From an optimization exercise on the open Yosys and OpenROAD flow, aimed at small area and a short achievable clock period; shortcuts taken in it are not production practice.
Where RTL was checked, it was by simulation tests only, not by an equivalence proof against the original.
Some runs may be left out. An edit can pass the tests and still lose a function that they never use.
The RTL of runs 2 to 9 was laid out without a check of its function.

--- design.v ---
`timescale 1ns / 1ps
module fir13_filter(
    input wire clk,
    input wire n_rst,
    input wire signed [7:0] x_in,
    output reg signed [7:0] y_out
);
    wire signed [7:0] h0 = -8'sd24;
    wire signed [7:0] h1 = -8'sd21;
    wire signed [7:0] h2 = 8'sd0;
    wire signed [7:0] h3 = 8'sd37;
    wire signed [7:0] h4 = 8'sd80;
    wire signed [7:0] h5 = 8'sd114;
    wire signed [7:0] h6 = 8'sd127;
    reg signed [7:0] x0, x1, x2, x3, x4, x5, x6, x7, x8, x9, x10, x11, x12;
    always @(posedge clk or negedge n_rst) begin
        if (!n_rst) begin
            x0 <= 0;  x1 <= 0;  x2 <= 0;  x3 <= 0;  x4 <= 0;
            x5 <= 0;  x6 <= 0;  x7 <= 0;  x8 <= 0;  x9 <= 0;
            x10 <= 0; x11 <= 0; x12 <= 0;
        end else begin
            x12 <= x11; x11 <= x10; x10 <= x9; x9 <= x8;
            x8  <= x7;  x7  <= x6;  x6  <= x5; x5 <= x4;
            x4  <= x3;  x3  <= x2;  x2  <= x1; x1 <= x0;
            x0  <= x_in;
        end
    end
    wire signed [8:0] sum0 = x0 + x12;
    wire signed [8:0] sum1 = x1 + x11;
    wire signed [8:0] sum2 = x2 + x10;
    wire signed [8:0] sum3 = x3 + x9;
    wire signed [8:0] sum4 = x4 + x8;
    wire signed [8:0] sum5 = x5 + x7;
    wire signed [16:0] p0 = h0 * sum0;
    wire signed [16:0] p1 = h1 * sum1;
    wire signed [16:0] p2 = h2 * sum2;
    wire signed [16:0] p3 = h3 * sum3;
    wire signed [16:0] p4 = h4 * sum4;
    wire signed [16:0] p5 = h5 * sum5;
    wire signed [16:0] p6 = h6 * x6;
    wire signed [17:0] s1_0 = p0 + p1;
    wire signed [17:0] s1_1 = p2 + p3;
    wire signed [17:0] s1_2 = p4 + p5;
    reg signed [18:0] s2_0, s2_1;
        always @(posedge clk or negedge n_rst) begin
        if (!n_rst) begin
            s2_0 <= 0;
            s2_1 <= 0;
        end else begin
            s2_0 <= s1_0 + s1_1;
            s2_1 <= s1_2 + p6;
        end
    end
    reg signed [19:0] acc ;
    always @(posedge clk or negedge n_rst) begin
        if (!n_rst) begin
            acc <= 0;
        end else begin
            acc <= s2_0 + s2_1;
        end
    end
    wire sign = acc[19];
    wire signed [2:0] acc_top3 = $signed(acc[18:16]);
    wire signed [6:0] acc_mid7 = $signed(acc[15:9]);
    wire signed [7:0] clip_val = $signed({sign, acc_mid7});
    wire signed [7:0] clip;
    assign clip = (sign == 1'b0 && acc_top3 != 3'sb000) ? 8'sd127 :
                (sign == 1'b1 && acc_top3 != 3'sb111) ? -8'sd128 :
                $signed(clip_val);
    always @(posedge clk or negedge n_rst) begin
        if (!n_rst)
            y_out <= 8'd0;
        else
            y_out <= clip;
    end
endmodule
--- run.sh ---
#!/bin/bash
# synth_recipe.tcl (not shown) runs the flow's synth.tcl, then flattens the netlist and writes it again
# the make line also repeats each setting of config.mk as NAME=value (left out here)
make -C /OpenROAD-flow-scripts/flow DESIGN_CONFIG=/design/flow/config.mk WORK_HOME=/design/flow/orfs CLKGATE_MAP_FILE= SYNTH_SCRIPT=/design/flow/synth_recipe.tcl finish
--- config.mk ---
export PLATFORM = sky130hd
export DESIGN_NAME = fir13_filter
export DESIGN_NICKNAME = fir13_filter
export VERILOG_FILES = /design/flow/design.v
export SDC_FILE = /design/flow/constraint.sdc
export NUM_CORES = 4
export LEC_CHECK = 0
export CAP_MARGIN = 20
export CORE_MARGIN = 2
export CORE_UTILIZATION = 40
export SLEW_MARGIN = 20
--- constraint.sdc ---
create_clock -name core_clock -period 7.5 [get_ports {clk}]
set_input_delay 1.5000 -clock core_clock [delete_from_list [all_inputs] [get_ports {clk}]]
set_output_delay 1.5000 -clock core_clock [all_outputs]
set_load 0.01 [all_outputs]
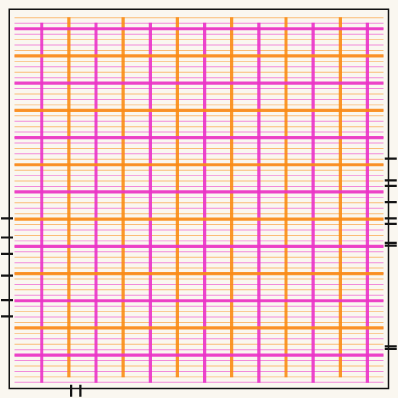
Fig. 1. Power grid (run 1).
(2 px per um) Pins as bars on the die edge.
orange -> VDD
magenta -> VSS
met5 straps = 13
met4 straps = 13
met1 rails = 68
core area: 33600 um^2
die height: 189 um

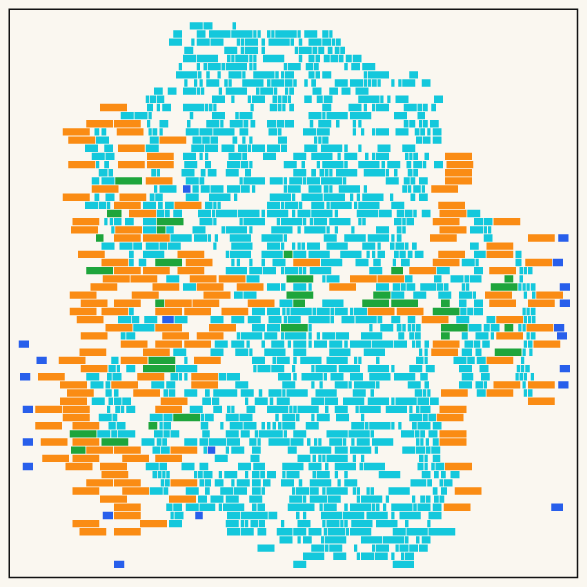
Fig. 2. Placed cells, one color a class (run 1).
(3 px per um)
orange -> flip-flops  # cells 158
blue -> other buffers and delay cells  # cells 21
green -> clock drivers and dummy loads  # cells 32
cyan -> all other logic  # cells 1117
post-route cell area: 15100 um^2
row count: 67

==> results by group, run 1 <==
Layout
  – Inverters: between 200 and 300
  – Multi-input logic cell count: about 820
  – Clock buffers: 19
  – Register area: around 4000 um^2
  – Share of cells above drive strength 1: 0.0557
  – Max FFs per register: 18
  – Commonest non-fill, non-tap cells in the layout: inv_1, ha_1, dfrtp_1, fa_1, xnor2_1
  – Multi-input logic area: around 8700 um^2
  – Most flops, register: s2_1
  – Signal buf overhead: 0.0135
  – Sequential share of cell area: 0.261
  – Biggest regs: s2_1: 18 flops, s2_0: 17 flops, acc: 11 flops
  – Area Growth Syn to Fin: 10.8%
  – Fillers: 3069
  – Final cell count without fillers: roughly 1800
  – Core Util, Final: 0.451
  – Num sequential: roughly 160
  – Final #Nets: between 1500 and 2000
  – Repair and plain buffers: 21
  – Top cell category: multi-input combinational cells

Synth
  – Cell with the most instances after synthesis: inv_1
  – Yosys top cell area share: 0.289
  – Multiplexer share of the synthesized area: 0.00192
  – Yosys warning count: 1
  – Synth Register Bits: 158
  – Distinct cells, synth: 55
  – Synth Area in Compound Gates: 0.0868
  – Post-synth top flop: dfrtp_1
  – Post-synth ARST share: 1.00
  – Mapped Avg Cell Area: between 10 and 15 um^2
  – Commonest cells in the netlist: inv_1, ha_1, dfrtp_1
  – Main area contributors after synthesis: dfrtp_1, ha_1, fa_1
  – Mapped cell area: between 10000 and 15000 um^2
  – Cell count after synthesis: around 1300
  – EDFF count, synth: 0
  – Post-synthesis net count: between 1500 and 2000
  – Largest family of logic cells by synthesized area: adder cells

Worst setup path
  – Startpoint Class: flip-flop
  – Critical Path Sink: s2_0[16]$_DFF_PN0_
  – Worst path arrival time: roughly 7.5 ns
  – Buffer and inverter count on the worst path: 3
  – Critical path data required time: about 7.9 ns
  – Worst R2R End: s2_0[16]$_DFF_PN0_
  – CP most frequent cell: fa_1
  – FF-to-FF setup slack: between 0.3 and 0.4 ns
  – Cell at the slowest stage of the critical path: fa_1
  – CP Capture Type: flip-flop
  – Crit path from: x0[0]$_DFF_PN0_
  – CP Class: flip-flop to flip-flop
  – Peak fanout along the critical path: 5
  – Register-to-Register Path Depth: 30
  – CP peak stage delay: around 0.52 ns
  – Critical Path Stages: 30

Clock network
  – Clock Tree Buf Depth: 2
  – # clock sinks: ~160
  – Post-CTS sizing: 0
  – Clock Pin Slew Worst Setup and Hold Paths: approximately 0.07 ns
  – TritonCTS clock tree: done
  – Total CTS buffers: 17
  – H-Tree Level Count: 4
  – CTS root buf: clkbuf_16

Routing
  – Final WL: ~24 mm
  – M1 WL: ~13 mm
  – Met2 wire len: 10.6 mm
  – Routed Antenna Nets: 0
  – Avg WL per Cell: around 14 um
  – Detailed Route Iter0 Violations: just under 400
  – # DRC: 0
  – Vias per cell: approximately 4.6
  – Via count: between 8000 and 9000
  – Met3 WL: ~550 um

GRT
  – First-pass GRT wire length: around 41 mm
  – Initial antenna violation count: 0
  – Largest net degree at the start of global routing: between 80 and 90
  – GR Util met3: 0.0237
  – Met2 global-route usage: 0.231
  – Global Route Usage Sum: 0.146
  – Gr busiest metal: met2

STA
  – Max Slew Vio Count: 0
  – RSZ-0062 raised after global routing: true
  – Peak Freq: 139 MHz
  – Hold_ws: between 0.3 and 0.4 ns
  – Tcrit/Tclk final: 0.959
  – Final hold violations: 0
  – Final worst slack: around 0.31 ns
  – Final min period: 7.19 ns
  – Setup-failing EPs final: 0
  – Setup TNS: 0 ns
  – Slew @ Worst Pin: roughly 0.73 ns

Placement
  – RePlAce Congestion: 0.821
  – Dpl ws: around 0.022 ns
  – Placed standard-cell area: 14400 um^2
  – Placed instance count: 1743

Hold path
  – Hold Crit Depth: 0
  – Hold Crit Class: flip-flop to flip-flop
  – Worst Min Path Start: x10[5]$_DFF_PN0_
  – Worst hold endpoint: x11[5]$_DFF_PN0_

Floorplan
  – Die footprint: 35700 um^2
  – Tapcell count: between 400 and 500
  – IO Count: 18
  – Initial core utilization: 0.407

Run
  – # Max-Cap Violations: 0

Run status
  – Status: no timing/DRC/antenna violations
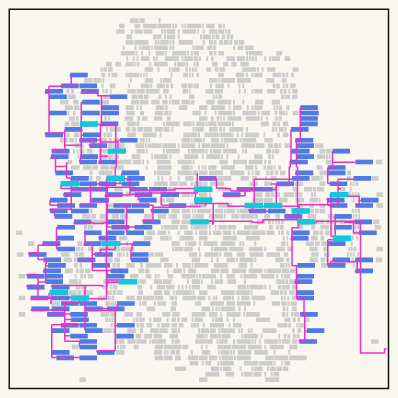
Fig. 3. Routed clock nets over the placement (run 1).
(2 px per um)
cyan -> cells driving clock nets  # count 17
magenta -> clock wires  # length 1980 um
blue -> flip-flops  # count 158
routed clock nets = 18
Worst-Skew Late Latency: 0.43 ns
Layout Skew: 0.00989 ns

==> run 2: a larger rewrite; changed files in full <==
==> design.v <==
`timescale 1ns / 1ps
module fir13_filter(
    input wire clk,
    input wire n_rst,
    input wire signed [7:0] x_in,
    output reg signed [7:0] y_out
);
    reg signed [7:0] xr0, xr1, xr2, xr3, xr4, xr5, xr6, xr7, xr8, xr9, xr10, xr11, xr12, xr13;
    always @(posedge clk or negedge n_rst) begin
        if (!n_rst) begin
            xr0 <= 0; xr1 <= 0; xr2 <= 0; xr3 <= 0; xr4 <= 0; xr5 <= 0; xr6 <= 0;
            xr7 <= 0; xr8 <= 0; xr9 <= 0; xr10 <= 0; xr11 <= 0; xr12 <= 0; xr13 <= 0;
        end else begin
            xr0 <= x_in; xr1 <= xr0; xr2 <= xr1; xr3 <= xr2; xr4 <= xr3; xr5 <= xr4; xr6 <= xr5;
            xr7 <= xr6; xr8 <= xr7; xr9 <= xr8; xr10 <= xr9; xr11 <= xr10; xr12 <= xr11; xr13 <= xr12;
        end
    end
    wire signed [8:0] s0 = xr1 + xr13;
    wire signed [8:0] s1 = xr2 + xr12;
    wire signed [8:0] s3 = xr4 + xr10;
    wire signed [8:0] s4 = xr5 + xr9;
    wire signed [8:0] s5 = xr6 + xr8;
    wire signed [7:0] x6 = xr7;
    wire signed [9:0] d = s3 - s1;
    wire t1 = ~x6[0] ^ 1'b1 ^ d[0];
    wire t2 = (~x6[0] & 1'b1) | (~x6[0] & d[0]) | (1'b1 & d[0]);
    wire t3 = ~x6[1] ^ s5[0] ^ d[1];
    wire t4 = (~x6[1] & s5[0]) | (~x6[1] & d[1]) | (s5[0] & d[1]);
    wire t5 = ~x6[2] ^ s5[1] ^ d[0];
    wire t6 = (~x6[2] & s5[1]) | (~x6[2] & d[0]) | (s5[1] & d[0]);
    wire t7 = d[2] ^ t4 ^ t5;
    wire t8 = (d[2] & t4) | (d[2] & t5) | (t4 & t5);
    wire t9 = ~x6[3] ^ 1'b1 ^ ~s0[0];
    wire t10 = (~x6[3] & 1'b1) | (~x6[3] & ~s0[0]) | (1'b1 & ~s0[0]);
    wire t11 = s5[2] ^ d[1] ^ d[3];
    wire t12 = (s5[2] & d[1]) | (s5[2] & d[3]) | (d[1] & d[3]);
    wire t13 = t9 ^ t6 ^ t11;
    wire t14 = (t9 & t6) | (t9 & t11) | (t6 & t11);
    wire t15 = ~x6[4] ^ 1'b1 ^ ~s0[0];
    wire t16 = (~x6[4] & 1'b1) | (~x6[4] & ~s0[0]) | (1'b1 & ~s0[0]);
    wire t17 = ~s0[1] ^ ~s1[0] ^ s4[0];
    wire t18 = (~s0[1] & ~s1[0]) | (~s0[1] & s4[0]) | (~s1[0] & s4[0]);
    wire t19 = ~s5[0] ^ s5[3] ^ t10;
    wire t20 = (~s5[0] & s5[3]) | (~s5[0] & t10) | (s5[3] & t10);
    wire t21 = d[2] ^ d[4] ^ t15;
    wire t22 = (d[2] & d[4]) | (d[2] & t15) | (d[4] & t15);
    wire t23 = t17 ^ t12 ^ t19;
    wire t24 = (t17 & t12) | (t17 & t19) | (t12 & t19);
    wire t25 = t21 ^ t14 ^ t23;
    wire t26 = (t21 & t14) | (t21 & t23) | (t14 & t23);
    wire t27 = ~x6[5] ^ 1'b1 ^ ~s0[1];
    wire t28 = (~x6[5] & 1'b1) | (~x6[5] & ~s0[1]) | (1'b1 & ~s0[1]);
    wire t29 = ~s0[2] ^ s3[0] ^ ~s1[1];
    wire t30 = (~s0[2] & s3[0]) | (~s0[2] & ~s1[1]) | (s3[0] & ~s1[1]);
    wire t31 = s4[1] ^ ~s5[1] ^ s5[4];
    wire t32 = (s4[1] & ~s5[1]) | (s4[1] & s5[4]) | (~s5[1] & s5[4]);
    wire t33 = t16 ^ t18 ^ d[3];
    wire t34 = (t16 & t18) | (t16 & d[3]) | (t18 & d[3]);
    wire t35 = d[5] ^ t27 ^ t29;
    wire t36 = (d[5] & t27) | (d[5] & t29) | (t27 & t29);
    wire t37 = t31 ^ t20 ^ t22;
    wire t38 = (t31 & t20) | (t31 & t22) | (t20 & t22);
    wire t39 = t33 ^ t35 ^ t24;
    wire t40 = (t33 & t35) | (t33 & t24) | (t35 & t24);
    wire t41 = t37 ^ t26 ^ t39;
    wire t42 = (t37 & t26) | (t37 & t39) | (t26 & t39);
    wire t43 = ~x6[6] ^ ~s0[2] ^ ~s0[3];
    wire t44 = (~x6[6] & ~s0[2]) | (~x6[6] & ~s0[3]) | (~s0[2] & ~s0[3]);
    wire t45 = s3[1] ^ ~s1[2] ^ s4[0];
    wire t46 = (s3[1] & ~s1[2]) | (s3[1] & s4[0]) | (~s1[2] & s4[0]);
    wire t47 = s4[2] ^ ~s5[2] ^ s5[5];
    wire t48 = (s4[2] & ~s5[2]) | (s4[2] & s5[5]) | (~s5[2] & s5[5]);
    wire t49 = t28 ^ t30 ^ t32;
    wire t50 = (t28 & t30) | (t28 & t32) | (t30 & t32);
    wire t51 = d[4] ^ d[6] ^ t43;
    wire t52 = (d[4] & d[6]) | (d[4] & t43) | (d[6] & t43);
    wire t53 = t45 ^ t47 ^ t34;
    wire t54 = (t45 & t47) | (t45 & t34) | (t47 & t34);
    wire t55 = t36 ^ t49 ^ t51;
    wire t56 = (t36 & t49) | (t36 & t51) | (t49 & t51);
    wire t57 = t38 ^ t53 ^ t55;
    wire t58 = (t38 & t53) | (t38 & t55) | (t53 & t55);
    wire t59 = t40 ^ t57 ^ t42;
    wire t60 = (t40 & t57) | (t40 & t42) | (t57 & t42);
    wire t61 = x6[0] ^ x6[7] ^ 1'b1;
    wire t62 = (x6[0] & x6[7]) | (x6[0] & 1'b1) | (x6[7] & 1'b1);
    wire t63 = t61 ^ ~s0[3] ^ ~s0[4];
    wire t64 = (t61 & ~s0[3]) | (t61 & ~s0[4]) | (~s0[3] & ~s0[4]);
    wire t65 = s3[2] ^ ~s1[3] ^ s4[1];
    wire t66 = (s3[2] & ~s1[3]) | (s3[2] & s4[1]) | (~s1[3] & s4[1]);
    wire t67 = s4[3] ^ s5[0] ^ ~s5[3];
    wire t68 = (s4[3] & s5[0]) | (s4[3] & ~s5[3]) | (s5[0] & ~s5[3]);
    wire t69 = s5[6] ^ t44 ^ t46;
    wire t70 = (s5[6] & t44) | (s5[6] & t46) | (t44 & t46);
    wire t71 = t48 ^ d[5] ^ d[7];
    wire t72 = (t48 & d[5]) | (t48 & d[7]) | (d[5] & d[7]);
    wire t73 = t63 ^ t65 ^ t67;
    wire t74 = (t63 & t65) | (t63 & t67) | (t65 & t67);
    wire t75 = t50 ^ t52 ^ t69;
    wire t76 = (t50 & t52) | (t50 & t69) | (t52 & t69);
    wire t77 = t71 ^ t73 ^ t54;
    wire t78 = (t71 & t73) | (t71 & t54) | (t73 & t54);
    wire t79 = t56 ^ t75 ^ t77;
    wire t80 = (t56 & t75) | (t56 & t77) | (t75 & t77);
    wire t81 = t58 ^ t79 ^ t60;
    wire t82 = (t58 & t79) | (t58 & t60) | (t79 & t60);
    wire t83 = x6[1] ^ 1'b1 ^ t62;
    wire t84 = (x6[1] & 1'b1) | (x6[1] & t62) | (1'b1 & t62);
    wire t85 = ~s0[4] ^ ~s0[5] ^ s3[3];
    wire t86 = (~s0[4] & ~s0[5]) | (~s0[4] & s3[3]) | (~s0[5] & s3[3]);
    wire t87 = ~s1[4] ^ s4[2] ^ s4[4];
    wire t88 = (~s1[4] & s4[2]) | (~s1[4] & s4[4]) | (s4[2] & s4[4]);
    wire t89 = s5[1] ^ ~s5[4] ^ s5[7];
    wire t90 = (s5[1] & ~s5[4]) | (s5[1] & s5[7]) | (~s5[4] & s5[7]);
    wire t91 = t83 ^ t64 ^ t66;
    wire t92 = (t83 & t64) | (t83 & t66) | (t64 & t66);
    wire t93 = t68 ^ d[6] ^ d[8];
    wire t94 = (t68 & d[6]) | (t68 & d[8]) | (d[6] & d[8]);
    wire t95 = t85 ^ t87 ^ t89;
    wire t96 = (t85 & t87) | (t85 & t89) | (t87 & t89);
    wire t97 = t70 ^ t72 ^ t74;
    wire t98 = (t70 & t72) | (t70 & t74) | (t72 & t74);
    wire t99 = t91 ^ t93 ^ t95;
    wire t100 = (t91 & t93) | (t91 & t95) | (t93 & t95);
    wire t101 = t76 ^ t97 ^ t99;
    wire t102 = (t76 & t97) | (t76 & t99) | (t97 & t99);
    wire t103 = t78 ^ t101 ^ t80;
    wire t104 = (t78 & t101) | (t78 & t80) | (t101 & t80);
    wire t105 = x6[2] ^ 1'b1 ^ ~s0[5];
    wire t106 = (x6[2] & 1'b1) | (x6[2] & ~s0[5]) | (1'b1 & ~s0[5]);
    wire t107 = ~s0[6] ^ s3[4] ^ ~s1[5];
    wire t108 = (~s0[6] & s3[4]) | (~s0[6] & ~s1[5]) | (s3[4] & ~s1[5]);
    wire t109 = s4[3] ^ s4[5] ^ s5[2];
    wire t110 = (s4[3] & s4[5]) | (s4[3] & s5[2]) | (s4[5] & s5[2]);
    wire t111 = ~s5[5] ^ ~s5[8] ^ t84;
    wire t112 = (~s5[5] & ~s5[8]) | (~s5[5] & t84) | (~s5[8] & t84);
    wire t113 = t86 ^ t88 ^ t90;
    wire t114 = (t86 & t88) | (t86 & t90) | (t88 & t90);
    wire t115 = d[7] ^ ~d[9] ^ t105;
    wire t116 = (d[7] & ~d[9]) | (d[7] & t105) | (~d[9] & t105);
    wire t117 = t107 ^ t109 ^ t111;
    wire t118 = (t107 & t109) | (t107 & t111) | (t109 & t111);
    wire t119 = t92 ^ t94 ^ t96;
    wire t120 = (t92 & t94) | (t92 & t96) | (t94 & t96);
    wire t121 = t113 ^ t115 ^ t117;
    wire t122 = (t113 & t115) | (t113 & t117) | (t115 & t117);
    wire t123 = t98 ^ t100 ^ t119;
    wire t124 = (t98 & t100) | (t98 & t119) | (t100 & t119);
    wire t125 = t121 ^ t102 ^ t123;
    wire t126 = (t121 & t102) | (t121 & t123) | (t102 & t123);
    wire t127 = x6[3] ^ ~s0[6] ^ ~s0[7];
    wire t128 = (x6[3] & ~s0[6]) | (x6[3] & ~s0[7]) | (~s0[6] & ~s0[7]);
    wire t129 = s3[5] ^ ~s1[6] ^ s4[4];
    wire t130 = (s3[5] & ~s1[6]) | (s3[5] & s4[4]) | (~s1[6] & s4[4]);
    wire t131 = s4[6] ^ s5[3] ^ ~s5[6];
    wire t132 = (s4[6] & s5[3]) | (s4[6] & ~s5[6]) | (s5[3] & ~s5[6]);
    wire t133 = t106 ^ t108 ^ t110;
    wire t134 = (t106 & t108) | (t106 & t110) | (t108 & t110);
    wire t135 = d[8] ^ t112 ^ t127;
    wire t136 = (d[8] & t112) | (d[8] & t127) | (t112 & t127);
    wire t137 = t129 ^ t131 ^ t114;
    wire t138 = (t129 & t131) | (t129 & t114) | (t131 & t114);
    wire t139 = t116 ^ t133 ^ t118;
    wire t140 = (t116 & t133) | (t116 & t118) | (t133 & t118);
    wire t141 = t135 ^ t120 ^ t137;
    wire t142 = (t135 & t120) | (t135 & t137) | (t120 & t137);
    wire t143 = t122 ^ t139 ^ t124;
    wire t144 = (t122 & t139) | (t122 & t124) | (t139 & t124);
    wire t145 = t141 ^ t126 ^ t143;
    wire t146 = (t141 & t126) | (t141 & t143) | (t126 & t143);
    wire t147 = x6[4] ^ 1'b1 ^ ~s0[7];
    wire t148 = (x6[4] & 1'b1) | (x6[4] & ~s0[7]) | (1'b1 & ~s0[7]);
    wire t149 = s0[8] ^ s3[6] ^ ~s1[7];
    wire t150 = (s0[8] & s3[6]) | (s0[8] & ~s1[7]) | (s3[6] & ~s1[7]);
    wire t151 = s4[5] ^ s4[7] ^ s5[4];
    wire t152 = (s4[5] & s4[7]) | (s4[5] & s5[4]) | (s4[7] & s5[4]);
    wire t153 = ~s5[7] ^ t128 ^ t130;
    wire t154 = (~s5[7] & t128) | (~s5[7] & t130) | (t128 & t130);
    wire t155 = t132 ^ ~d[9] ^ t147;
    wire t156 = (t132 & ~d[9]) | (t132 & t147) | (~d[9] & t147);
    wire t157 = t149 ^ t151 ^ t134;
    wire t158 = (t149 & t151) | (t149 & t134) | (t151 & t134);
    wire t159 = t136 ^ t153 ^ t155;
    wire t160 = (t136 & t153) | (t136 & t155) | (t153 & t155);
    wire t161 = t138 ^ t157 ^ t140;
    wire t162 = (t138 & t157) | (t138 & t140) | (t157 & t140);
    wire t163 = t159 ^ t142 ^ t161;
    wire t164 = (t159 & t142) | (t159 & t161) | (t142 & t161);
    wire t165 = t144 ^ t163 ^ t146;
    wire t166 = (t144 & t163) | (t144 & t146) | (t163 & t146);
    wire t167 = x6[5] ^ s0[8] ^ s3[7];
    wire t168 = (x6[5] & s0[8]) | (x6[5] & s3[7]) | (s0[8] & s3[7]);
    wire t169 = s1[8] ^ s4[6] ^ ~s4[8];
    wire t170 = (s1[8] & s4[6]) | (s1[8] & ~s4[8]) | (s4[6] & ~s4[8]);
    wire t171 = s5[5] ^ s5[8] ^ t148;
    wire t172 = (s5[5] & s5[8]) | (s5[5] & t148) | (s5[8] & t148);
    wire t173 = t150 ^ t152 ^ t167;
    wire t174 = (t150 & t152) | (t150 & t167) | (t152 & t167);
    wire t175 = t169 ^ t154 ^ t156;
    wire t176 = (t169 & t154) | (t169 & t156) | (t154 & t156);
    wire t177 = t171 ^ t173 ^ t158;
    wire t178 = (t171 & t173) | (t171 & t158) | (t173 & t158);
    wire t179 = t160 ^ t175 ^ t177;
    wire t180 = (t160 & t175) | (t160 & t177) | (t175 & t177);
    wire t181 = t162 ^ t179 ^ t164;
    wire t182 = (t162 & t179) | (t162 & t164) | (t179 & t164);
    wire t183 = x6[6] ^ ~s3[8] ^ s4[7];
    wire t184 = (x6[6] & ~s3[8]) | (x6[6] & s4[7]) | (~s3[8] & s4[7]);
    wire t185 = s5[6] ^ t168 ^ t170;
    wire t186 = (s5[6] & t168) | (s5[6] & t170) | (t168 & t170);
    wire t187 = t183 ^ t172 ^ t174;
    wire t188 = (t183 & t172) | (t183 & t174) | (t172 & t174);
    wire t189 = t185 ^ t176 ^ t187;
    wire t190 = (t185 & t176) | (t185 & t187) | (t176 & t187);
    wire t191 = t178 ^ t189 ^ t180;
    wire t192 = (t178 & t189) | (t178 & t180) | (t189 & t180);
    wire t193 = ~x6[7] ^ ~s4[8] ^ s5[7];
    wire t194 = (~x6[7] & ~s4[8]) | (~x6[7] & s5[7]) | (~s4[8] & s5[7]);
    wire t195 = t184 ^ t193 ^ t186;
    wire t196 = (t184 & t193) | (t184 & t186) | (t193 & t186);
    wire t197 = t188 ^ t195 ^ t190;
    wire t198 = (t188 & t195) | (t188 & t190) | (t195 & t190);
    wire t199 = 1'b1 ^ ~s5[8] ^ t194;
    wire t200 = (1'b1 & ~s5[8]) | (1'b1 & t194) | (~s5[8] & t194);
    wire t201 = t199 ^ t196 ^ t198;
    wire t202 = (t199 & t196) | (t199 & t198) | (t196 & t198);
    wire [8:0] lo_a = {t82, t81, t59, t41, t25, t8, t7, t2, t1};
    wire [8:0] lo_b = {t103, 1'b0, 1'b0, 1'b0, 1'b0, t13, 1'b0, t3, 1'b0};
    wire [9:0] lo_sum = {1'b0, lo_a} + {1'b0, lo_b};
    wire lo_c = lo_sum[9];
    wire [8:0] hi_0 = {1'b1, t200, t201, t192, t182, t166, t165, t145, t104};
    wire [8:0] hi_1 = {1'b0, t202, 1'b0, t197, t191, t181, 1'b0, 1'b0, t125};
    reg [8:0] z0;
    reg [8:0] z1;
    reg zc;
    always @(posedge clk or negedge n_rst) begin
        if (!n_rst) begin
            z0 <= 0;
            z1 <= 0;
            zc <= 0;
        end else begin
            z0 <= hi_0;
            z1 <= hi_1;
            zc <= lo_c;
        end
    end
    wire [8:0] acc_hi = z0 + z1 + {8'd0, zc};
    wire sgn = acc_hi[8];
    wire ovf = acc_hi[8] ^ acc_hi[7];
    wire [7:0] clip = ovf ? {sgn, {7{~sgn}}} : acc_hi[7:0];
    always @(posedge clk or negedge n_rst) begin
        if (!n_rst)
            y_out <= 8'd0;
        else
            y_out <= clip;
    end
endmodule
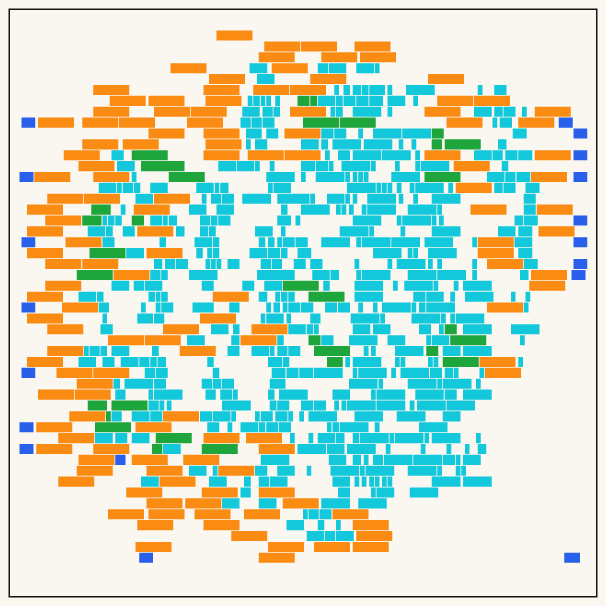
Fig. 4. Placed cells, one color a class (run 2).
(4 px per um)
green -> clock drivers and dummy loads  # cells 32
cyan -> all other logic  # cells 510
orange -> flip-flops  # cells 135
blue -> other buffers and delay cells  # cells 18
core area: 20100 um^2
sequential share of cell area: 0.366
Core Util, Final: 0.459

==> results by group, run 2 <==
Floorplan
  – Initial core utilization: 0.404 (-0.00290)
  – Die height: 146 um (-22%)
  – IO Count: 18 (unchanged)

STA
  – Setup TNS: 0 ns (unchanged)
  – Final worst slack: 1.64 ns (+1.33 ns)
  – Final min period: 5.86 ns (-1.33 ns)
  – Tcrit/Tclk final: 0.781 (-0.178)
  – Hold_ws: 0.348 ns (+0.00333 ns)

Synth
  – Yosys top cell area share: 0.416 (+0.127)
  – EDFF count, synth: 0 (unchanged)
  – Cell count after synthesis: 645 (-50%)
  – Largest family of logic cells by synthesized area: adder cells
  – Post-synth ARST share: 1.00 (unchanged)
  – Cell with the most instances after synthesis: inv_1
  – Post-synth top flop: dfrtp_1
  – Yosys warning count: 1 (unchanged)
  – Mapped cell area: 8120 um^2 (-41%)
  – Distinct cells, synth: 47 (-15%)
  – Mapped Avg Cell Area: 12.6 um^2 (+18%)
  – Commonest cells in the netlist: inv_1, dfrtp_1, fa_1
  – Post-synthesis net count: 811 (-52%)
  – Multiplexer share of the synthesized area: 0.00262 (+0.000698)

Layout
  – Top cell category: multi-input combinational cells
  – Multi-input logic cell count: 372 (-55%)
  – Fillers: 1800 (-41%)
  – Max FFs per register: 9 (-9)
  – Most flops, register: z0
  – Commonest non-fill, non-tap cells in the layout: inv_1, dfrtp_1, fa_1, ha_1, xnor2_1
  – Register area: 3380 um^2 (-15%)
  – Signal buf overhead: 0.0194 (+0.00586)
  – Area Growth Syn to Fin: 13.6%
  – Inverters: 138 (-53%)
  – Repair and plain buffers: 18 (-14%)

Worst setup path
  – Cell at the slowest stage of the critical path: fa_1
  – CP Class: flip-flop to flip-flop
  – Buffer and inverter count on the worst path: 3 (unchanged)
  – Critical path data required time: 7.79 ns (-0.06 ns)
  – CP Capture Type: flip-flop
  – CP peak stage delay: 0.52 ns (about the same)
  – Peak fanout along the critical path: 4 (-1)
  – FF-to-FF setup slack: 1.64 ns (+1.33 ns)
  – Worst path arrival time: 6.15 ns (-1.39 ns)

Clock network
  – Clock Pin Slew Worst Setup and Hold Paths: 0.06 ns (about the same)
  – Post-CTS sizing: 0 (unchanged)
  – Clock Tree Buf Depth: 2 (unchanged)
  – Worst-Skew Late Latency: 0.42 ns (about the same)
  – H-Tree Level Count: 4 (unchanged)
  – CTS root buf: clkbuf_16

GRT
  – Global Route Usage Sum: 0.154 (+0.00772)
  – First-pass GRT wire length: 25.0 mm (-39%)
  – Largest net degree at the start of global routing: 73 (-15%)
  – Gr busiest metal: met2

Run status
  – Status: no timing/DRC/antenna violations

Routing
  – M1 WL: 7.03 mm (-44%)
  – Final WL: 15.1 mm (-37%)
  – Vias per cell: 4.63 (+0.68%)
  – Detailed Route Iter0 Violations: 154 (-60%)
  – # DRC: 0 (unchanged)
  – Met3 WL: 389 um (-29%)
  – Met2 wire len: 7.47 mm (-29%)

Hold path
  – Worst hold endpoint: xr12[1]$_DFF_PN0_
  – Hold Crit Depth: 0 (unchanged)

Placement
  – Placed standard-cell area: 8640 um^2 (-40%)
  – Placed instance count: 933 (-46%)
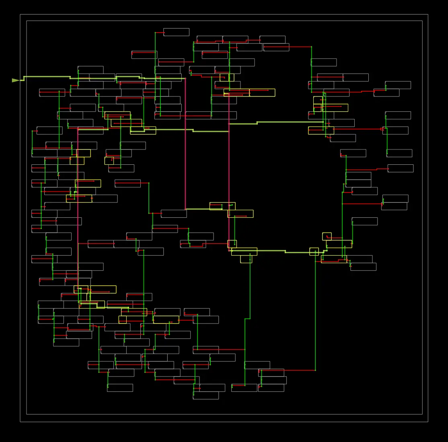
Fig. 5. Clock nets (run 2).
# clock sinks: 135
total CTS buffers: 17

==> run 3: changes to the inputs <==
--- a/config.mk
+++ b/config.mk
@@ -5,7 +5,9 @@
 export SDC_FILE = /design/flow/constraint.sdc
 export NUM_CORES = 4
 export LEC_CHECK = 0
+export ABC_CLOCK_PERIOD_IN_PS = 2500
 export CAP_MARGIN = 20
 export CORE_MARGIN = 2
 export CORE_UTILIZATION = 40
+export SETUP_SLACK_MARGIN = 4.8
 export SLEW_MARGIN = 20
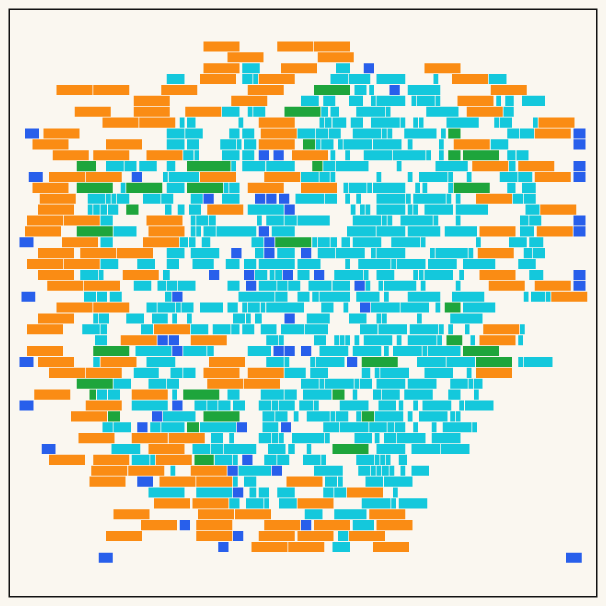
Fig. 6. Placed cells, one color a class (run 3).
(4 px per um)
cyan -> all other logic  # cells 510
blue -> other buffers and delay cells  # cells 62
orange -> flip-flops  # cells 135
green -> clock drivers and dummy loads  # cells 32
post-route cell area: 10000 um^2
row count: 52
sequential share of cell area: 0.336
Core Util, Final: 0.500

==> results by group, run 3 <==
Routing
  – Final WL: 16.4 mm (+8.5%)
  – Vias per cell: 4.69 (+1.4%)
  – # DRC: 0 (unchanged)
  – Met3 WL: 544 um (+40%)
  – Met2 wire len: 8.22 mm (+10%)
  – M1 WL: 7.34 mm (+4.4%)
  – Detailed Route Iter0 Violations: 187 (+21%)

Layout
  – Area Growth Syn to Fin: 23.8%
  – Max FFs per register: 9 (unchanged)
  – Fillers: 1698 (-5.7%)
  – Repair and plain buffers: 62 (+44)
  – Top cell category: multi-input combinational cells
  – Most flops, register: z0
  – Inverters: 138 (unchanged)
  – Register area: 3380 um^2 (unchanged)

GRT
  – Global Route Usage Sum: 0.166 (+0.0122)
  – Gr busiest metal: met2
  – First-pass GRT wire length: 27.0 mm (+8.2%)
  – Largest net degree at the start of global routing: 85 (+16%)
  – Vias in the first global route: about 5300

Clock network
  – Worst-Skew Late Latency: 0.43 ns (about the same)
  – # clock sinks: 135 (unchanged)
  – CTS root buf: clkbuf_16
  – H-Tree Level Count: 4 (unchanged)
  – Total CTS buffers: 17 (unchanged)
  – Clock Tree Buf Depth: 2 (unchanged)
  – Clock Pin Slew Worst Setup and Hold Paths: 0.06 ns (about the same)
  – Post-CTS sizing: 53 (+53)

Synth
  – Post-synth top flop: dfrtp_1
  – Multiplexer share of the synthesized area: 0.00262 (unchanged)
  – Post-synthesis net count: 811 (unchanged)
  – Largest family of logic cells by synthesized area: adder cells
  – Mapped cell area: 8120 um^2 (unchanged)
  – Post-synth ARST share: 1.00 (unchanged)
  – Cell with the most instances after synthesis: inv_1
  – EDFF count, synth: 0 (unchanged)
  – Commonest cells in the netlist: inv_1, dfrtp_1, fa_1
  – Yosys warning count: 1 (unchanged)
  – Yosys top cell area share: 0.416 (unchanged)

Placement
  – Placed standard-cell area: 8770 um^2 (+1.5%)
  – Placed instance count: 933 (unchanged)

STA
  – Final min period: 5.24 ns (-0.616 ns)
  – Hold_ws: 0.342 ns (-0.00611 ns)
  – Setup TNS: 0 ns (unchanged)
  – Tcrit/Tclk final: 0.699 (-0.0821)
  – Final worst slack: 2.26 ns (+0.616 ns)

Worst setup path
  – FF-to-FF setup slack: 2.26 ns (+0.62 ns)
  – Worst path arrival time: 5.60 ns (-0.55 ns)
  – Critical path data required time: 7.86 ns (+0.07 ns)
  – Register-to-Register Path Depth: 17
  – CP Class: flip-flop to flip-flop
  – CP peak stage delay: 0.52 ns (about the same)
  – Peak fanout along the critical path: 3 (-1)

Floorplan
  – Core area: 20100 um^2 (unchanged)
  – IO Count: 18 (unchanged)
  – Initial core utilization: 0.404 (unchanged)

Run status
  – Status: no timing/DRC/antenna violations

Hold path
  – Hold Crit Depth: 0 (unchanged)
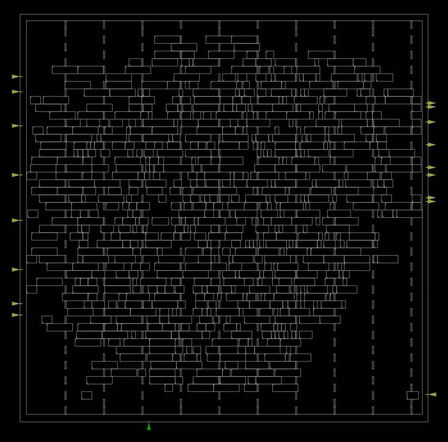
Fig. 7. Placed standard cells (run 3).
final cell count without fillers: 1009
tapcell count: 270
num sequential: 135

## Run 4: files that changed since run 3, shown whole
==> design.v <==
`timescale 1ns / 1ps
module fir13_filter(
    input wire clk,
    input wire n_rst,
    input wire signed [7:0] x_in,
    output reg signed [7:0] y_out
);
    reg signed [7:0] xr0, xr1, xr2, xr3, xr4, xr5, xr6, xr7, xr8, xr9, xr10, xr11, xr12;
    always @(posedge clk or negedge n_rst) begin
        if (!n_rst) begin
            xr0 <= 0; xr1 <= 0; xr2 <= 0; xr3 <= 0; xr4 <= 0; xr5 <= 0; xr6 <= 0;
            xr7 <= 0; xr8 <= 0; xr9 <= 0; xr10 <= 0; xr11 <= 0; xr12 <= 0;
        end else begin
            xr0 <= x_in; xr1 <= xr0; xr2 <= xr1; xr3 <= xr2; xr4 <= xr3; xr5 <= xr4; xr6 <= xr5;
            xr7 <= xr6; xr8 <= xr7; xr9 <= xr8; xr10 <= xr9; xr11 <= xr10; xr12 <= xr11;
        end
    end
    reg signed [8:0] s0, s1, s3, s4, s5;
    always @(posedge clk or negedge n_rst) begin
        if (!n_rst) begin
            s0 <= 0; s1 <= 0; s3 <= 0; s4 <= 0; s5 <= 0;
        end else begin
            s0 <= xr0 + xr12;
            s1 <= xr1 + xr11;
            s3 <= xr3 + xr9;
            s4 <= xr4 + xr8;
            s5 <= xr5 + xr7;
        end
    end
    wire signed [7:0] x6 = xr7;    
    wire t1 = ~s1[0] ^ s3[0] ^ ~x6[0];
    wire t2 = (~s1[0] & s3[0]) | (~s1[0] & ~x6[0]) | (s3[0] & ~x6[0]);
    wire t3 = ~s1[1] ^ s3[1] ^ s5[0];
    wire t4 = (~s1[1] & s3[1]) | (~s1[1] & s5[0]) | (s3[1] & s5[0]);
    wire t5 = ~x6[1] ^ 1'b1 ^ t2;
    wire t6 = (~x6[1] & 1'b1) | (~x6[1] & t2) | (1'b1 & t2);
    wire t7 = ~s1[0] ^ ~s1[2] ^ s3[0];
    wire t8 = (~s1[0] & ~s1[2]) | (~s1[0] & s3[0]) | (~s1[2] & s3[0]);
    wire t9 = s3[2] ^ s5[1] ^ ~x6[2];
    wire t10 = (s3[2] & s5[1]) | (s3[2] & ~x6[2]) | (s5[1] & ~x6[2]);
    wire t11 = 1'b1 ^ t4 ^ t7;
    wire t12 = (1'b1 & t4) | (1'b1 & t7) | (t4 & t7);
    wire t13 = t9 ^ t6 ^ t11;
    wire t14 = (t9 & t6) | (t9 & t11) | (t6 & t11);
    wire t15 = ~s0[0] ^ ~s1[1] ^ ~s1[3];
    wire t16 = (~s0[0] & ~s1[1]) | (~s0[0] & ~s1[3]) | (~s1[1] & ~s1[3]);
    wire t17 = s3[1] ^ s3[3] ^ s5[2];
    wire t18 = (s3[1] & s3[3]) | (s3[1] & s5[2]) | (s3[3] & s5[2]);
    wire t19 = ~x6[3] ^ 1'b1 ^ t8;
    wire t20 = (~x6[3] & 1'b1) | (~x6[3] & t8) | (1'b1 & t8);
    wire t21 = t10 ^ t15 ^ t17;
    wire t22 = (t10 & t15) | (t10 & t17) | (t15 & t17);
    wire t23 = t12 ^ t19 ^ t21;
    wire t24 = (t12 & t19) | (t12 & t21) | (t19 & t21);
    wire t25 = ~s0[0] ^ ~s0[1] ^ ~s1[0];
    wire t26 = (~s0[0] & ~s0[1]) | (~s0[0] & ~s1[0]) | (~s0[1] & ~s1[0]);
    wire t27 = ~s1[2] ^ ~s1[4] ^ s3[2];
    wire t28 = (~s1[2] & ~s1[4]) | (~s1[2] & s3[2]) | (~s1[4] & s3[2]);
    wire t29 = s3[4] ^ s4[0] ^ ~s5[0];
    wire t30 = (s3[4] & s4[0]) | (s3[4] & ~s5[0]) | (s4[0] & ~s5[0]);
    wire t31 = s5[3] ^ ~x6[4] ^ 1'b1;
    wire t32 = (s5[3] & ~x6[4]) | (s5[3] & 1'b1) | (~x6[4] & 1'b1);
    wire t33 = t16 ^ t18 ^ t25;
    wire t34 = (t16 & t18) | (t16 & t25) | (t18 & t25);
    wire t35 = t27 ^ t29 ^ t31;
    wire t36 = (t27 & t29) | (t27 & t31) | (t29 & t31);
    wire t37 = t20 ^ t22 ^ t33;
    wire t38 = (t20 & t22) | (t20 & t33) | (t22 & t33);
    wire t39 = t35 ^ t24 ^ t37;
    wire t40 = (t35 & t24) | (t35 & t37) | (t24 & t37);
    wire t41 = ~s0[1] ^ ~s0[2] ^ ~s1[1];
    wire t42 = (~s0[1] & ~s0[2]) | (~s0[1] & ~s1[1]) | (~s0[2] & ~s1[1]);
    wire t43 = ~s1[3] ^ ~s1[5] ^ s3[0];
    wire t44 = (~s1[3] & ~s1[5]) | (~s1[3] & s3[0]) | (~s1[5] & s3[0]);
    wire t45 = s3[3] ^ s3[5] ^ s4[1];
    wire t46 = (s3[3] & s3[5]) | (s3[3] & s4[1]) | (s3[5] & s4[1]);
    wire t47 = ~s5[1] ^ s5[4] ^ ~x6[5];
    wire t48 = (~s5[1] & s5[4]) | (~s5[1] & ~x6[5]) | (s5[4] & ~x6[5]);
    wire t49 = 1'b1 ^ t26 ^ t28;
    wire t50 = (1'b1 & t26) | (1'b1 & t28) | (t26 & t28);
    wire t51 = t30 ^ t32 ^ t41;
    wire t52 = (t30 & t32) | (t30 & t41) | (t32 & t41);
    wire t53 = t43 ^ t45 ^ t47;
    wire t54 = (t43 & t45) | (t43 & t47) | (t45 & t47);
    wire t55 = t34 ^ t36 ^ t49;
    wire t56 = (t34 & t36) | (t34 & t49) | (t36 & t49);
    wire t57 = t51 ^ t53 ^ t38;
    wire t58 = (t51 & t53) | (t51 & t38) | (t53 & t38);
    wire t59 = t55 ^ t40 ^ t57;
    wire t60 = (t55 & t40) | (t55 & t57) | (t40 & t57);
    wire t61 = ~s0[2] ^ ~s0[3] ^ ~s1[2];
    wire t62 = (~s0[2] & ~s0[3]) | (~s0[2] & ~s1[2]) | (~s0[3] & ~s1[2]);
    wire t63 = ~s1[4] ^ ~s1[6] ^ s3[1];
    wire t64 = (~s1[4] & ~s1[6]) | (~s1[4] & s3[1]) | (~s1[6] & s3[1]);
    wire t65 = s3[4] ^ s3[6] ^ s4[0];
    wire t66 = (s3[4] & s3[6]) | (s3[4] & s4[0]) | (s3[6] & s4[0]);
    wire t67 = s4[2] ^ ~s5[2] ^ s5[5];
    wire t68 = (s4[2] & ~s5[2]) | (s4[2] & s5[5]) | (~s5[2] & s5[5]);
    wire t69 = ~x6[6] ^ t42 ^ t44;
    wire t70 = (~x6[6] & t42) | (~x6[6] & t44) | (t42 & t44);
    wire t71 = t46 ^ t48 ^ t61;
    wire t72 = (t46 & t48) | (t46 & t61) | (t48 & t61);
    wire t73 = t63 ^ t65 ^ t67;
    wire t74 = (t63 & t65) | (t63 & t67) | (t65 & t67);
    wire t75 = t50 ^ t52 ^ t54;
    wire t76 = (t50 & t52) | (t50 & t54) | (t52 & t54);
    wire t77 = t69 ^ t71 ^ t73;
    wire t78 = (t69 & t71) | (t69 & t73) | (t71 & t73);
    wire t79 = t56 ^ t75 ^ t77;
    wire t80 = (t56 & t75) | (t56 & t77) | (t75 & t77);
    wire t81 = t58 ^ t79 ^ t60;
    wire t82 = (t58 & t79) | (t58 & t60) | (t79 & t60);
    wire t83 = ~s0[3] ^ ~s0[4] ^ ~s1[3];
    wire t84 = (~s0[3] & ~s0[4]) | (~s0[3] & ~s1[3]) | (~s0[4] & ~s1[3]);
    wire t85 = ~s1[5] ^ ~s1[7] ^ s3[2];
    wire t86 = (~s1[5] & ~s1[7]) | (~s1[5] & s3[2]) | (~s1[7] & s3[2]);
    wire t87 = s3[5] ^ s3[7] ^ s4[1];
    wire t88 = (s3[5] & s3[7]) | (s3[5] & s4[1]) | (s3[7] & s4[1]);
    wire t89 = s4[3] ^ s5[0] ^ ~s5[3];
    wire t90 = (s4[3] & s5[0]) | (s4[3] & ~s5[3]) | (s5[0] & ~s5[3]);
    wire t91 = s5[6] ^ x6[0] ^ x6[7];
    wire t92 = (s5[6] & x6[0]) | (s5[6] & x6[7]) | (x6[0] & x6[7]);
    wire t93 = 1'b1 ^ t62 ^ t64;
    wire t94 = (1'b1 & t62) | (1'b1 & t64) | (t62 & t64);
    wire t95 = t66 ^ t68 ^ t83;
    wire t96 = (t66 & t68) | (t66 & t83) | (t68 & t83);
    wire t97 = t85 ^ t87 ^ t89;
    wire t98 = (t85 & t87) | (t85 & t89) | (t87 & t89);
    wire t99 = t91 ^ t70 ^ t72;
    wire t100 = (t91 & t70) | (t91 & t72) | (t70 & t72);
    wire t101 = t74 ^ t93 ^ t95;
    wire t102 = (t74 & t93) | (t74 & t95) | (t93 & t95);
    wire t103 = t97 ^ t76 ^ t78;
    wire t104 = (t97 & t76) | (t97 & t78) | (t76 & t78);
    wire t105 = t99 ^ t101 ^ t80;
    wire t106 = (t99 & t101) | (t99 & t80) | (t101 & t80);
    wire t107 = t103 ^ t105 ^ t82;
    wire t108 = (t103 & t105) | (t103 & t82) | (t105 & t82);
    wire t109 = ~s0[4] ^ ~s0[5] ^ ~s1[4];
    wire t110 = (~s0[4] & ~s0[5]) | (~s0[4] & ~s1[4]) | (~s0[5] & ~s1[4]);
    wire t111 = ~s1[6] ^ s1[8] ^ s3[3];
    wire t112 = (~s1[6] & s1[8]) | (~s1[6] & s3[3]) | (s1[8] & s3[3]);
    wire t113 = s3[6] ^ ~s3[8] ^ s4[2];
    wire t114 = (s3[6] & ~s3[8]) | (s3[6] & s4[2]) | (~s3[8] & s4[2]);
    wire t115 = s4[4] ^ s5[1] ^ ~s5[4];
    wire t116 = (s4[4] & s5[1]) | (s4[4] & ~s5[4]) | (s5[1] & ~s5[4]);
    wire t117 = s5[7] ^ x6[1] ^ 1'b1;
    wire t118 = (s5[7] & x6[1]) | (s5[7] & 1'b1) | (x6[1] & 1'b1);
    wire t119 = t84 ^ t86 ^ t88;
    wire t120 = (t84 & t86) | (t84 & t88) | (t86 & t88);
    wire t121 = t90 ^ t92 ^ t109;
    wire t122 = (t90 & t92) | (t90 & t109) | (t92 & t109);
    wire t123 = t111 ^ t113 ^ t115;
    wire t124 = (t111 & t113) | (t111 & t115) | (t113 & t115);
    wire t125 = t117 ^ t94 ^ t96;
    wire t126 = (t117 & t94) | (t117 & t96) | (t94 & t96);
    wire t127 = t98 ^ t119 ^ t121;
    wire t128 = (t98 & t119) | (t98 & t121) | (t119 & t121);
    wire t129 = t123 ^ t100 ^ t102;
    wire t130 = (t123 & t100) | (t123 & t102) | (t100 & t102);
    wire t131 = t125 ^ t127 ^ t104;
    wire t132 = (t125 & t127) | (t125 & t104) | (t127 & t104);
    wire t133 = t129 ^ t106 ^ t131;
    wire t134 = (t129 & t106) | (t129 & t131) | (t106 & t131);
    wire t135 = ~s0[5] ^ ~s0[6] ^ ~s1[5];
    wire t136 = (~s0[5] & ~s0[6]) | (~s0[5] & ~s1[5]) | (~s0[6] & ~s1[5]);
    wire t137 = ~s1[7] ^ s3[4] ^ s3[7];
    wire t138 = (~s1[7] & s3[4]) | (~s1[7] & s3[7]) | (s3[4] & s3[7]);
    wire t139 = s4[3] ^ s4[5] ^ s5[2];
    wire t140 = (s4[3] & s4[5]) | (s4[3] & s5[2]) | (s4[5] & s5[2]);
    wire t141 = ~s5[5] ^ ~s5[8] ^ x6[2];
    wire t142 = (~s5[5] & ~s5[8]) | (~s5[5] & x6[2]) | (~s5[8] & x6[2]);
    wire t143 = 1'b1 ^ t110 ^ t112;
    wire t144 = (1'b1 & t110) | (1'b1 & t112) | (t110 & t112);
    wire t145 = t114 ^ t116 ^ t118;
    wire t146 = (t114 & t116) | (t114 & t118) | (t116 & t118);
    wire t147 = t135 ^ t137 ^ t139;
    wire t148 = (t135 & t137) | (t135 & t139) | (t137 & t139);
    wire t149 = t141 ^ t120 ^ t122;
    wire t150 = (t141 & t120) | (t141 & t122) | (t120 & t122);
    wire t151 = t124 ^ t143 ^ t145;
    wire t152 = (t124 & t143) | (t124 & t145) | (t143 & t145);
    wire t153 = t147 ^ t126 ^ t128;
    wire t154 = (t147 & t126) | (t147 & t128) | (t126 & t128);
    wire t155 = t149 ^ t151 ^ t130;
    wire t156 = (t149 & t151) | (t149 & t130) | (t151 & t130);
    wire t157 = t153 ^ t132 ^ t155;
    wire t158 = (t153 & t132) | (t153 & t155) | (t132 & t155);
    wire t159 = ~s0[6] ^ ~s0[7] ^ ~s1[6];
    wire t160 = (~s0[6] & ~s0[7]) | (~s0[6] & ~s1[6]) | (~s0[7] & ~s1[6]);
    wire t161 = s1[8] ^ s3[5] ^ ~s3[8];
    wire t162 = (s1[8] & s3[5]) | (s1[8] & ~s3[8]) | (s3[5] & ~s3[8]);
    wire t163 = s4[4] ^ s4[6] ^ s5[3];
    wire t164 = (s4[4] & s4[6]) | (s4[4] & s5[3]) | (s4[6] & s5[3]);
    wire t165 = ~s5[6] ^ x6[3] ^ t136;
    wire t166 = (~s5[6] & x6[3]) | (~s5[6] & t136) | (x6[3] & t136);
    wire t167 = t138 ^ t140 ^ t142;
    wire t168 = (t138 & t140) | (t138 & t142) | (t140 & t142);
    wire t169 = t159 ^ t161 ^ t163;
    wire t170 = (t159 & t161) | (t159 & t163) | (t161 & t163);
    wire t171 = t144 ^ t146 ^ t148;
    wire t172 = (t144 & t146) | (t144 & t148) | (t146 & t148);
    wire t173 = t165 ^ t167 ^ t169;
    wire t174 = (t165 & t167) | (t165 & t169) | (t167 & t169);
    wire t175 = t150 ^ t152 ^ t171;
    wire t176 = (t150 & t152) | (t150 & t171) | (t152 & t171);
    wire t177 = t173 ^ t154 ^ t175;
    wire t178 = (t173 & t154) | (t173 & t175) | (t154 & t175);
    wire t179 = t156 ^ t177 ^ t158;
    wire t180 = (t156 & t177) | (t156 & t158) | (t177 & t158);
    wire t181 = ~s0[7] ^ s0[8] ^ ~s1[7];
    wire t182 = (~s0[7] & s0[8]) | (~s0[7] & ~s1[7]) | (s0[8] & ~s1[7]);
    wire t183 = s3[6] ^ s4[5] ^ s4[7];
    wire t184 = (s3[6] & s4[5]) | (s3[6] & s4[7]) | (s4[5] & s4[7]);
    wire t185 = s5[4] ^ ~s5[7] ^ x6[4];
    wire t186 = (s5[4] & ~s5[7]) | (s5[4] & x6[4]) | (~s5[7] & x6[4]);
    wire t187 = 1'b1 ^ t160 ^ t162;
    wire t188 = (1'b1 & t160) | (1'b1 & t162) | (t160 & t162);
    wire t189 = t164 ^ t181 ^ t183;
    wire t190 = (t164 & t181) | (t164 & t183) | (t181 & t183);
    wire t191 = t185 ^ t166 ^ t168;
    wire t192 = (t185 & t166) | (t185 & t168) | (t166 & t168);
    wire t193 = t170 ^ t187 ^ t189;
    wire t194 = (t170 & t187) | (t170 & t189) | (t187 & t189);
    wire t195 = t172 ^ t191 ^ t174;
    wire t196 = (t172 & t191) | (t172 & t174) | (t191 & t174);
    wire t197 = t193 ^ t176 ^ t195;
    wire t198 = (t193 & t176) | (t193 & t195) | (t176 & t195);
    wire t199 = t178 ^ t197 ^ t180;
    wire t200 = (t178 & t197) | (t178 & t180) | (t197 & t180);
    wire t201 = s0[8] ^ s1[8] ^ s3[7];
    wire t202 = (s0[8] & s1[8]) | (s0[8] & s3[7]) | (s1[8] & s3[7]);
    wire t203 = s4[6] ^ ~s4[8] ^ s5[5];
    wire t204 = (s4[6] & ~s4[8]) | (s4[6] & s5[5]) | (~s4[8] & s5[5]);
    wire t205 = s5[8] ^ x6[5] ^ t182;
    wire t206 = (s5[8] & x6[5]) | (s5[8] & t182) | (x6[5] & t182);
    wire t207 = t184 ^ t186 ^ t201;
    wire t208 = (t184 & t186) | (t184 & t201) | (t186 & t201);
    wire t209 = t203 ^ t188 ^ t190;
    wire t210 = (t203 & t188) | (t203 & t190) | (t188 & t190);
    wire t211 = t205 ^ t207 ^ t192;
    wire t212 = (t205 & t207) | (t205 & t192) | (t207 & t192);
    wire t213 = t194 ^ t209 ^ t211;
    wire t214 = (t194 & t209) | (t194 & t211) | (t209 & t211);
    wire t215 = t196 ^ t213 ^ t198;
    wire t216 = (t196 & t213) | (t196 & t198) | (t213 & t198);
    wire t217 = ~s3[8] ^ s4[7] ^ s5[6];
    wire t218 = (~s3[8] & s4[7]) | (~s3[8] & s5[6]) | (s4[7] & s5[6]);
    wire t219 = x6[6] ^ t202 ^ t204;
    wire t220 = (x6[6] & t202) | (x6[6] & t204) | (t202 & t204);
    wire t221 = t217 ^ t206 ^ t208;
    wire t222 = (t217 & t206) | (t217 & t208) | (t206 & t208);
    wire t223 = t219 ^ t210 ^ t221;
    wire t224 = (t219 & t210) | (t219 & t221) | (t210 & t221);
    wire t225 = t212 ^ t223 ^ t214;
    wire t226 = (t212 & t223) | (t212 & t214) | (t223 & t214);
    wire t227 = ~s4[8] ^ s5[7] ^ ~x6[7];
    wire t228 = (~s4[8] & s5[7]) | (~s4[8] & ~x6[7]) | (s5[7] & ~x6[7]);
    wire t229 = t218 ^ t227 ^ t220;
    wire t230 = (t218 & t227) | (t218 & t220) | (t227 & t220);
    wire t231 = t222 ^ t229 ^ t224;
    wire t232 = (t222 & t229) | (t222 & t224) | (t229 & t224);
    wire t233 = ~s5[8] ^ 1'b1 ^ t228;
    wire t234 = (~s5[8] & 1'b1) | (~s5[8] & t228) | (1'b1 & t228);
    wire t235 = t233 ^ t230 ^ t232;
    wire t236 = (t233 & t230) | (t233 & t232) | (t230 & t232);
    wire [8:0] lo_a = {t108, t107, t81, t59, t39, t14, t13, t3, t1};
    wire [8:0] lo_b = {t133, 1'b0, 1'b0, 1'b0, 1'b0, t23, 1'b0, t5, 1'b0};
    wire [9:0] lo_sum = {1'b0, lo_a} + {1'b0, lo_b};
    wire lo_c = lo_sum[9];
    wire [8:0] hi_0 = {1'b1, t234, t235, t226, t216, t200, t199, t179, t134};
    wire [8:0] hi_1 = {1'b0, t236, 1'b0, t231, t225, t215, 1'b0, 1'b0, t157};
    reg [8:0] z0;
    reg [8:0] z1;
    reg zc;
    always @(posedge clk or negedge n_rst) begin
        if (!n_rst) begin
            z0 <= 0;
            z1 <= 0;
            zc <= 0;
        end else begin
            z0 <= hi_0;
            z1 <= hi_1;
            zc <= lo_c;
        end
    end
    wire [8:0] acc_hi = z0 + z1 + {8'd0, zc};
    wire sgn = acc_hi[8];
    wire ovf = acc_hi[8] ^ acc_hi[7];
    wire [7:0] clip = ovf ? {sgn, {7{~sgn}}} : acc_hi[7:0];
    always @(posedge clk or negedge n_rst) begin
        if (!n_rst)
            y_out <= 8'd0;
        else
            y_out <= clip;
    end
endmodule
==> config.mk <==
export PLATFORM = sky130hd
export DESIGN_NAME = fir13_filter
export DESIGN_NICKNAME = fir13_filter
export VERILOG_FILES = /design/flow/design.v
export SDC_FILE = /design/flow/constraint.sdc
export NUM_CORES = 4
export LEC_CHECK = 0
export ABC_CLOCK_PERIOD_IN_PS = 2500
export CAP_MARGIN = 20
export CORE_MARGIN = 2
export CORE_UTILIZATION = 40
export SETUP_SLACK_MARGIN = 5.0
export SLEW_MARGIN = 20
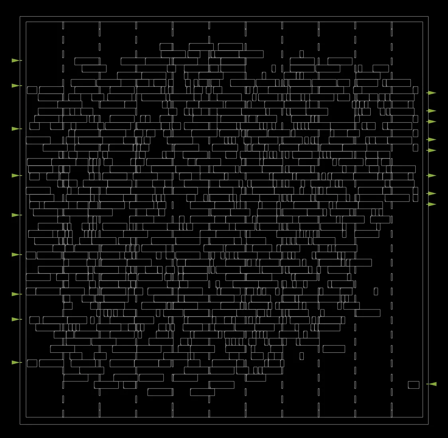
Fig. 8. Placed standard cells (run 4).
Core Util, Final: 0.459
row count: 55
num sequential: 172
fillers: 2042
tapcell count: 285

==> results by group, run 4 <==
Run status
  – Status: no timing/DRC/antenna violations

Floorplan
  – IO Count: 18 (unchanged)
  – Initial core utilization: 0.403 (-0.000723)
  – Die footprint: around 24000 um^2

Run
  – # Max-Cap Violations: 0

STA
  – Final hold violations: 0
  – Tcrit/Tclk final: 0.534 (-0.165)
  – Final worst slack: 3.49 ns (+1.24 ns)
  – Setup TNS: 0 ns (unchanged)
  – Hold_ws: 0.343 ns (+0.00124 ns)
  – Peak Freq: 250 MHz
  – Final min period: 4.01 ns (-1.24 ns)
  – Layout Skew: 0.0125 ns
  – Slew @ Worst Pin: ~0.78 ns

Routing
  – Met2 wire len: 7.63 mm (-7.1%)
  – Via count: 4599
  – Final WL: 15.8 mm (-4.0%)
  – Detailed Route Iter0 Violations: 150 (-20%)
  – M1 WL: 7.59 mm (+3.5%)
  – # DRC: 0 (unchanged)
  – Met3 WL: 292 um (-46%)
  – Vias per cell: 4.40 (-6.2%)
  – Top Layer Used: met4
  – Avg WL per Cell: 15.1 um

Layout
  – Final #Nets: 927
  – Area Growth Syn to Fin: 13.9%
  – Repair and plain buffers: 27 (-56%)
  – Share of cells above drive strength 1: 0.153
  – Inverters: 198 (+43%)
  – Register area: 4320 um^2 (+28%)
  – Diode count: 0
  – Post-route cell area: 10300 um^2 (+2.5%)
  – Clock buffers: 18
  – Top cell category: flip-flops and latches
  – Multi-input logic cell count: 331
  – Sequential share of cell area: 0.419 (+0.0828)
  – Signal buf overhead: 0.0216
  – Final cell count without fillers: 1045 (+3.6%)
  – Clock-cell share of area: 0.0565

Synth
  – Register area share after synthesis: 0.476
  – Synth Register Bits: about 170
  – Distinct cells, synth: 32
  – Mapped cell area: 9040 um^2 (+11%)
  – Largest family of logic cells by synthesized area: adder cells
  – Multiplexer share of the synthesized area: 0 (-0.00262)
  – Simple-gate share of the synthesized area: 0.0292
  – Post-synthesis net count: 881 (+8.6%)
  – Cell count after synthesis: about 700
  – EDFF count, synth: 0 (unchanged)
  – Synth Area in Adders: 0.330
  – Yosys top cell area share: 0.476 (+0.0598)
  – Mapped Avg Cell Area: about 13 um^2
  – Post-synth top flop: dfrtp_1
  – Post-synth ARST share: 1.00 (unchanged)
  – Yosys warning count: 1 (unchanged)
  – Cell with the most instances after synthesis: inv_1
  – Commonest cells in the netlist: inv_1, dfrtp_1, fa_1
  – Synth Area in Compound Gates: 0.0494
  – Main area contributors after synthesis: dfrtp_1, fa_1, inv_1

Worst setup path
  – Critical Path Sink: zc$_DFF_PN0_
  – Critical path data required time: 7.82 ns (-0.04 ns)
  – CP Class: flip-flop to flip-flop
  – CP peak stage delay: 0.53 ns (about the same)
  – CP Capture Type: flip-flop
  – Crit path from: s1[0]$_DFF_PN0_
  – Peak fanout along the critical path: 2 (-1)
  – Crit-path leading delay family: adder cells
  – Buffer and inverter count on the worst path: 5
  – Register-to-Register Path Depth: 15 (-2)
  – Worst path arrival time: 4.33 ns (-1.27 ns)
  – FF-to-FF setup slack: 3.49 ns (+1.24 ns)

Clock network
  – CTS root buf: clkbuf_16
  – # clock sinks: 172 (+27%)
  – Post-CTS sizing: 47 (-11%)
  – TritonCTS clock tree: done
  – Setup Fix Bufs, Post-CTS: 7
  – H-Tree Level Count: 4 (unchanged)
  – Clock Pin Slew Worst Setup and Hold Paths: 0.07 ns (about the same)
  – Clock Tree Buf Depth: 2 (unchanged)
  – Total CTS buffers: 17 (unchanged)
  – Worst-Skew Late Latency: 0.43 ns (about the same)

GRT
  – Met1 Use GR: 0.202
  – Largest net degree at the start of global routing: 89 (+4.7%)
  – Global Route Usage Sum: 0.147 (-0.0188)
  – First-pass GRT wire length: 26.4 mm (-2.1%)
  – Vias in the first global route: 5140 (-3.6%)
  – Initial antenna violation count: 0
  – Gr busiest metal: met2
  – Met2 global-route usage: 0.240

Placement
  – Dpl ws: 3.37 ns
  – Post-DP HPWL: ~12 mm
  – Placed standard-cell area: 9650 um^2 (+10%)
  – Placed instance count: 1004 (+7.6%)
  – RePlAce Congestion: approximately 0.87
  – Port buffer count: 17

Hold path
  – Worst hold endpoint: xr7[7]$_DFF_PN0_
  – Worst Min Path Start: xr6[7]$_DFF_PN0_
  – Hold Crit Depth: 0 (unchanged)
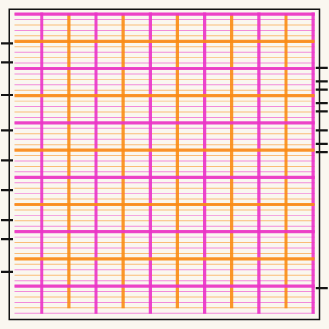
Fig. 9. Power grid (run 4).
(2 px per um) Pins as bars on the die edge.
magenta -> VSS
orange -> VDD
signal pins = 18
rows = 55
met5 straps = 11
die width: 154 um
core area: 22400 um^2
die height: 154 um

==> run 5: changes to the inputs <==
--- a/design.v
+++ b/design.v
@@ -206,85 +206,77 @@
     wire t176 = (t150 & t152) | (t150 & t171) | (t152 & t171);
     wire t177 = t173 ^ t154 ^ t175;
     wire t178 = (t173 & t154) | (t173 & t175) | (t154 & t175);
-    wire t179 = t156 ^ t177 ^ t158;
-    wire t180 = (t156 & t177) | (t156 & t158) | (t177 & t158);
-    wire t181 = ~s0[7] ^ s0[8] ^ ~s1[7];
-    wire t182 = (~s0[7] & s0[8]) | (~s0[7] & ~s1[7]) | (s0[8] & ~s1[7]);
-    wire t183 = s3[6] ^ s4[5] ^ s4[7];
-    wire t184 = (s3[6] & s4[5]) | (s3[6] & s4[7]) | (s4[5] & s4[7]);
-    wire t185 = s5[4] ^ ~s5[7] ^ x6[4];
-    wire t186 = (s5[4] & ~s5[7]) | (s5[4] & x6[4]) | (~s5[7] & x6[4]);
-    wire t187 = 1'b1 ^ t160 ^ t162;
-    wire t188 = (1'b1 & t160) | (1'b1 & t162) | (t160 & t162);
-    wire t189 = t164 ^ t181 ^ t183;
-    wire t190 = (t164 & t181) | (t164 & t183) | (t181 & t183);
-    wire t191 = t185 ^ t166 ^ t168;
-    wire t192 = (t185 & t166) | (t185 & t168) | (t166 & t168);
-    wire t193 = t170 ^ t187 ^ t189;
-    wire t194 = (t170 & t187) | (t170 & t189) | (t187 & t189);
-    wire t195 = t172 ^ t191 ^ t174;
-    wire t196 = (t172 & t191) | (t172 & t174) | (t191 & t174);
-    wire t197 = t193 ^ t176 ^ t195;
-    wire t198 = (t193 & t176) | (t193 & t195) | (t176 & t195);
-    wire t199 = t178 ^ t197 ^ t180;
-    wire t200 = (t178 & t197) | (t178 & t180) | (t197 & t180);
-    wire t201 = s0[8] ^ s1[8] ^ s3[7];
-    wire t202 = (s0[8] & s1[8]) | (s0[8] & s3[7]) | (s1[8] & s3[7]);
-    wire t203 = s4[6] ^ ~s4[8] ^ s5[5];
-    wire t204 = (s4[6] & ~s4[8]) | (s4[6] & s5[5]) | (~s4[8] & s5[5]);
-    wire t205 = s5[8] ^ x6[5] ^ t182;
-    wire t206 = (s5[8] & x6[5]) | (s5[8] & t182) | (x6[5] & t182);
-    wire t207 = t184 ^ t186 ^ t201;
-    wire t208 = (t184 & t186) | (t184 & t201) | (t186 & t201);
-    wire t209 = t203 ^ t188 ^ t190;
-    wire t210 = (t203 & t188) | (t203 & t190) | (t188 & t190);
-    wire t211 = t205 ^ t207 ^ t192;
-    wire t212 = (t205 & t207) | (t205 & t192) | (t207 & t192);
-    wire t213 = t194 ^ t209 ^ t211;
-    wire t214 = (t194 & t209) | (t194 & t211) | (t209 & t211);
-    wire t215 = t196 ^ t213 ^ t198;
-    wire t216 = (t196 & t213) | (t196 & t198) | (t213 & t198);
-    wire t217 = ~s3[8] ^ s4[7] ^ s5[6];
-    wire t218 = (~s3[8] & s4[7]) | (~s3[8] & s5[6]) | (s4[7] & s5[6]);
-    wire t219 = x6[6] ^ t202 ^ t204;
-    wire t220 = (x6[6] & t202) | (x6[6] & t204) | (t202 & t204);
-    wire t221 = t217 ^ t206 ^ t208;
-    wire t222 = (t217 & t206) | (t217 & t208) | (t206 & t208);
-    wire t223 = t219 ^ t210 ^ t221;
-    wire t224 = (t219 & t210) | (t219 & t221) | (t210 & t221);
-    wire t225 = t212 ^ t223 ^ t214;
-    wire t226 = (t212 & t223) | (t212 & t214) | (t223 & t214);
-    wire t227 = ~s4[8] ^ s5[7] ^ ~x6[7];
-    wire t228 = (~s4[8] & s5[7]) | (~s4[8] & ~x6[7]) | (s5[7] & ~x6[7]);
-    wire t229 = t218 ^ t227 ^ t220;
-    wire t230 = (t218 & t227) | (t218 & t220) | (t227 & t220);
-    wire t231 = t222 ^ t229 ^ t224;
-    wire t232 = (t222 & t229) | (t222 & t224) | (t229 & t224);
-    wire t233 = ~s5[8] ^ 1'b1 ^ t228;
-    wire t234 = (~s5[8] & 1'b1) | (~s5[8] & t228) | (1'b1 & t228);
-    wire t235 = t233 ^ t230 ^ t232;
-    wire t236 = (t233 & t230) | (t233 & t232) | (t230 & t232);
+    wire t179 = ~s0[7] ^ s0[8] ^ ~s1[7];
+    wire t180 = (~s0[7] & s0[8]) | (~s0[7] & ~s1[7]) | (s0[8] & ~s1[7]);
+    wire t181 = s3[6] ^ s4[5] ^ s4[7];
+    wire t182 = (s3[6] & s4[5]) | (s3[6] & s4[7]) | (s4[5] & s4[7]);
+    wire t183 = s5[4] ^ ~s5[7] ^ x6[4];
+    wire t184 = (s5[4] & ~s5[7]) | (s5[4] & x6[4]) | (~s5[7] & x6[4]);
+    wire t185 = 1'b1 ^ t160 ^ t162;
+    wire t186 = (1'b1 & t160) | (1'b1 & t162) | (t160 & t162);
+    wire t187 = t164 ^ t179 ^ t181;
+    wire t188 = (t164 & t179) | (t164 & t181) | (t179 & t181);
+    wire t189 = t183 ^ t166 ^ t168;
+    wire t190 = (t183 & t166) | (t183 & t168) | (t166 & t168);
+    wire t191 = t170 ^ t185 ^ t187;
+    wire t192 = (t170 & t185) | (t170 & t187) | (t185 & t187);
+    wire t193 = t172 ^ t189 ^ t174;
+    wire t194 = (t172 & t189) | (t172 & t174) | (t189 & t174);
+    wire t195 = t191 ^ t176 ^ t193;
+    wire t196 = (t191 & t176) | (t191 & t193) | (t176 & t193);
+    wire t197 = s0[8] ^ s1[8] ^ s3[7];
+    wire t198 = (s0[8] & s1[8]) | (s0[8] & s3[7]) | (s1[8] & s3[7]);
+    wire t199 = s4[6] ^ ~s4[8] ^ s5[5];
+    wire t200 = (s4[6] & ~s4[8]) | (s4[6] & s5[5]) | (~s4[8] & s5[5]);
+    wire t201 = s5[8] ^ x6[5] ^ t180;
+    wire t202 = (s5[8] & x6[5]) | (s5[8] & t180) | (x6[5] & t180);
+    wire t203 = t182 ^ t184 ^ t197;
+    wire t204 = (t182 & t184) | (t182 & t197) | (t184 & t197);
+    wire t205 = t199 ^ t186 ^ t188;
+    wire t206 = (t199 & t186) | (t199 & t188) | (t186 & t188);
+    wire t207 = t201 ^ t203 ^ t190;
+    wire t208 = (t201 & t203) | (t201 & t190) | (t203 & t190);
+    wire t209 = t192 ^ t205 ^ t207;
+    wire t210 = (t192 & t205) | (t192 & t207) | (t205 & t207);
+    wire t211 = ~s3[8] ^ s4[7] ^ s5[6];
+    wire t212 = (~s3[8] & s4[7]) | (~s3[8] & s5[6]) | (s4[7] & s5[6]);
+    wire t213 = x6[6] ^ t198 ^ t200;
+    wire t214 = (x6[6] & t198) | (x6[6] & t200) | (t198 & t200);
+    wire t215 = t211 ^ t202 ^ t204;
+    wire t216 = (t211 & t202) | (t211 & t204) | (t202 & t204);
+    wire t217 = t213 ^ t206 ^ t215;
+    wire t218 = (t213 & t206) | (t213 & t215) | (t206 & t215);
+    wire t219 = ~s4[8] ^ s5[7] ^ ~x6[7];
+    wire t220 = (~s4[8] & s5[7]) | (~s4[8] & ~x6[7]) | (s5[7] & ~x6[7]);
+    wire t221 = t212 ^ t219 ^ t214;
+    wire t222 = (t212 & t219) | (t212 & t214) | (t219 & t214);
+    wire t223 = ~s5[8] ^ 1'b1 ^ t220;
+    wire t224 = (~s5[8] & 1'b1) | (~s5[8] & t220) | (1'b1 & t220);
     wire [8:0] lo_a = {t108, t107, t81, t59, t39, t14, t13, t3, t1};
     wire [8:0] lo_b = {t133, 1'b0, 1'b0, 1'b0, 1'b0, t23, 1'b0, t5, 1'b0};
     wire [9:0] lo_sum = {1'b0, lo_a} + {1'b0, lo_b};
     wire lo_c = lo_sum[9];
-    wire [8:0] hi_0 = {1'b1, t234, t235, t226, t216, t200, t199, t179, t134};
-    wire [8:0] hi_1 = {1'b0, t236, 1'b0, t231, t225, t215, 1'b0, 1'b0, t157};
+    wire [8:0] hi_0 = {1'b1, t224, t222, t216, t208, t194, t178, t156, t134};
+    wire [8:0] hi_1 = {1'b0, 1'b0, t223, t218, t210, t196, t195, t158, t157};
+    wire [8:0] hi_2 = {1'b0, 1'b0, 1'b0, t221, t217, t209, 1'b0, t177, 1'b0};
     reg [8:0] z0;
     reg [8:0] z1;
+    reg [8:0] z2;
     reg zc;
     always @(posedge clk or negedge n_rst) begin
         if (!n_rst) begin
             z0 <= 0;
             z1 <= 0;
+            z2 <= 0;
             zc <= 0;
         end else begin
             z0 <= hi_0;
             z1 <= hi_1;
+            z2 <= hi_2;
             zc <= lo_c;
         end
     end
-    wire [8:0] acc_hi = z0 + z1 + {8'd0, zc};
+    wire [8:0] acc_hi = z0 + z1 + z2 + {8'd0, zc};
     wire sgn = acc_hi[8];
     wire ovf = acc_hi[8] ^ acc_hi[7];
     wire [7:0] clip = ovf ? {sgn, {7{~sgn}}} : acc_hi[7:0];
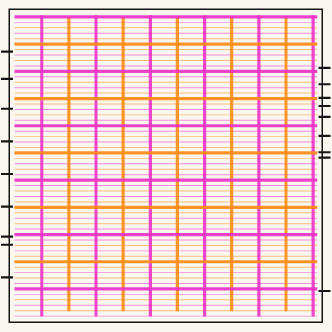
Fig. 10. Power grid (run 5).
(2 px per um) Pins as bars on the die edge.
magenta -> VSS
orange -> VDD
met4 straps = 11
signal pins = 18
met5 straps = 11
met1 rails = 56
rows = 55
core area: 22600 um^2
die width: 156 um
die height: 156 um

==> results by group, run 5 <==
Run status
  – Status: no timing/DRC/antenna violations

STA
  – Setup-failing EPs final: 0
  – Final min period: 3.88 ns (-0.126 ns)
  – Final hold violations: 0 (unchanged)
  – Setup TNS: 0 ns (unchanged)
  – Layout Skew: 0.0130 ns (+0.000515 ns)
  – Peak Freq: 258 MHz (+3.3%)
  – Tcrit/Tclk final: 0.517 (-0.0169)
  – Slew @ Worst Pin: 0.860 ns (+0.0800 ns)
  – Hold_ws: 0.343 ns (+0.000698 ns)

Clock network
  – Post-CTS sizing: 58 (+23%)
  – # clock sinks: 178 (+3.5%)
  – Total CTS buffers: 17 (unchanged)
  – Worst-Skew Late Latency: 0.44 ns (about the same)
  – H-Tree Level Count: 4 (unchanged)
  – CTS root buf: clkbuf_16
  – Clock Tree Buf Depth: 2 (unchanged)
  – TritonCTS clock tree: done

Synth
  – Cell count after synthesis: 707 (+0.86%)
  – Main area contributors after synthesis: dfrtp_1, fa_1, ha_1
  – Multiplexer share of the synthesized area: 0.00109 (+0.00109)
  – Largest family of logic cells by synthesized area: adder cells
  – Distinct cells, synth: 36 (+13%)
  – Cell with the most instances after synthesis: inv_1
  – Synth Register Bits: 178 (+3.5%)
  – Simple-gate share of the synthesized area: 0.0380 (+0.00882)
  – Post-synthesis net count: 890 (+1.0%)
  – Post-synth top flop: dfrtp_1
  – Post-synth ARST share: 1.00 (unchanged)
  – Mapped cell area: 9220 um^2 (+1.9%)
  – Yosys top cell area share: 0.483 (+0.00737)
  – Synth Area in Compound Gates: 0.0478 (-0.00160)
  – Yosys warning count: 1 (unchanged)
  – Register area share after synthesis: 0.483 (+0.00737)

Worst setup path
  – CP peak stage delay: 0.49 ns (-0.04 ns)
  – Critical Path Sink: zc$_DFF_PN0_
  – Buffer and inverter count on the worst path: 2 (-3)
  – CP Class: flip-flop to flip-flop
  – Critical path data required time: 7.87 ns (+0.05 ns)
  – Crit path from: s0[0]$_DFF_PN0_
  – Crit-path leading delay family: adder cells
  – CP Capture Type: flip-flop
  – FF-to-FF setup slack: 3.62 ns (+0.13 ns)
  – Peak fanout along the critical path: 2 (unchanged)
  – Worst path arrival time: 4.25 ns (-0.08 ns)

GRT
  – First-pass GRT wire length: 27.3 mm (+3.3%)
  – Initial antenna violation count: 0 (unchanged)
  – Met2 global-route usage: 0.243 (+0.00356)
  – Met1 Use GR: 0.211 (+0.00876)
  – Vias in the first global route: 5286 (+2.8%)
  – Gr busiest metal: met2

Routing
  – Avg WL per Cell: 15.4 um (+1.9%)
  – Met2 wire len: 7.91 mm (+3.6%)
  – Detailed Route Iter0 Violations: 224 (+49%)
  – # DRC: 0 (unchanged)
  – Vias per cell: 4.50 (+2.2%)
  – Top Layer Used: met4
  – Met3 WL: 372 um (+27%)

Layout
  – Post-route cell area: 10600 um^2 (+3.1%)
  – Repair and plain buffers: 34 (+26%)
  – Multi-input logic cell count: 350 (+5.7%)
  – Clock-cell share of area: 0.0573 (+0.000875)
  – Final #Nets: 943 (+1.7%)
  – Clock buffers: 17 (-1)
  – Inverters: 179 (-9.6%)
  – Sequential share of cell area: 0.420 (+0.00140)
  – Signal buf overhead: 0.0261 (+0.00452)
  – Core Util, Final: 0.469 (+0.0101)
  – Final cell count without fillers: 1058 (+1.2%)
  – Top cell category: flip-flops and latches

Floorplan
  – Row count: 55 (unchanged)
  – Initial core utilization: 0.407 (+0.00395)
  – Tapcell count: 285 (unchanged)

Placement
  – Post-DP HPWL: 12.7 mm (+3.4%)
  – Port buffer count: 17 (unchanged)
  – Placed instance count: 1010 (+0.60%)
  – Placed standard-cell area: 9830 um^2 (+1.9%)

Run
  – # Max-Cap Violations: 0 (unchanged)

Hold path
  – Worst hold endpoint: xr11[6]$_DFF_PN0_
  – Hold Crit Depth: 0 (unchanged)
  – Worst Min Path Start: xr10[6]$_DFF_PN0_
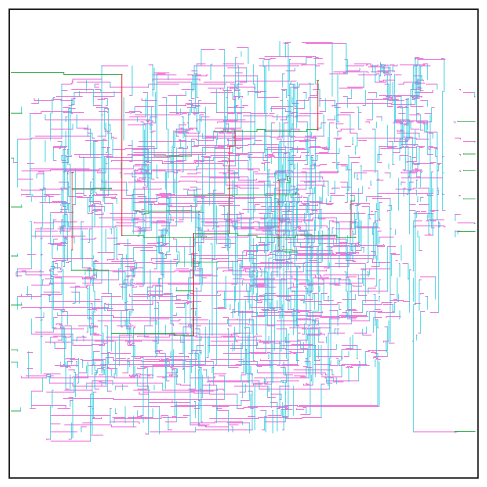
Fig. 11. Signal wires by layer (run 5).
(3 px per um)
cyan -> met2  # wire length 7910 um
green -> met3  # wire length 372 um
magenta -> met1  # wire length 7770 um
red -> met4  # wire length 201 um
final WL: 16.2 mm
via count: 4757
Global Route Usage Sum: 0.151

==> run 6: a larger rewrite; changed files in full <==
==> design.v <==
`timescale 1ns / 1ps
module fir13_filter(
    input wire clk,
    input wire n_rst,
    input wire signed [7:0] x_in,
    output reg signed [7:0] y_out
);
    reg signed [7:0] xr0, xr1, xr2, xr3, xr4, xr5, xr6, xr7, xr8, xr9, xr10, xr11, xr12, xr13;
    always @(posedge clk or negedge n_rst) begin
        if (!n_rst) begin
            xr0 <= 0; xr1 <= 0; xr2 <= 0; xr3 <= 0; xr4 <= 0; xr5 <= 0; xr6 <= 0;
            xr7 <= 0; xr8 <= 0; xr9 <= 0; xr10 <= 0; xr11 <= 0; xr12 <= 0; xr13 <= 0;
        end else begin
            xr0 <= x_in; xr1 <= xr0; xr2 <= xr1; xr3 <= xr2; xr4 <= xr3; xr5 <= xr4; xr6 <= xr5;
            xr7 <= xr6; xr8 <= xr7; xr9 <= xr8; xr10 <= xr9; xr11 <= xr10; xr12 <= xr11; xr13 <= xr12;
        end
    end
    wire signed [8:0] s0 = xr1 + xr13;
    wire signed [8:0] s1 = xr2 + xr12;
    wire signed [8:0] s3 = xr4 + xr10;
    wire signed [8:0] s4 = xr5 + xr9;
    wire signed [8:0] s5 = xr6 + xr8;
    wire signed [7:0] x6 = xr7;
    wire t1 = ~x6[0] ^ ~s1[0] ^ s3[0];
    wire t2 = (~x6[0] & ~s1[0]) | (~x6[0] & s3[0]) | (~s1[0] & s3[0]);
    wire t3 = ~x6[1] ^ 1'b1 ^ ~s1[1];
    wire t4 = (~x6[1] & 1'b1) | (~x6[1] & ~s1[1]) | (1'b1 & ~s1[1]);
    wire t5 = s3[1] ^ s5[0] ^ t2;
    wire t6 = (s3[1] & s5[0]) | (s3[1] & t2) | (s5[0] & t2);
    wire t7 = ~x6[2] ^ 1'b1 ^ ~s1[0];
    wire t8 = (~x6[2] & 1'b1) | (~x6[2] & ~s1[0]) | (1'b1 & ~s1[0]);
    wire t9 = ~s1[2] ^ s3[0] ^ s3[2];
    wire t10 = (~s1[2] & s3[0]) | (~s1[2] & s3[2]) | (s3[0] & s3[2]);
    wire t11 = s5[1] ^ t4 ^ t7;
    wire t12 = (s5[1] & t4) | (s5[1] & t7) | (t4 & t7);
    wire t13 = t9 ^ t6 ^ t11;
    wire t14 = (t9 & t6) | (t9 & t11) | (t6 & t11);
    wire t15 = ~x6[3] ^ 1'b1 ^ ~s0[0];
    wire t16 = (~x6[3] & 1'b1) | (~x6[3] & ~s0[0]) | (1'b1 & ~s0[0]);
    wire t17 = ~s1[1] ^ ~s1[3] ^ s3[1];
    wire t18 = (~s1[1] & ~s1[3]) | (~s1[1] & s3[1]) | (~s1[3] & s3[1]);
    wire t19 = s3[3] ^ s5[2] ^ t8;
    wire t20 = (s3[3] & s5[2]) | (s3[3] & t8) | (s5[2] & t8);
    wire t21 = t10 ^ t15 ^ t17;
    wire t22 = (t10 & t15) | (t10 & t17) | (t15 & t17);
    wire t23 = t12 ^ t19 ^ t21;
    wire t24 = (t12 & t19) | (t12 & t21) | (t19 & t21);
    wire t25 = ~x6[4] ^ 1'b1 ^ ~s0[0];
    wire t26 = (~x6[4] & 1'b1) | (~x6[4] & ~s0[0]) | (1'b1 & ~s0[0]);
    wire t27 = ~s0[1] ^ ~s1[0] ^ ~s1[2];
    wire t28 = (~s0[1] & ~s1[0]) | (~s0[1] & ~s1[2]) | (~s1[0] & ~s1[2]);
    wire t29 = ~s1[4] ^ s3[2] ^ s3[4];
    wire t30 = (~s1[4] & s3[2]) | (~s1[4] & s3[4]) | (s3[2] & s3[4]);
    wire t31 = s4[0] ^ ~s5[0] ^ s5[3];
    wire t32 = (s4[0] & ~s5[0]) | (s4[0] & s5[3]) | (~s5[0] & s5[3]);
    wire t33 = t16 ^ t18 ^ t25;
    wire t34 = (t16 & t18) | (t16 & t25) | (t18 & t25);
    wire t35 = t27 ^ t29 ^ t31;
    wire t36 = (t27 & t29) | (t27 & t31) | (t29 & t31);
    wire t37 = t20 ^ t22 ^ t33;
    wire t38 = (t20 & t22) | (t20 & t33) | (t22 & t33);
    wire t39 = t35 ^ t24 ^ t37;
    wire t40 = (t35 & t24) | (t35 & t37) | (t24 & t37);
    wire t41 = ~x6[5] ^ 1'b1 ^ ~s0[1];
    wire t42 = (~x6[5] & 1'b1) | (~x6[5] & ~s0[1]) | (1'b1 & ~s0[1]);
    wire t43 = ~s0[2] ^ ~s1[1] ^ ~s1[3];
    wire t44 = (~s0[2] & ~s1[1]) | (~s0[2] & ~s1[3]) | (~s1[1] & ~s1[3]);
    wire t45 = ~s1[5] ^ s3[0] ^ s3[3];
    wire t46 = (~s1[5] & s3[0]) | (~s1[5] & s3[3]) | (s3[0] & s3[3]);
    wire t47 = s3[5] ^ s4[1] ^ ~s5[1];
    wire t48 = (s3[5] & s4[1]) | (s3[5] & ~s5[1]) | (s4[1] & ~s5[1]);
    wire t49 = s5[4] ^ t26 ^ t28;
    wire t50 = (s5[4] & t26) | (s5[4] & t28) | (t26 & t28);
    wire t51 = t30 ^ t32 ^ t41;
    wire t52 = (t30 & t32) | (t30 & t41) | (t32 & t41);
    wire t53 = t43 ^ t45 ^ t47;
    wire t54 = (t43 & t45) | (t43 & t47) | (t45 & t47);
    wire t55 = t34 ^ t36 ^ t49;
    wire t56 = (t34 & t36) | (t34 & t49) | (t36 & t49);
    wire t57 = t51 ^ t53 ^ t38;
    wire t58 = (t51 & t53) | (t51 & t38) | (t53 & t38);
    wire t59 = t55 ^ t40 ^ t57;
    wire t60 = (t55 & t40) | (t55 & t57) | (t40 & t57);
    wire t61 = ~x6[6] ^ ~s0[2] ^ ~s0[3];
    wire t62 = (~x6[6] & ~s0[2]) | (~x6[6] & ~s0[3]) | (~s0[2] & ~s0[3]);
    wire t63 = ~s1[2] ^ ~s1[4] ^ ~s1[6];
    wire t64 = (~s1[2] & ~s1[4]) | (~s1[2] & ~s1[6]) | (~s1[4] & ~s1[6]);
    wire t65 = s3[1] ^ s3[4] ^ s3[6];
    wire t66 = (s3[1] & s3[4]) | (s3[1] & s3[6]) | (s3[4] & s3[6]);
    wire t67 = s4[0] ^ s4[2] ^ ~s5[2];
    wire t68 = (s4[0] & s4[2]) | (s4[0] & ~s5[2]) | (s4[2] & ~s5[2]);
    wire t69 = s5[5] ^ t42 ^ t44;
    wire t70 = (s5[5] & t42) | (s5[5] & t44) | (t42 & t44);
    wire t71 = t46 ^ t48 ^ t61;
    wire t72 = (t46 & t48) | (t46 & t61) | (t48 & t61);
    wire t73 = t63 ^ t65 ^ t67;
    wire t74 = (t63 & t65) | (t63 & t67) | (t65 & t67);
    wire t75 = t50 ^ t52 ^ t54;
    wire t76 = (t50 & t52) | (t50 & t54) | (t52 & t54);
    wire t77 = t69 ^ t71 ^ t73;
    wire t78 = (t69 & t71) | (t69 & t73) | (t71 & t73);
    wire t79 = t56 ^ t75 ^ t77;
    wire t80 = (t56 & t75) | (t56 & t77) | (t75 & t77);
    wire t81 = t58 ^ t79 ^ t60;
    wire t82 = (t58 & t79) | (t58 & t60) | (t79 & t60);
    wire t83 = x6[0] ^ x6[7] ^ 1'b1;
    wire t84 = (x6[0] & x6[7]) | (x6[0] & 1'b1) | (x6[7] & 1'b1);
    wire t85 = t83 ^ ~s0[3] ^ ~s0[4];
    wire t86 = (t83 & ~s0[3]) | (t83 & ~s0[4]) | (~s0[3] & ~s0[4]);
    wire t87 = ~s1[3] ^ ~s1[5] ^ ~s1[7];
    wire t88 = (~s1[3] & ~s1[5]) | (~s1[3] & ~s1[7]) | (~s1[5] & ~s1[7]);
    wire t89 = s3[2] ^ s3[5] ^ s3[7];
    wire t90 = (s3[2] & s3[5]) | (s3[2] & s3[7]) | (s3[5] & s3[7]);
    wire t91 = s4[1] ^ s4[3] ^ s5[0];
    wire t92 = (s4[1] & s4[3]) | (s4[1] & s5[0]) | (s4[3] & s5[0]);
    wire t93 = ~s5[3] ^ s5[6] ^ t62;
    wire t94 = (~s5[3] & s5[6]) | (~s5[3] & t62) | (s5[6] & t62);
    wire t95 = t64 ^ t66 ^ t68;
    wire t96 = (t64 & t66) | (t64 & t68) | (t66 & t68);
    wire t97 = t85 ^ t87 ^ t89;
    wire t98 = (t85 & t87) | (t85 & t89) | (t87 & t89);
    wire t99 = t91 ^ t70 ^ t72;
    wire t100 = (t91 & t70) | (t91 & t72) | (t70 & t72);
    wire t101 = t74 ^ t93 ^ t95;
    wire t102 = (t74 & t93) | (t74 & t95) | (t93 & t95);
    wire t103 = t97 ^ t76 ^ t78;
    wire t104 = (t97 & t76) | (t97 & t78) | (t76 & t78);
    wire t105 = t99 ^ t101 ^ t80;
    wire t106 = (t99 & t101) | (t99 & t80) | (t101 & t80);
    wire t107 = t103 ^ t105 ^ t82;
    wire t108 = (t103 & t105) | (t103 & t82) | (t105 & t82);
    wire t109 = x6[1] ^ 1'b1 ^ t84;
    wire t110 = (x6[1] & 1'b1) | (x6[1] & t84) | (1'b1 & t84);
    wire t111 = ~s0[4] ^ ~s0[5] ^ ~s1[4];
    wire t112 = (~s0[4] & ~s0[5]) | (~s0[4] & ~s1[4]) | (~s0[5] & ~s1[4]);
    wire t113 = ~s1[6] ^ s1[8] ^ s3[3];
    wire t114 = (~s1[6] & s1[8]) | (~s1[6] & s3[3]) | (s1[8] & s3[3]);
    wire t115 = s3[6] ^ ~s3[8] ^ s4[2];
    wire t116 = (s3[6] & ~s3[8]) | (s3[6] & s4[2]) | (~s3[8] & s4[2]);
    wire t117 = s4[4] ^ s5[1] ^ ~s5[4];
    wire t118 = (s4[4] & s5[1]) | (s4[4] & ~s5[4]) | (s5[1] & ~s5[4]);
    wire t119 = s5[7] ^ t109 ^ t86;
    wire t120 = (s5[7] & t109) | (s5[7] & t86) | (t109 & t86);
    wire t121 = t88 ^ t90 ^ t92;
    wire t122 = (t88 & t90) | (t88 & t92) | (t90 & t92);
    wire t123 = t111 ^ t113 ^ t115;
    wire t124 = (t111 & t113) | (t111 & t115) | (t113 & t115);
    wire t125 = t117 ^ t94 ^ t96;
    wire t126 = (t117 & t94) | (t117 & t96) | (t94 & t96);
    wire t127 = t98 ^ t119 ^ t121;
    wire t128 = (t98 & t119) | (t98 & t121) | (t119 & t121);
    wire t129 = t123 ^ t100 ^ t102;
    wire t130 = (t123 & t100) | (t123 & t102) | (t100 & t102);
    wire t131 = t125 ^ t127 ^ t104;
    wire t132 = (t125 & t127) | (t125 & t104) | (t127 & t104);
    wire t133 = t129 ^ t106 ^ t131;
    wire t134 = (t129 & t106) | (t129 & t131) | (t106 & t131);
    wire t135 = x6[2] ^ 1'b1 ^ ~s0[5];
    wire t136 = (x6[2] & 1'b1) | (x6[2] & ~s0[5]) | (1'b1 & ~s0[5]);
    wire t137 = ~s0[6] ^ ~s1[5] ^ ~s1[7];
    wire t138 = (~s0[6] & ~s1[5]) | (~s0[6] & ~s1[7]) | (~s1[5] & ~s1[7]);
    wire t139 = s3[4] ^ s3[7] ^ s4[3];
    wire t140 = (s3[4] & s3[7]) | (s3[4] & s4[3]) | (s3[7] & s4[3]);
    wire t141 = s4[5] ^ s5[2] ^ ~s5[5];
    wire t142 = (s4[5] & s5[2]) | (s4[5] & ~s5[5]) | (s5[2] & ~s5[5]);
    wire t143 = ~s5[8] ^ t110 ^ t112;
    wire t144 = (~s5[8] & t110) | (~s5[8] & t112) | (t110 & t112);
    wire t145 = t114 ^ t116 ^ t118;
    wire t146 = (t114 & t116) | (t114 & t118) | (t116 & t118);
    wire t147 = t135 ^ t137 ^ t139;
    wire t148 = (t135 & t137) | (t135 & t139) | (t137 & t139);
    wire t149 = t141 ^ t120 ^ t122;
    wire t150 = (t141 & t120) | (t141 & t122) | (t120 & t122);
    wire t151 = t124 ^ t143 ^ t145;
    wire t152 = (t124 & t143) | (t124 & t145) | (t143 & t145);
    wire t153 = t147 ^ t126 ^ t128;
    wire t154 = (t147 & t126) | (t147 & t128) | (t126 & t128);
    wire t155 = t149 ^ t151 ^ t130;
    wire t156 = (t149 & t151) | (t149 & t130) | (t151 & t130);
    wire t157 = t153 ^ t132 ^ t155;
    wire t158 = (t153 & t132) | (t153 & t155) | (t132 & t155);
    wire t159 = x6[3] ^ ~s0[6] ^ ~s0[7];
    wire t160 = (x6[3] & ~s0[6]) | (x6[3] & ~s0[7]) | (~s0[6] & ~s0[7]);
    wire t161 = ~s1[6] ^ s1[8] ^ s3[5];
    wire t162 = (~s1[6] & s1[8]) | (~s1[6] & s3[5]) | (s1[8] & s3[5]);
    wire t163 = ~s3[8] ^ s4[4] ^ s4[6];
    wire t164 = (~s3[8] & s4[4]) | (~s3[8] & s4[6]) | (s4[4] & s4[6]);
    wire t165 = s5[3] ^ ~s5[6] ^ t136;
    wire t166 = (s5[3] & ~s5[6]) | (s5[3] & t136) | (~s5[6] & t136);
    wire t167 = t138 ^ t140 ^ t142;
    wire t168 = (t138 & t140) | (t138 & t142) | (t140 & t142);
    wire t169 = t159 ^ t161 ^ t163;
    wire t170 = (t159 & t161) | (t159 & t163) | (t161 & t163);
    wire t171 = t144 ^ t146 ^ t148;
    wire t172 = (t144 & t146) | (t144 & t148) | (t146 & t148);
    wire t173 = t165 ^ t167 ^ t169;
    wire t174 = (t165 & t167) | (t165 & t169) | (t167 & t169);
    wire t175 = t150 ^ t152 ^ t171;
    wire t176 = (t150 & t152) | (t150 & t171) | (t152 & t171);
    wire t177 = t173 ^ t154 ^ t175;
    wire t178 = (t173 & t154) | (t173 & t175) | (t154 & t175);
    wire t179 = t156 ^ t177 ^ t158;
    wire t180 = (t156 & t177) | (t156 & t158) | (t177 & t158);
    wire t181 = x6[4] ^ 1'b1 ^ ~s0[7];
    wire t182 = (x6[4] & 1'b1) | (x6[4] & ~s0[7]) | (1'b1 & ~s0[7]);
    wire t183 = s0[8] ^ ~s1[7] ^ s3[6];
    wire t184 = (s0[8] & ~s1[7]) | (s0[8] & s3[6]) | (~s1[7] & s3[6]);
    wire t185 = s4[5] ^ s4[7] ^ s5[4];
    wire t186 = (s4[5] & s4[7]) | (s4[5] & s5[4]) | (s4[7] & s5[4]);
    wire t187 = ~s5[7] ^ t160 ^ t162;
    wire t188 = (~s5[7] & t160) | (~s5[7] & t162) | (t160 & t162);
    wire t189 = t164 ^ t181 ^ t183;
    wire t190 = (t164 & t181) | (t164 & t183) | (t181 & t183);
    wire t191 = t185 ^ t166 ^ t168;
    wire t192 = (t185 & t166) | (t185 & t168) | (t166 & t168);
    wire t193 = t170 ^ t187 ^ t189;
    wire t194 = (t170 & t187) | (t170 & t189) | (t187 & t189);
    wire t195 = t172 ^ t191 ^ t174;
    wire t196 = (t172 & t191) | (t172 & t174) | (t191 & t174);
    wire t197 = t193 ^ t176 ^ t195;
    wire t198 = (t193 & t176) | (t193 & t195) | (t176 & t195);
    wire t199 = t178 ^ t197 ^ t180;
    wire t200 = (t178 & t197) | (t178 & t180) | (t197 & t180);
    wire t201 = x6[5] ^ s0[8] ^ s1[8];
    wire t202 = (x6[5] & s0[8]) | (x6[5] & s1[8]) | (s0[8] & s1[8]);
    wire t203 = s3[7] ^ s4[6] ^ ~s4[8];
    wire t204 = (s3[7] & s4[6]) | (s3[7] & ~s4[8]) | (s4[6] & ~s4[8]);
    wire t205 = s5[5] ^ s5[8] ^ t182;
    wire t206 = (s5[5] & s5[8]) | (s5[5] & t182) | (s5[8] & t182);
    wire t207 = t184 ^ t186 ^ t201;
    wire t208 = (t184 & t186) | (t184 & t201) | (t186 & t201);
    wire t209 = t203 ^ t188 ^ t190;
    wire t210 = (t203 & t188) | (t203 & t190) | (t188 & t190);
    wire t211 = t205 ^ t207 ^ t192;
    wire t212 = (t205 & t207) | (t205 & t192) | (t207 & t192);
    wire t213 = t194 ^ t209 ^ t211;
    wire t214 = (t194 & t209) | (t194 & t211) | (t209 & t211);
    wire t215 = t196 ^ t213 ^ t198;
    wire t216 = (t196 & t213) | (t196 & t198) | (t213 & t198);
    wire t217 = x6[6] ^ ~s3[8] ^ s4[7];
    wire t218 = (x6[6] & ~s3[8]) | (x6[6] & s4[7]) | (~s3[8] & s4[7]);
    wire t219 = s5[6] ^ t202 ^ t204;
    wire t220 = (s5[6] & t202) | (s5[6] & t204) | (t202 & t204);
    wire t221 = t217 ^ t206 ^ t208;
    wire t222 = (t217 & t206) | (t217 & t208) | (t206 & t208);
    wire t223 = t219 ^ t210 ^ t221;
    wire t224 = (t219 & t210) | (t219 & t221) | (t210 & t221);
    wire t225 = t212 ^ t223 ^ t214;
    wire t226 = (t212 & t223) | (t212 & t214) | (t223 & t214);
    wire t227 = ~x6[7] ^ ~s4[8] ^ s5[7];
    wire t228 = (~x6[7] & ~s4[8]) | (~x6[7] & s5[7]) | (~s4[8] & s5[7]);
    wire t229 = t218 ^ t227 ^ t220;
    wire t230 = (t218 & t227) | (t218 & t220) | (t227 & t220);
    wire t231 = t222 ^ t229 ^ t224;
    wire t232 = (t222 & t229) | (t222 & t224) | (t229 & t224);
    wire t233 = 1'b1 ^ ~s5[8] ^ t228;
    wire t234 = (1'b1 & ~s5[8]) | (1'b1 & t228) | (~s5[8] & t228);
    wire t235 = t233 ^ t230 ^ t232;
    wire t236 = (t233 & t230) | (t233 & t232) | (t230 & t232);
    wire [8:0] lo_a = {t108, t107, t81, t59, t39, t14, t13, t3, t1};
    wire [8:0] lo_b = {t133, 1'b0, 1'b0, 1'b0, 1'b0, t23, 1'b0, t5, 1'b0};
    wire [9:0] lo_sum = {1'b0, lo_a} + {1'b0, lo_b};
    wire lo_c = lo_sum[9];
    wire [8:0] hi_0 = {1'b1, t234, t235, t226, t216, t200, t199, t179, t134};
    wire [8:0] hi_1 = {1'b0, t236, 1'b0, t231, t225, t215, 1'b0, 1'b0, t157};
    reg [8:0] z0;
    reg [8:0] z1;
    reg zc;
    always @(posedge clk or negedge n_rst) begin
        if (!n_rst) begin
            z0 <= 0;
            z1 <= 0;
            zc <= 0;
        end else begin
            z0 <= hi_0;
            z1 <= hi_1;
            zc <= lo_c;
        end
    end
    wire [8:0] acc_hi = z0 + z1 + {8'd0, zc};
    wire sgn = acc_hi[8];
    wire ovf = acc_hi[8] ^ acc_hi[7];
    wire [7:0] clip = ovf ? {sgn, {7{~sgn}}} : acc_hi[7:0];
    always @(posedge clk or negedge n_rst) begin
        if (!n_rst)
            y_out <= 8'd0;
        else
            y_out <= clip;
    end
endmodule
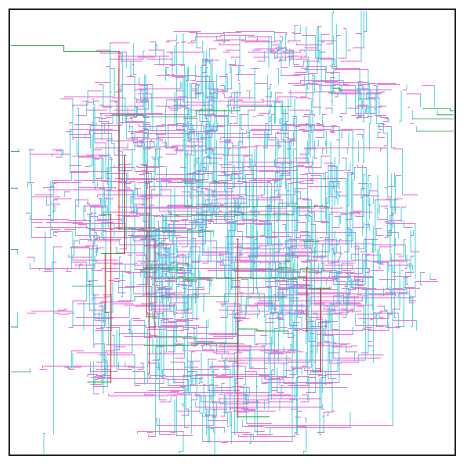
Fig. 12. Signal wires by layer (run 6).
(3 px per um)
green -> met3  # wire length 599 um
cyan -> met2  # wire length 8840 um
magenta -> met1  # wire length 8190 um
red -> met4  # wire length 422 um
Avg WL per Cell: 17.6 um
final WL: 18.0 mm
Global Route Usage Sum: 0.180
via count: 4867

==> results by group, run 6 <==
Clock network
  – Total CTS buffers: 17 (unchanged)
  – Clock Tree Buf Depth: 2 (unchanged)

Layout
  – Final cell count without fillers: 1027 (-2.9%)
  – Final #Nets: 921 (-2.3%)
  – Clock-cell share of area: 0.0585 (+0.00111)
  – Top cell category: multi-input combinational cells
  – Signal buf overhead: 0.0478 (+0.0217)

Worst setup path
  – CP peak stage delay: 0.49 ns (about the same)
  – CP Capture Type: flip-flop
  – Critical path data required time: 7.80 ns (-0.07 ns)
  – Buffer and inverter count on the worst path: 2 (unchanged)
  – Peak fanout along the critical path: 2 (unchanged)
  – Worst path arrival time: 5.43 ns (+1.18 ns)
  – Critical Path Sink: z0[2]$_DFF_PN0_
  – Crit-path leading delay family: adder cells
  – FF-to-FF setup slack: 2.37 ns (-1.25 ns)

Routing
  – Detailed Route Iter0 Violations: 260 (+16%)
  – Met3 WL: 598 um (+61%)
  – Met2 wire len: 8.84 mm (+12%)
  – Top Layer Used: met4
  – Vias per cell: 4.74 (+5.4%)

GRT
  – Vias in the first global route: 5461 (+3.3%)
  – Met1 Use GR: 0.241 (+0.0304)

Synth
  – Yosys warning count: 1 (unchanged)
  – Synth Register Bits: 135 (-24%)
  – Main area contributors after synthesis: dfrtp_1, fa_1, ha_1
  – Post-synthesis net count: 846 (-4.9%)
  – Multiplexer share of the synthesized area: 0.00135 (+0.000269)
  – Synth Area in Compound Gates: 0.0762 (+0.0284)
  – Distinct cells, synth: 59 (+64%)
  – Mapped cell area: 8310 um^2 (-9.8%)
  – Cell count after synthesis: 669 (-5.4%)
  – Largest family of logic cells by synthesized area: adder cells

Hold path
  – Worst hold endpoint: xr12[6]$_DFF_PN0_

Placement
  – Port buffer count: 17 (unchanged)
  – Placed standard-cell area: 8960 um^2 (-8.9%)

STA
  – Setup-failing EPs final: 0 (unchanged)
  – Peak Freq: 195 MHz (-24%)
  – Slew @ Worst Pin: 0.715 ns (-0.145 ns)
  – Final hold violations: 0 (unchanged)
  – Final min period: 5.13 ns (+1.25 ns)

Floorplan
  – Die height: 148 um (-4.9%)

Run status
  – Status: no timing/DRC/antenna violations
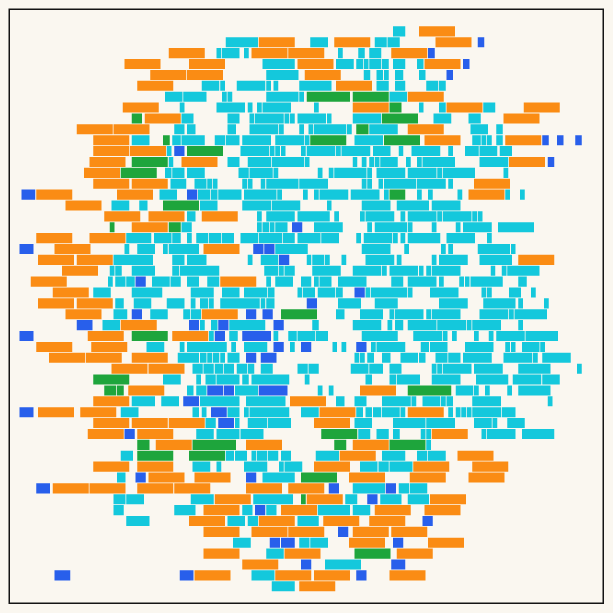
Fig. 13. Placed cells, one color a class (run 6).
(4 px per um)
cyan -> all other logic  # cells 531
orange -> flip-flops  # cells 135
green -> clock drivers and dummy loads  # cells 32
blue -> other buffers and delay cells  # cells 59
post-route cell area: 10300 um^2
Core Util, Final: 0.509
row count: 52

## Run 7: large edit since run 6, in outline
design.v: 290 -> 309 lines; modules unchanged: 0
  fir13_filter: edited, 289 -> 308 lines
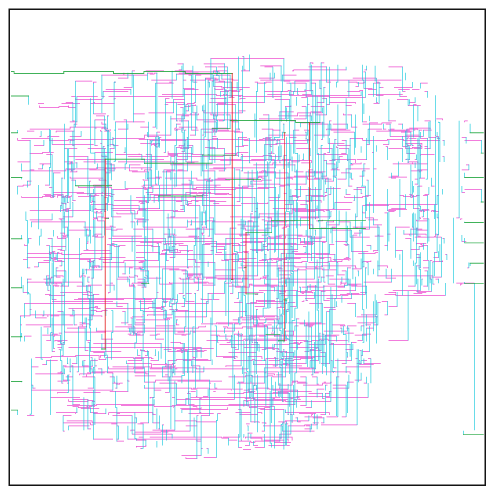
Fig. 14. Signal wires by layer (run 7).
(3 px per um)
cyan -> met2  # wire length 8210 um
green -> met3  # wire length 339 um
red -> met4  # wire length 257 um
magenta -> met1  # wire length 7480 um
via count: 4877
final WL: 16.3 mm
Global Route Usage Sum: 0.149
Avg WL per Cell: 14.8 um

==> results by group, run 7 <==
Layout
  – Top cell category: flip-flops and latches
  – Signal buf overhead: 0.0244 (-0.0234)
  – Final #Nets: 968 (+5.1%)
  – Clock-cell share of area: 0.0554 (-0.00303)
  – Final cell count without fillers: 1100 (+7.1%)

Worst setup path
  – Buffer and inverter count on the worst path: 5 (+3)
  – CP peak stage delay: 0.54 ns (+0.05 ns)
  – CP Capture Type: flip-flop
  – Worst path arrival time: 3.97 ns (-1.46 ns)
  – Peak fanout along the critical path: 2 (unchanged)
  – FF-to-FF setup slack: 3.84 ns (+1.48 ns)
  – Crit-path leading delay family: adder cells
  – Critical Path Sink: zc$_DFF_PN0_

Placement
  – Placed standard-cell area: 10100 um^2 (+13%)

Synth
  – Distinct cells, synth: 32 (-46%)
  – Largest family of logic cells by synthesized area: adder cells
  – Yosys warning count: 1 (unchanged)
  – Main area contributors after synthesis: dfrtp_1, fa_1, ha_1
  – Multiplexer share of the synthesized area: 0 (-0.00135)
  – Post-synthesis net count: 918 (+8.5%)
  – Synth Area in Compound Gates: 0.0484 (-0.0278)
  – Cell count after synthesis: 719 (+7.5%)
  – Mapped cell area: 9510 um^2 (+14%)
  – Synth Register Bits: 182 (+35%)

Floorplan
  – Die height: 158 um (+6.8%)
  – Row count: 56 (+7.7%)

STA
  – Peak Freq: 273 MHz (+40%)
  – Setup-failing EPs final: 0 (unchanged)
  – Final min period: 3.66 ns (-1.48 ns)
  – Slew @ Worst Pin: 0.504 ns (-0.210 ns)

Hold path
  – Worst hold endpoint: xr7[4]$_DFF_PN0_

GRT
  – Vias in the first global route: 5426 (-0.64%)
  – Met1 Use GR: 0.195 (-0.0466)

Routing
  – Met3 WL: 339 um (-43%)
  – Met2 wire len: 8.21 mm (-7.1%)
  – Vias per cell: 4.43 (-6.4%)
  – Detailed Route Iter0 Violations: 139 (-47%)
  – Top Layer Used: met4

Run status
  – Status: no timing/DRC/antenna violations

Clock network
  – Total CTS buffers: 17 (unchanged)
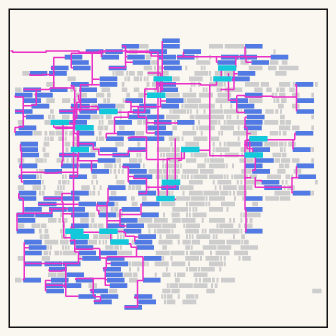
Fig. 15. Routed clock nets over the placement (run 7).
(2 px per um)
cyan -> cells driving clock nets  # count 17
blue -> flip-flops  # count 182
magenta -> clock wires  # length 2100 um
routed clock nets = 18
flops lie = spread over the die
Layout Skew: 0.0218 ns
Worst-Skew Late Latency: 0.44 ns

==> run 8: changes to the inputs <==
--- a/design.v
+++ b/design.v
@@ -258,45 +258,41 @@
     wire t228 = (t194 & t155) | (t194 & t195) | (t155 & t195);
     wire t229 = t196 ^ t159 ^ t197;
     wire t230 = (t196 & t159) | (t196 & t197) | (t159 & t197);
-    wire t231 = t160 ^ t198;
-    wire t232 = t160 & t198;
-    wire t233 = t164 ^ t200;
-    wire t234 = t164 & t200;
-    wire t235 = t168 ^ t202;
-    wire t236 = t168 & t202;
-    wire t237 = t172 ^ t205;
-    wire t238 = t172 & t205;
-    wire t239 = t179 ^ t207;
-    wire t240 = t179 & t207;
-    wire t241 = t209 ^ t180;
-    wire t242 = t209 & t180;
-    wire t243 = t211 ^ t182;
-    wire t244 = t211 & t182;
+    wire t231 = t160 ^ t198 ^ t199;
+    wire t232 = (t160 & t198) | (t160 & t199) | (t198 & t199);
+    wire t233 = t164 ^ t200 ^ t201;
+    wire t234 = (t164 & t200) | (t164 & t201) | (t200 & t201);
+    wire t235 = t168 ^ t202 ^ t203;
+    wire t236 = (t168 & t202) | (t168 & t203) | (t202 & t203);
+    wire t237 = t172 ^ t205 ^ t204;
+    wire t238 = (t172 & t205) | (t172 & t204) | (t205 & t204);
+    wire t239 = t179 ^ t207 ^ t206;
+    wire t240 = (t179 & t207) | (t179 & t206) | (t207 & t206);
+    wire t241 = t209 ^ t180 ^ t208;
+    wire t242 = (t209 & t180) | (t209 & t208) | (t180 & t208);
+    wire t243 = t211 ^ t182 ^ t210;
+    wire t244 = (t211 & t182) | (t211 & t210) | (t182 & t210);
     wire [8:0] lo_a = {t228, t226, t224, t222, t220, t218, t216, t214, t213};
     wire [8:0] lo_b = {t229, t227, t225, t223, t221, t219, t217, t215, ~x6[0]};
     wire [9:0] lo_sum = {1'b0, lo_a} + {1'b0, lo_b};
     wire lo_c = lo_sum[9];
     wire [8:0] hi_0 = {1'b1, t244, t242, t240, t238, t236, t234, t232, t230};
     wire [8:0] hi_1 = {1'b0, t212, t243, t241, t239, t237, t235, t233, t231};
-    wire [8:0] hi_2 = {1'b0, 1'b0, t210, t208, t206, t204, t203, t201, t199};
     reg [8:0] z0;
     reg [8:0] z1;
-    reg [8:0] z2;
     reg zc;
     always @(posedge clk or negedge n_rst) begin
         if (!n_rst) begin
             z0 <= 0;
             z1 <= 0;
-            z2 <= 0;
             zc <= 0;
         end else begin
             z0 <= hi_0;
             z1 <= hi_1;
-            z2 <= hi_2;
             zc <= lo_c;
         end
     end
-    wire [8:0] acc_hi = z0 + z1 + z2 + {8'd0, zc};
+    wire [8:0] acc_hi = z0 + z1 + {8'd0, zc};
     wire sgn = acc_hi[8];
     wire ovf = acc_hi[8] ^ acc_hi[7];
     wire [7:0] clip = ovf ? {sgn, {7{~sgn}}} : acc_hi[7:0];
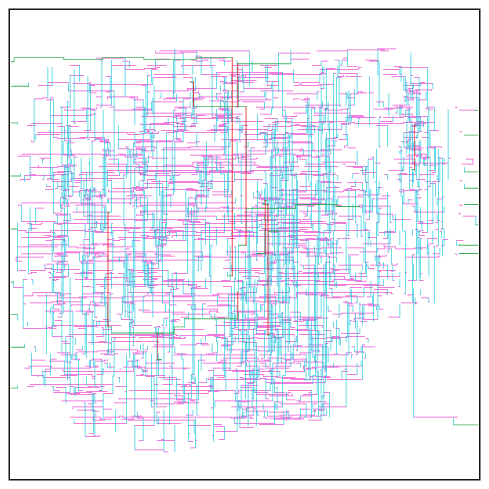
Fig. 16. Signal wires by layer (run 8).
(3 px per um)
cyan -> met2  # wire length 7970 um
red -> met4  # wire length 273 um
green -> met3  # wire length 275 um
magenta -> met1  # wire length 7950 um
Avg WL per Cell: 15.3 um
final WL: 16.5 mm
Global Route Usage Sum: 0.151
via count: 4870

==> results by group, run 8 <==
Worst setup path
  – Worst path arrival time: 3.92 ns (-0.05 ns)
  – Crit-path cells: fa_1, inv_2, fa_2, inv_2, fa_2, fa_1, fa_2, inv_1, ha_4, a21oi_1, o21ai_1
  – CP Capture Type: flip-flop
  – Worst R2R End: zc$_DFF_PN0_
  – Peak fanout along the critical path: 2 (unchanged)
  – Critical Path Sink: zc$_DFF_PN0_
  – CP peak stage delay: 0.56 ns (+0.02 ns)
  – Crit-path leading delay family: adder cells
  – CP Class: flip-flop to flip-flop
  – Crit Reg-Reg Startpoint: s0[5]$_DFF_PN0_
  – FF-to-FF setup slack: 3.89 ns (+0.05 ns)
  – Crit path from: s0[5]$_DFF_PN0_
  – Critical path data required time: between 7 and 8 ns
  – CP most frequent cell: fa_2
  – Buffer and inverter count on the worst path: 3 (-2)

Layout
  – Multi-input combinational area share: 0.406
  – Core Util, Final: 0.471
  – Final cell count without fillers: 1077 (-2.1%)
  – Signal buf overhead: 0.0277 (+0.00330)
  – Area Growth Syn to Fin: 15.2%
  – Repair and plain buffers: 36
  – Multi-input logic area: approximately 4300 um^2
  – Post-route cell area: 10700 um^2
  – Num sequential: 175
  – Final #Nets: 971 (+0.31%)
  – Register area: 4380 um^2
  – Commonest non-fill, non-tap cell in the layout: dfrtp_1
  – Clock-cell share of area: 0.0575 (+0.00205)
  – Inverters: about 190
  – Multi-input logic cell count: roughly 360
  – Top cell category: flip-flops and latches

STA
  – Max Slew Vio Count: 0
  – Final hold violations: 0
  – Slew @ Worst Pin: 0.651 ns (+0.146 ns)
  – Layout Skew: 0.0117 ns (-0.0101 ns)
  – Setup TNS: 0 ns
  – Final min period: 3.61 ns (-0.0502 ns)
  – Peak Freq: 277 MHz (+1.4%)
  – Setup-failing EPs final: 0 (unchanged)
  – Headroom to the max-slew limit: 0.566
  – Hold_ws: around 0.35 ns

Clock network
  – CTS root buf: clkbuf_16
  – Clock Pin Slew Worst Setup and Hold Paths: 0.07 ns
  – Clock Tree Buf Depth: 2
  – Setup Fix Bufs, Post-CTS: 11
  – H-Tree Level Count: 4
  – Worst-Skew Late Latency: 0.43 ns (about the same)
  – Total CTS buffers: 17 (unchanged)
  – Post-CTS sizing: 60
  – # clock sinks: between 150 and 200
  – TritonCTS clock tree: done
  – Post-CTS Hold Fix Bufs: 0

GRT
  – Largest net degree at the start of global routing: roughly 70
  – Congestion Overflow GR: 0
  – Vias in the first global route: 5338 (-1.6%)
  – Met1 Use GR: 0.202 (+0.00735)
  – Initial antenna violation count: 0

Routing
  – Vias per cell: 4.52 (+2.0%)
  – Detailed Route Iter0 Violations: 193 (+39%)
  – Routed Antenna Nets: 0
  – Top Layer Used: met4
  – Met3 WL: 275 um (-19%)
  – Met2 wire len: 7.97 mm (-2.9%)
  – M1 WL: roughly 7.9 mm

Synth
  – Multiplexer share of the synthesized area: 0.00108 (+0.00108)
  – XOR/XNOR Fraction of Synth Area: 0.0293
  – Yosys top cell area share: 0.472
  – Synth Register Bits: 175 (-3.8%)
  – Cell with the most instances after synthesis: inv_1
  – Synth Area in Compound Gates: 0.0525 (+0.00405)
  – Simple-gate share of the synthesized area: 0.0351
  – Commonest cells in the netlist: inv_1, dfrtp_1, fa_1
  – Largest family of logic cells by synthesized area: adder cells
  – Cell count after synthesis: 725 (+0.83%)
  – Mapped cell area: 9280 um^2 (-2.4%)
  – Post-synthesis net count: 916 (-0.22%)
  – Leading area contributor after synthesis: dfrtp_1
  – Yosys warning count: 1 (unchanged)
  – EDFF count, synth: 0
  – Main area contributors after synthesis: dfrtp_1, fa_1, ha_1
  – Distinct cells, synth: 35 (+9.4%)

Hold path
  – Hold Crit Depth: 0
  – Worst hold endpoint: xr11[2]$_DFF_PN0_

Placement
  – Placed standard-cell area: 9860 um^2 (-2.8%)
  – Placed instance count: approximately 1000
  – Post-DP HPWL: ~13 mm
  – RePlAce Congestion: between 0.8 and 0.9

Run status
  – Status: no timing/DRC/antenna violations

Floorplan
  – Die width: 156 um
  – Initial core utilization: 0.409
  – Die height: 156 um (-1.2%)
  – Die footprint: between 20000 and 25000 um^2
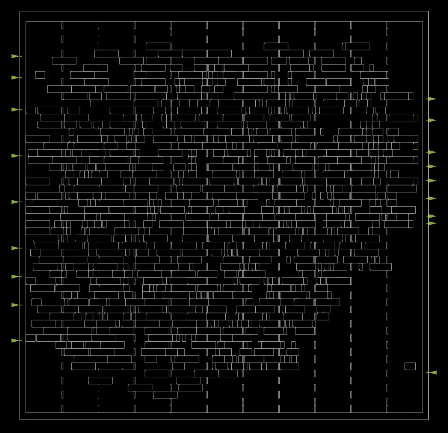
Fig. 17. Placed standard cells (run 8).
core area: 22700 um^2
fillers: 2017
row count: 55

--- run 9: outline of the changes from run 8 ---
design.v: 305 -> 316 lines; modules unchanged: 0
  fir13_filter: edited, 304 -> 315 lines
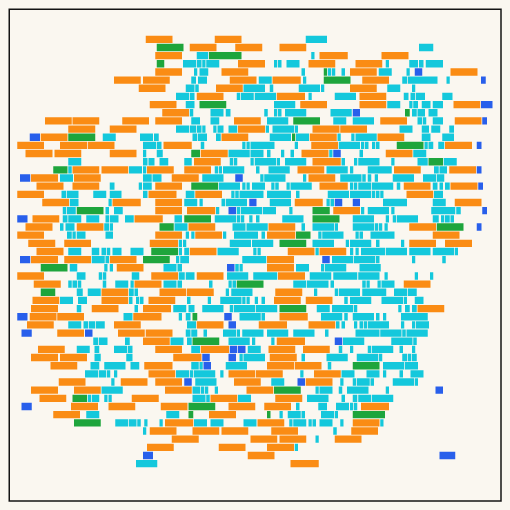
Fig. 18. Placed cells, one color a class (run 9).
(3 px per um)
cyan -> all other logic  # cells 563
orange -> flip-flops  # cells 206
blue -> other buffers and delay cells  # cells 39
green -> clock drivers and dummy loads  # cells 39
core area: 25000 um^2
post-route cell area: 11700 um^2
Core Util, Final: 0.468

==> results by group, run 9 <==
Clock network
  – Post-CTS sizing: 56 (-6.7%)
  – Setup Fix Bufs, Post-CTS: 10 (-1)
  – CTS root buf: clkbuf_16
  – # clock sinks: 206 (+18%)
  – H-Tree Level Count: 1 (-3)
  – Worst-Skew Late Latency: 0.51 ns (+0.08 ns)
  – Total CTS buffers: 22 (+5)
  – Post-CTS Hold Fix Bufs: 0 (unchanged)
  – Clock Pin Slew Worst Setup and Hold Paths: 0.06 ns (about the same)

Routing
  – Met3 WL: 609 um (+120%)
  – Routed Antenna Nets: 0 (unchanged)
  – Detailed Route Iter0 Violations: 287 (+49%)
  – Met2 wire len: 8.39 mm (+5.3%)
  – Avg WL per Cell: 15.0 um (-1.7%)
  – Top Layer Used: met4

Layout
  – Top cell category: flip-flops and latches
  – Area Growth Syn to Fin: 15.3% (about the same)
  – Clock-cell share of area: 0.0641 (+0.00665)
  – Final #Nets: 1028 (+5.9%)
  – Multi-input combinational area share: 0.369 (-0.0375)
  – Commonest non-fill, non-tap cell in the layout: inv_1
  – Multi-input logic cell count: 364 (unchanged)
  – Num sequential: 206 (+18%)
  – Final cell count without fillers: 1177 (+9.3%)
  – Inverters: 199 (+7.0%)
  – Signal buf overhead: 0.0261 (-0.00160)
  – Multi-input logic area: 4330 um^2 (-0.40%)
  – Repair and plain buffers: 39 (+8.3%)
  – Fillers: 2204 (+9.3%)

Synth
  – Simple-gate share of the synthesized area: 0.0310 (-0.00406)
  – Multiplexer share of the synthesized area: 0.000984 (-0.0000946)
  – Leading area contributor after synthesis: dfrtp_1
  – Mapped cell area: 10200 um^2 (+9.6%)
  – Synth Area in Compound Gates: 0.0477 (-0.00473)
  – Cell count after synthesis: 769 (+6.1%)
  – Distinct cells, synth: 37 (+5.7%)
  – Cell with the most instances after synthesis: inv_1
  – Main area contributors after synthesis: dfrtp_1, fa_1, ha_1
  – EDFF count, synth: 0 (unchanged)
  – XOR/XNOR Fraction of Synth Area: 0.0276 (-0.00171)
  – Yosys warning count: 1 (unchanged)
  – Yosys top cell area share: 0.477 (+0.00535)
  – Commonest cells in the netlist: inv_1, dfrtp_1, fa_1

GRT
  – Initial antenna violation count: 0 (unchanged)
  – Vias in the first global route: 5892 (+10%)
  – Met1 Use GR: 0.198 (-0.00404)
  – Largest net degree at the start of global routing: 95 (+38%)

Worst setup path
  – CP Class: flip-flop to flip-flop
  – FF-to-FF setup slack: 4.38 ns (+0.49 ns)
  – CP peak stage delay: 0.55 ns (about the same)
  – Critical Path Sink: zc$_DFF_PN0_
  – Buffer and inverter count on the worst path: 3 (unchanged)
  – Crit Reg-Reg Startpoint: pb1[1]$_DFF_PN0_
  – Peak fanout along the critical path: 2 (unchanged)
  – Worst path arrival time: 3.51 ns (-0.41 ns)

STA
  – Hold_ws: 0.343 ns (-0.00637 ns)
  – Layout Skew: 0.0196 ns (+0.00791 ns)
  – Peak Freq: 321 MHz (+16%)
  – Slew @ Worst Pin: 0.743 ns (+0.0922 ns)
  – Final min period: 3.12 ns (-0.491 ns)
  – Headroom to the max-slew limit: 0.505 (-0.0615)
  – Final hold violations: 0 (unchanged)
  – Max Slew Vio Count: 0 (unchanged)

Hold path
  – Hold Crit Depth: 0 (unchanged)
  – Worst hold endpoint: xr6[6]$_DFF_PN0_

Placement
  – Placed instance count: 1118 (+8.6%)
  – Placed standard-cell area: 10800 um^2 (+9.3%)
  – RePlAce Congestion: 0.825 (-3.0%)

Run status
  – Status: no timing/DRC/antenna violations

Floorplan
  – Row count: 58 (+5.5%)
  – Die height: 163 um (+4.6%)
  – Die width: 163 um (+4.6%)
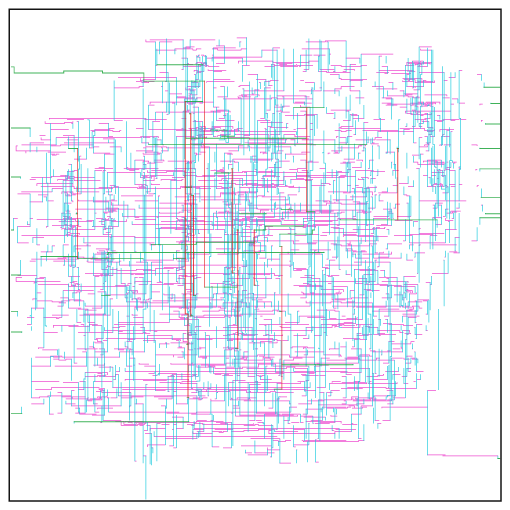
Fig. 19. Signal wires by layer (run 9).
(3 px per um)
red -> met4  # wire length 504 um
green -> met3  # wire length 609 um
magenta -> met1  # wire length 8180 um
cyan -> met2  # wire length 8390 um
via count: 5231
Global Route Usage Sum: 0.146
final WL: 17.7 mm


## Gallery

Routed clock nets over the placement.
(2 px per um)
shot_01.png
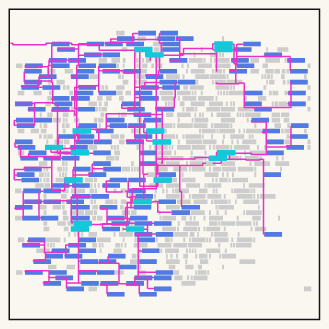
shot_02.png
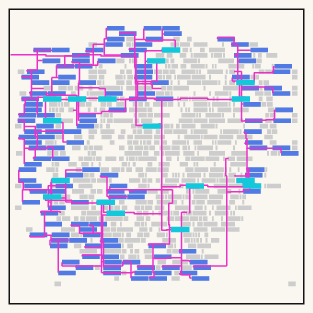
shot_03.png
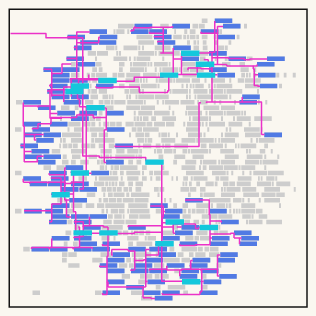
shot_04.png
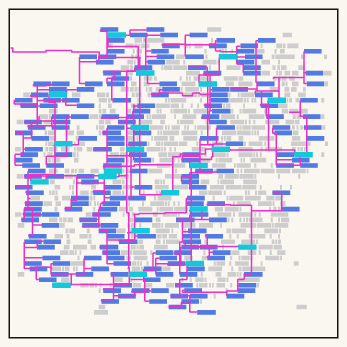
shot_04.png is run 9.
shot_02.png is run 3.
shot_03.png is run 6.
shot_01.png is run 4.
The one with the most sequential cells is shot_04.png.

Key to shot_01.png:
magenta -> clock wires  # length 2220 um
cyan -> cells driving clock nets  # count 17
blue -> flip-flops  # count 172
flops lie = spread over the die
routed clock nets = 18


==> gallery <==
Power grid.
(2 px per um) Pins as bars on the die edge.
Plate I
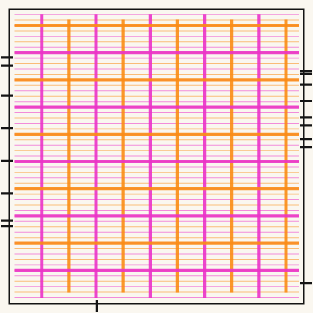
Plate II
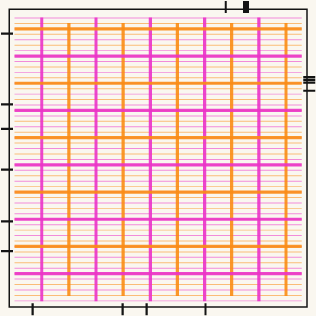
Plate III
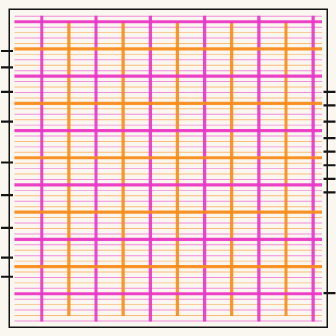
- Plate III = run 7
- Plate I = run 2
- Plate II = run 6

## what the ideal ports hide
The results above use ideal ports. As a check the final layouts listed here were re-extracted and re-timed, cells and wires unchanged. Step 1 (the two cells are an assumption about what drives the block):
set clk [get_ports {clk}]
set_driving_cell -lib_cell sky130_fd_sc_hd__clkbuf_16 $clk
set_driving_cell -lib_cell sky130_fd_sc_hd__buf_2 [delete_from_list [all_inputs] $clk]
Step 2 times the ports against the registers' clock, not the clock port: input delays grow and output delays shrink by t, the midpoint of the rising clock arrivals with the driver on. Three values: ideal, step 1, step 2; two values: the first two.
run	t (ns)	setup slack, ns	worst setup path after step 2
run 1	0.474	0.309 / 0.309 / 0.309	register to register
run 2	0.460	1.641 / 1.641 / 1.641	register to register
run 3	0.462	2.257 / 2.257 / 2.257	register to register
run 4	0.471	3.493 / 3.493 / 3.493	register to register
run 5	0.475	3.619 / 3.619 / 3.619	register to register
run 6	0.462	2.366 / 2.366 / 2.366	register to register
run 7	0.475	3.841 / 3.841 / 3.841	register to register
run 8	0.469	3.891 / 3.891 / 3.891	register to register
run 9	0.547	4.383 / 4.383 / 4.383	register to register
After both steps every run listed still meets setup and hold.
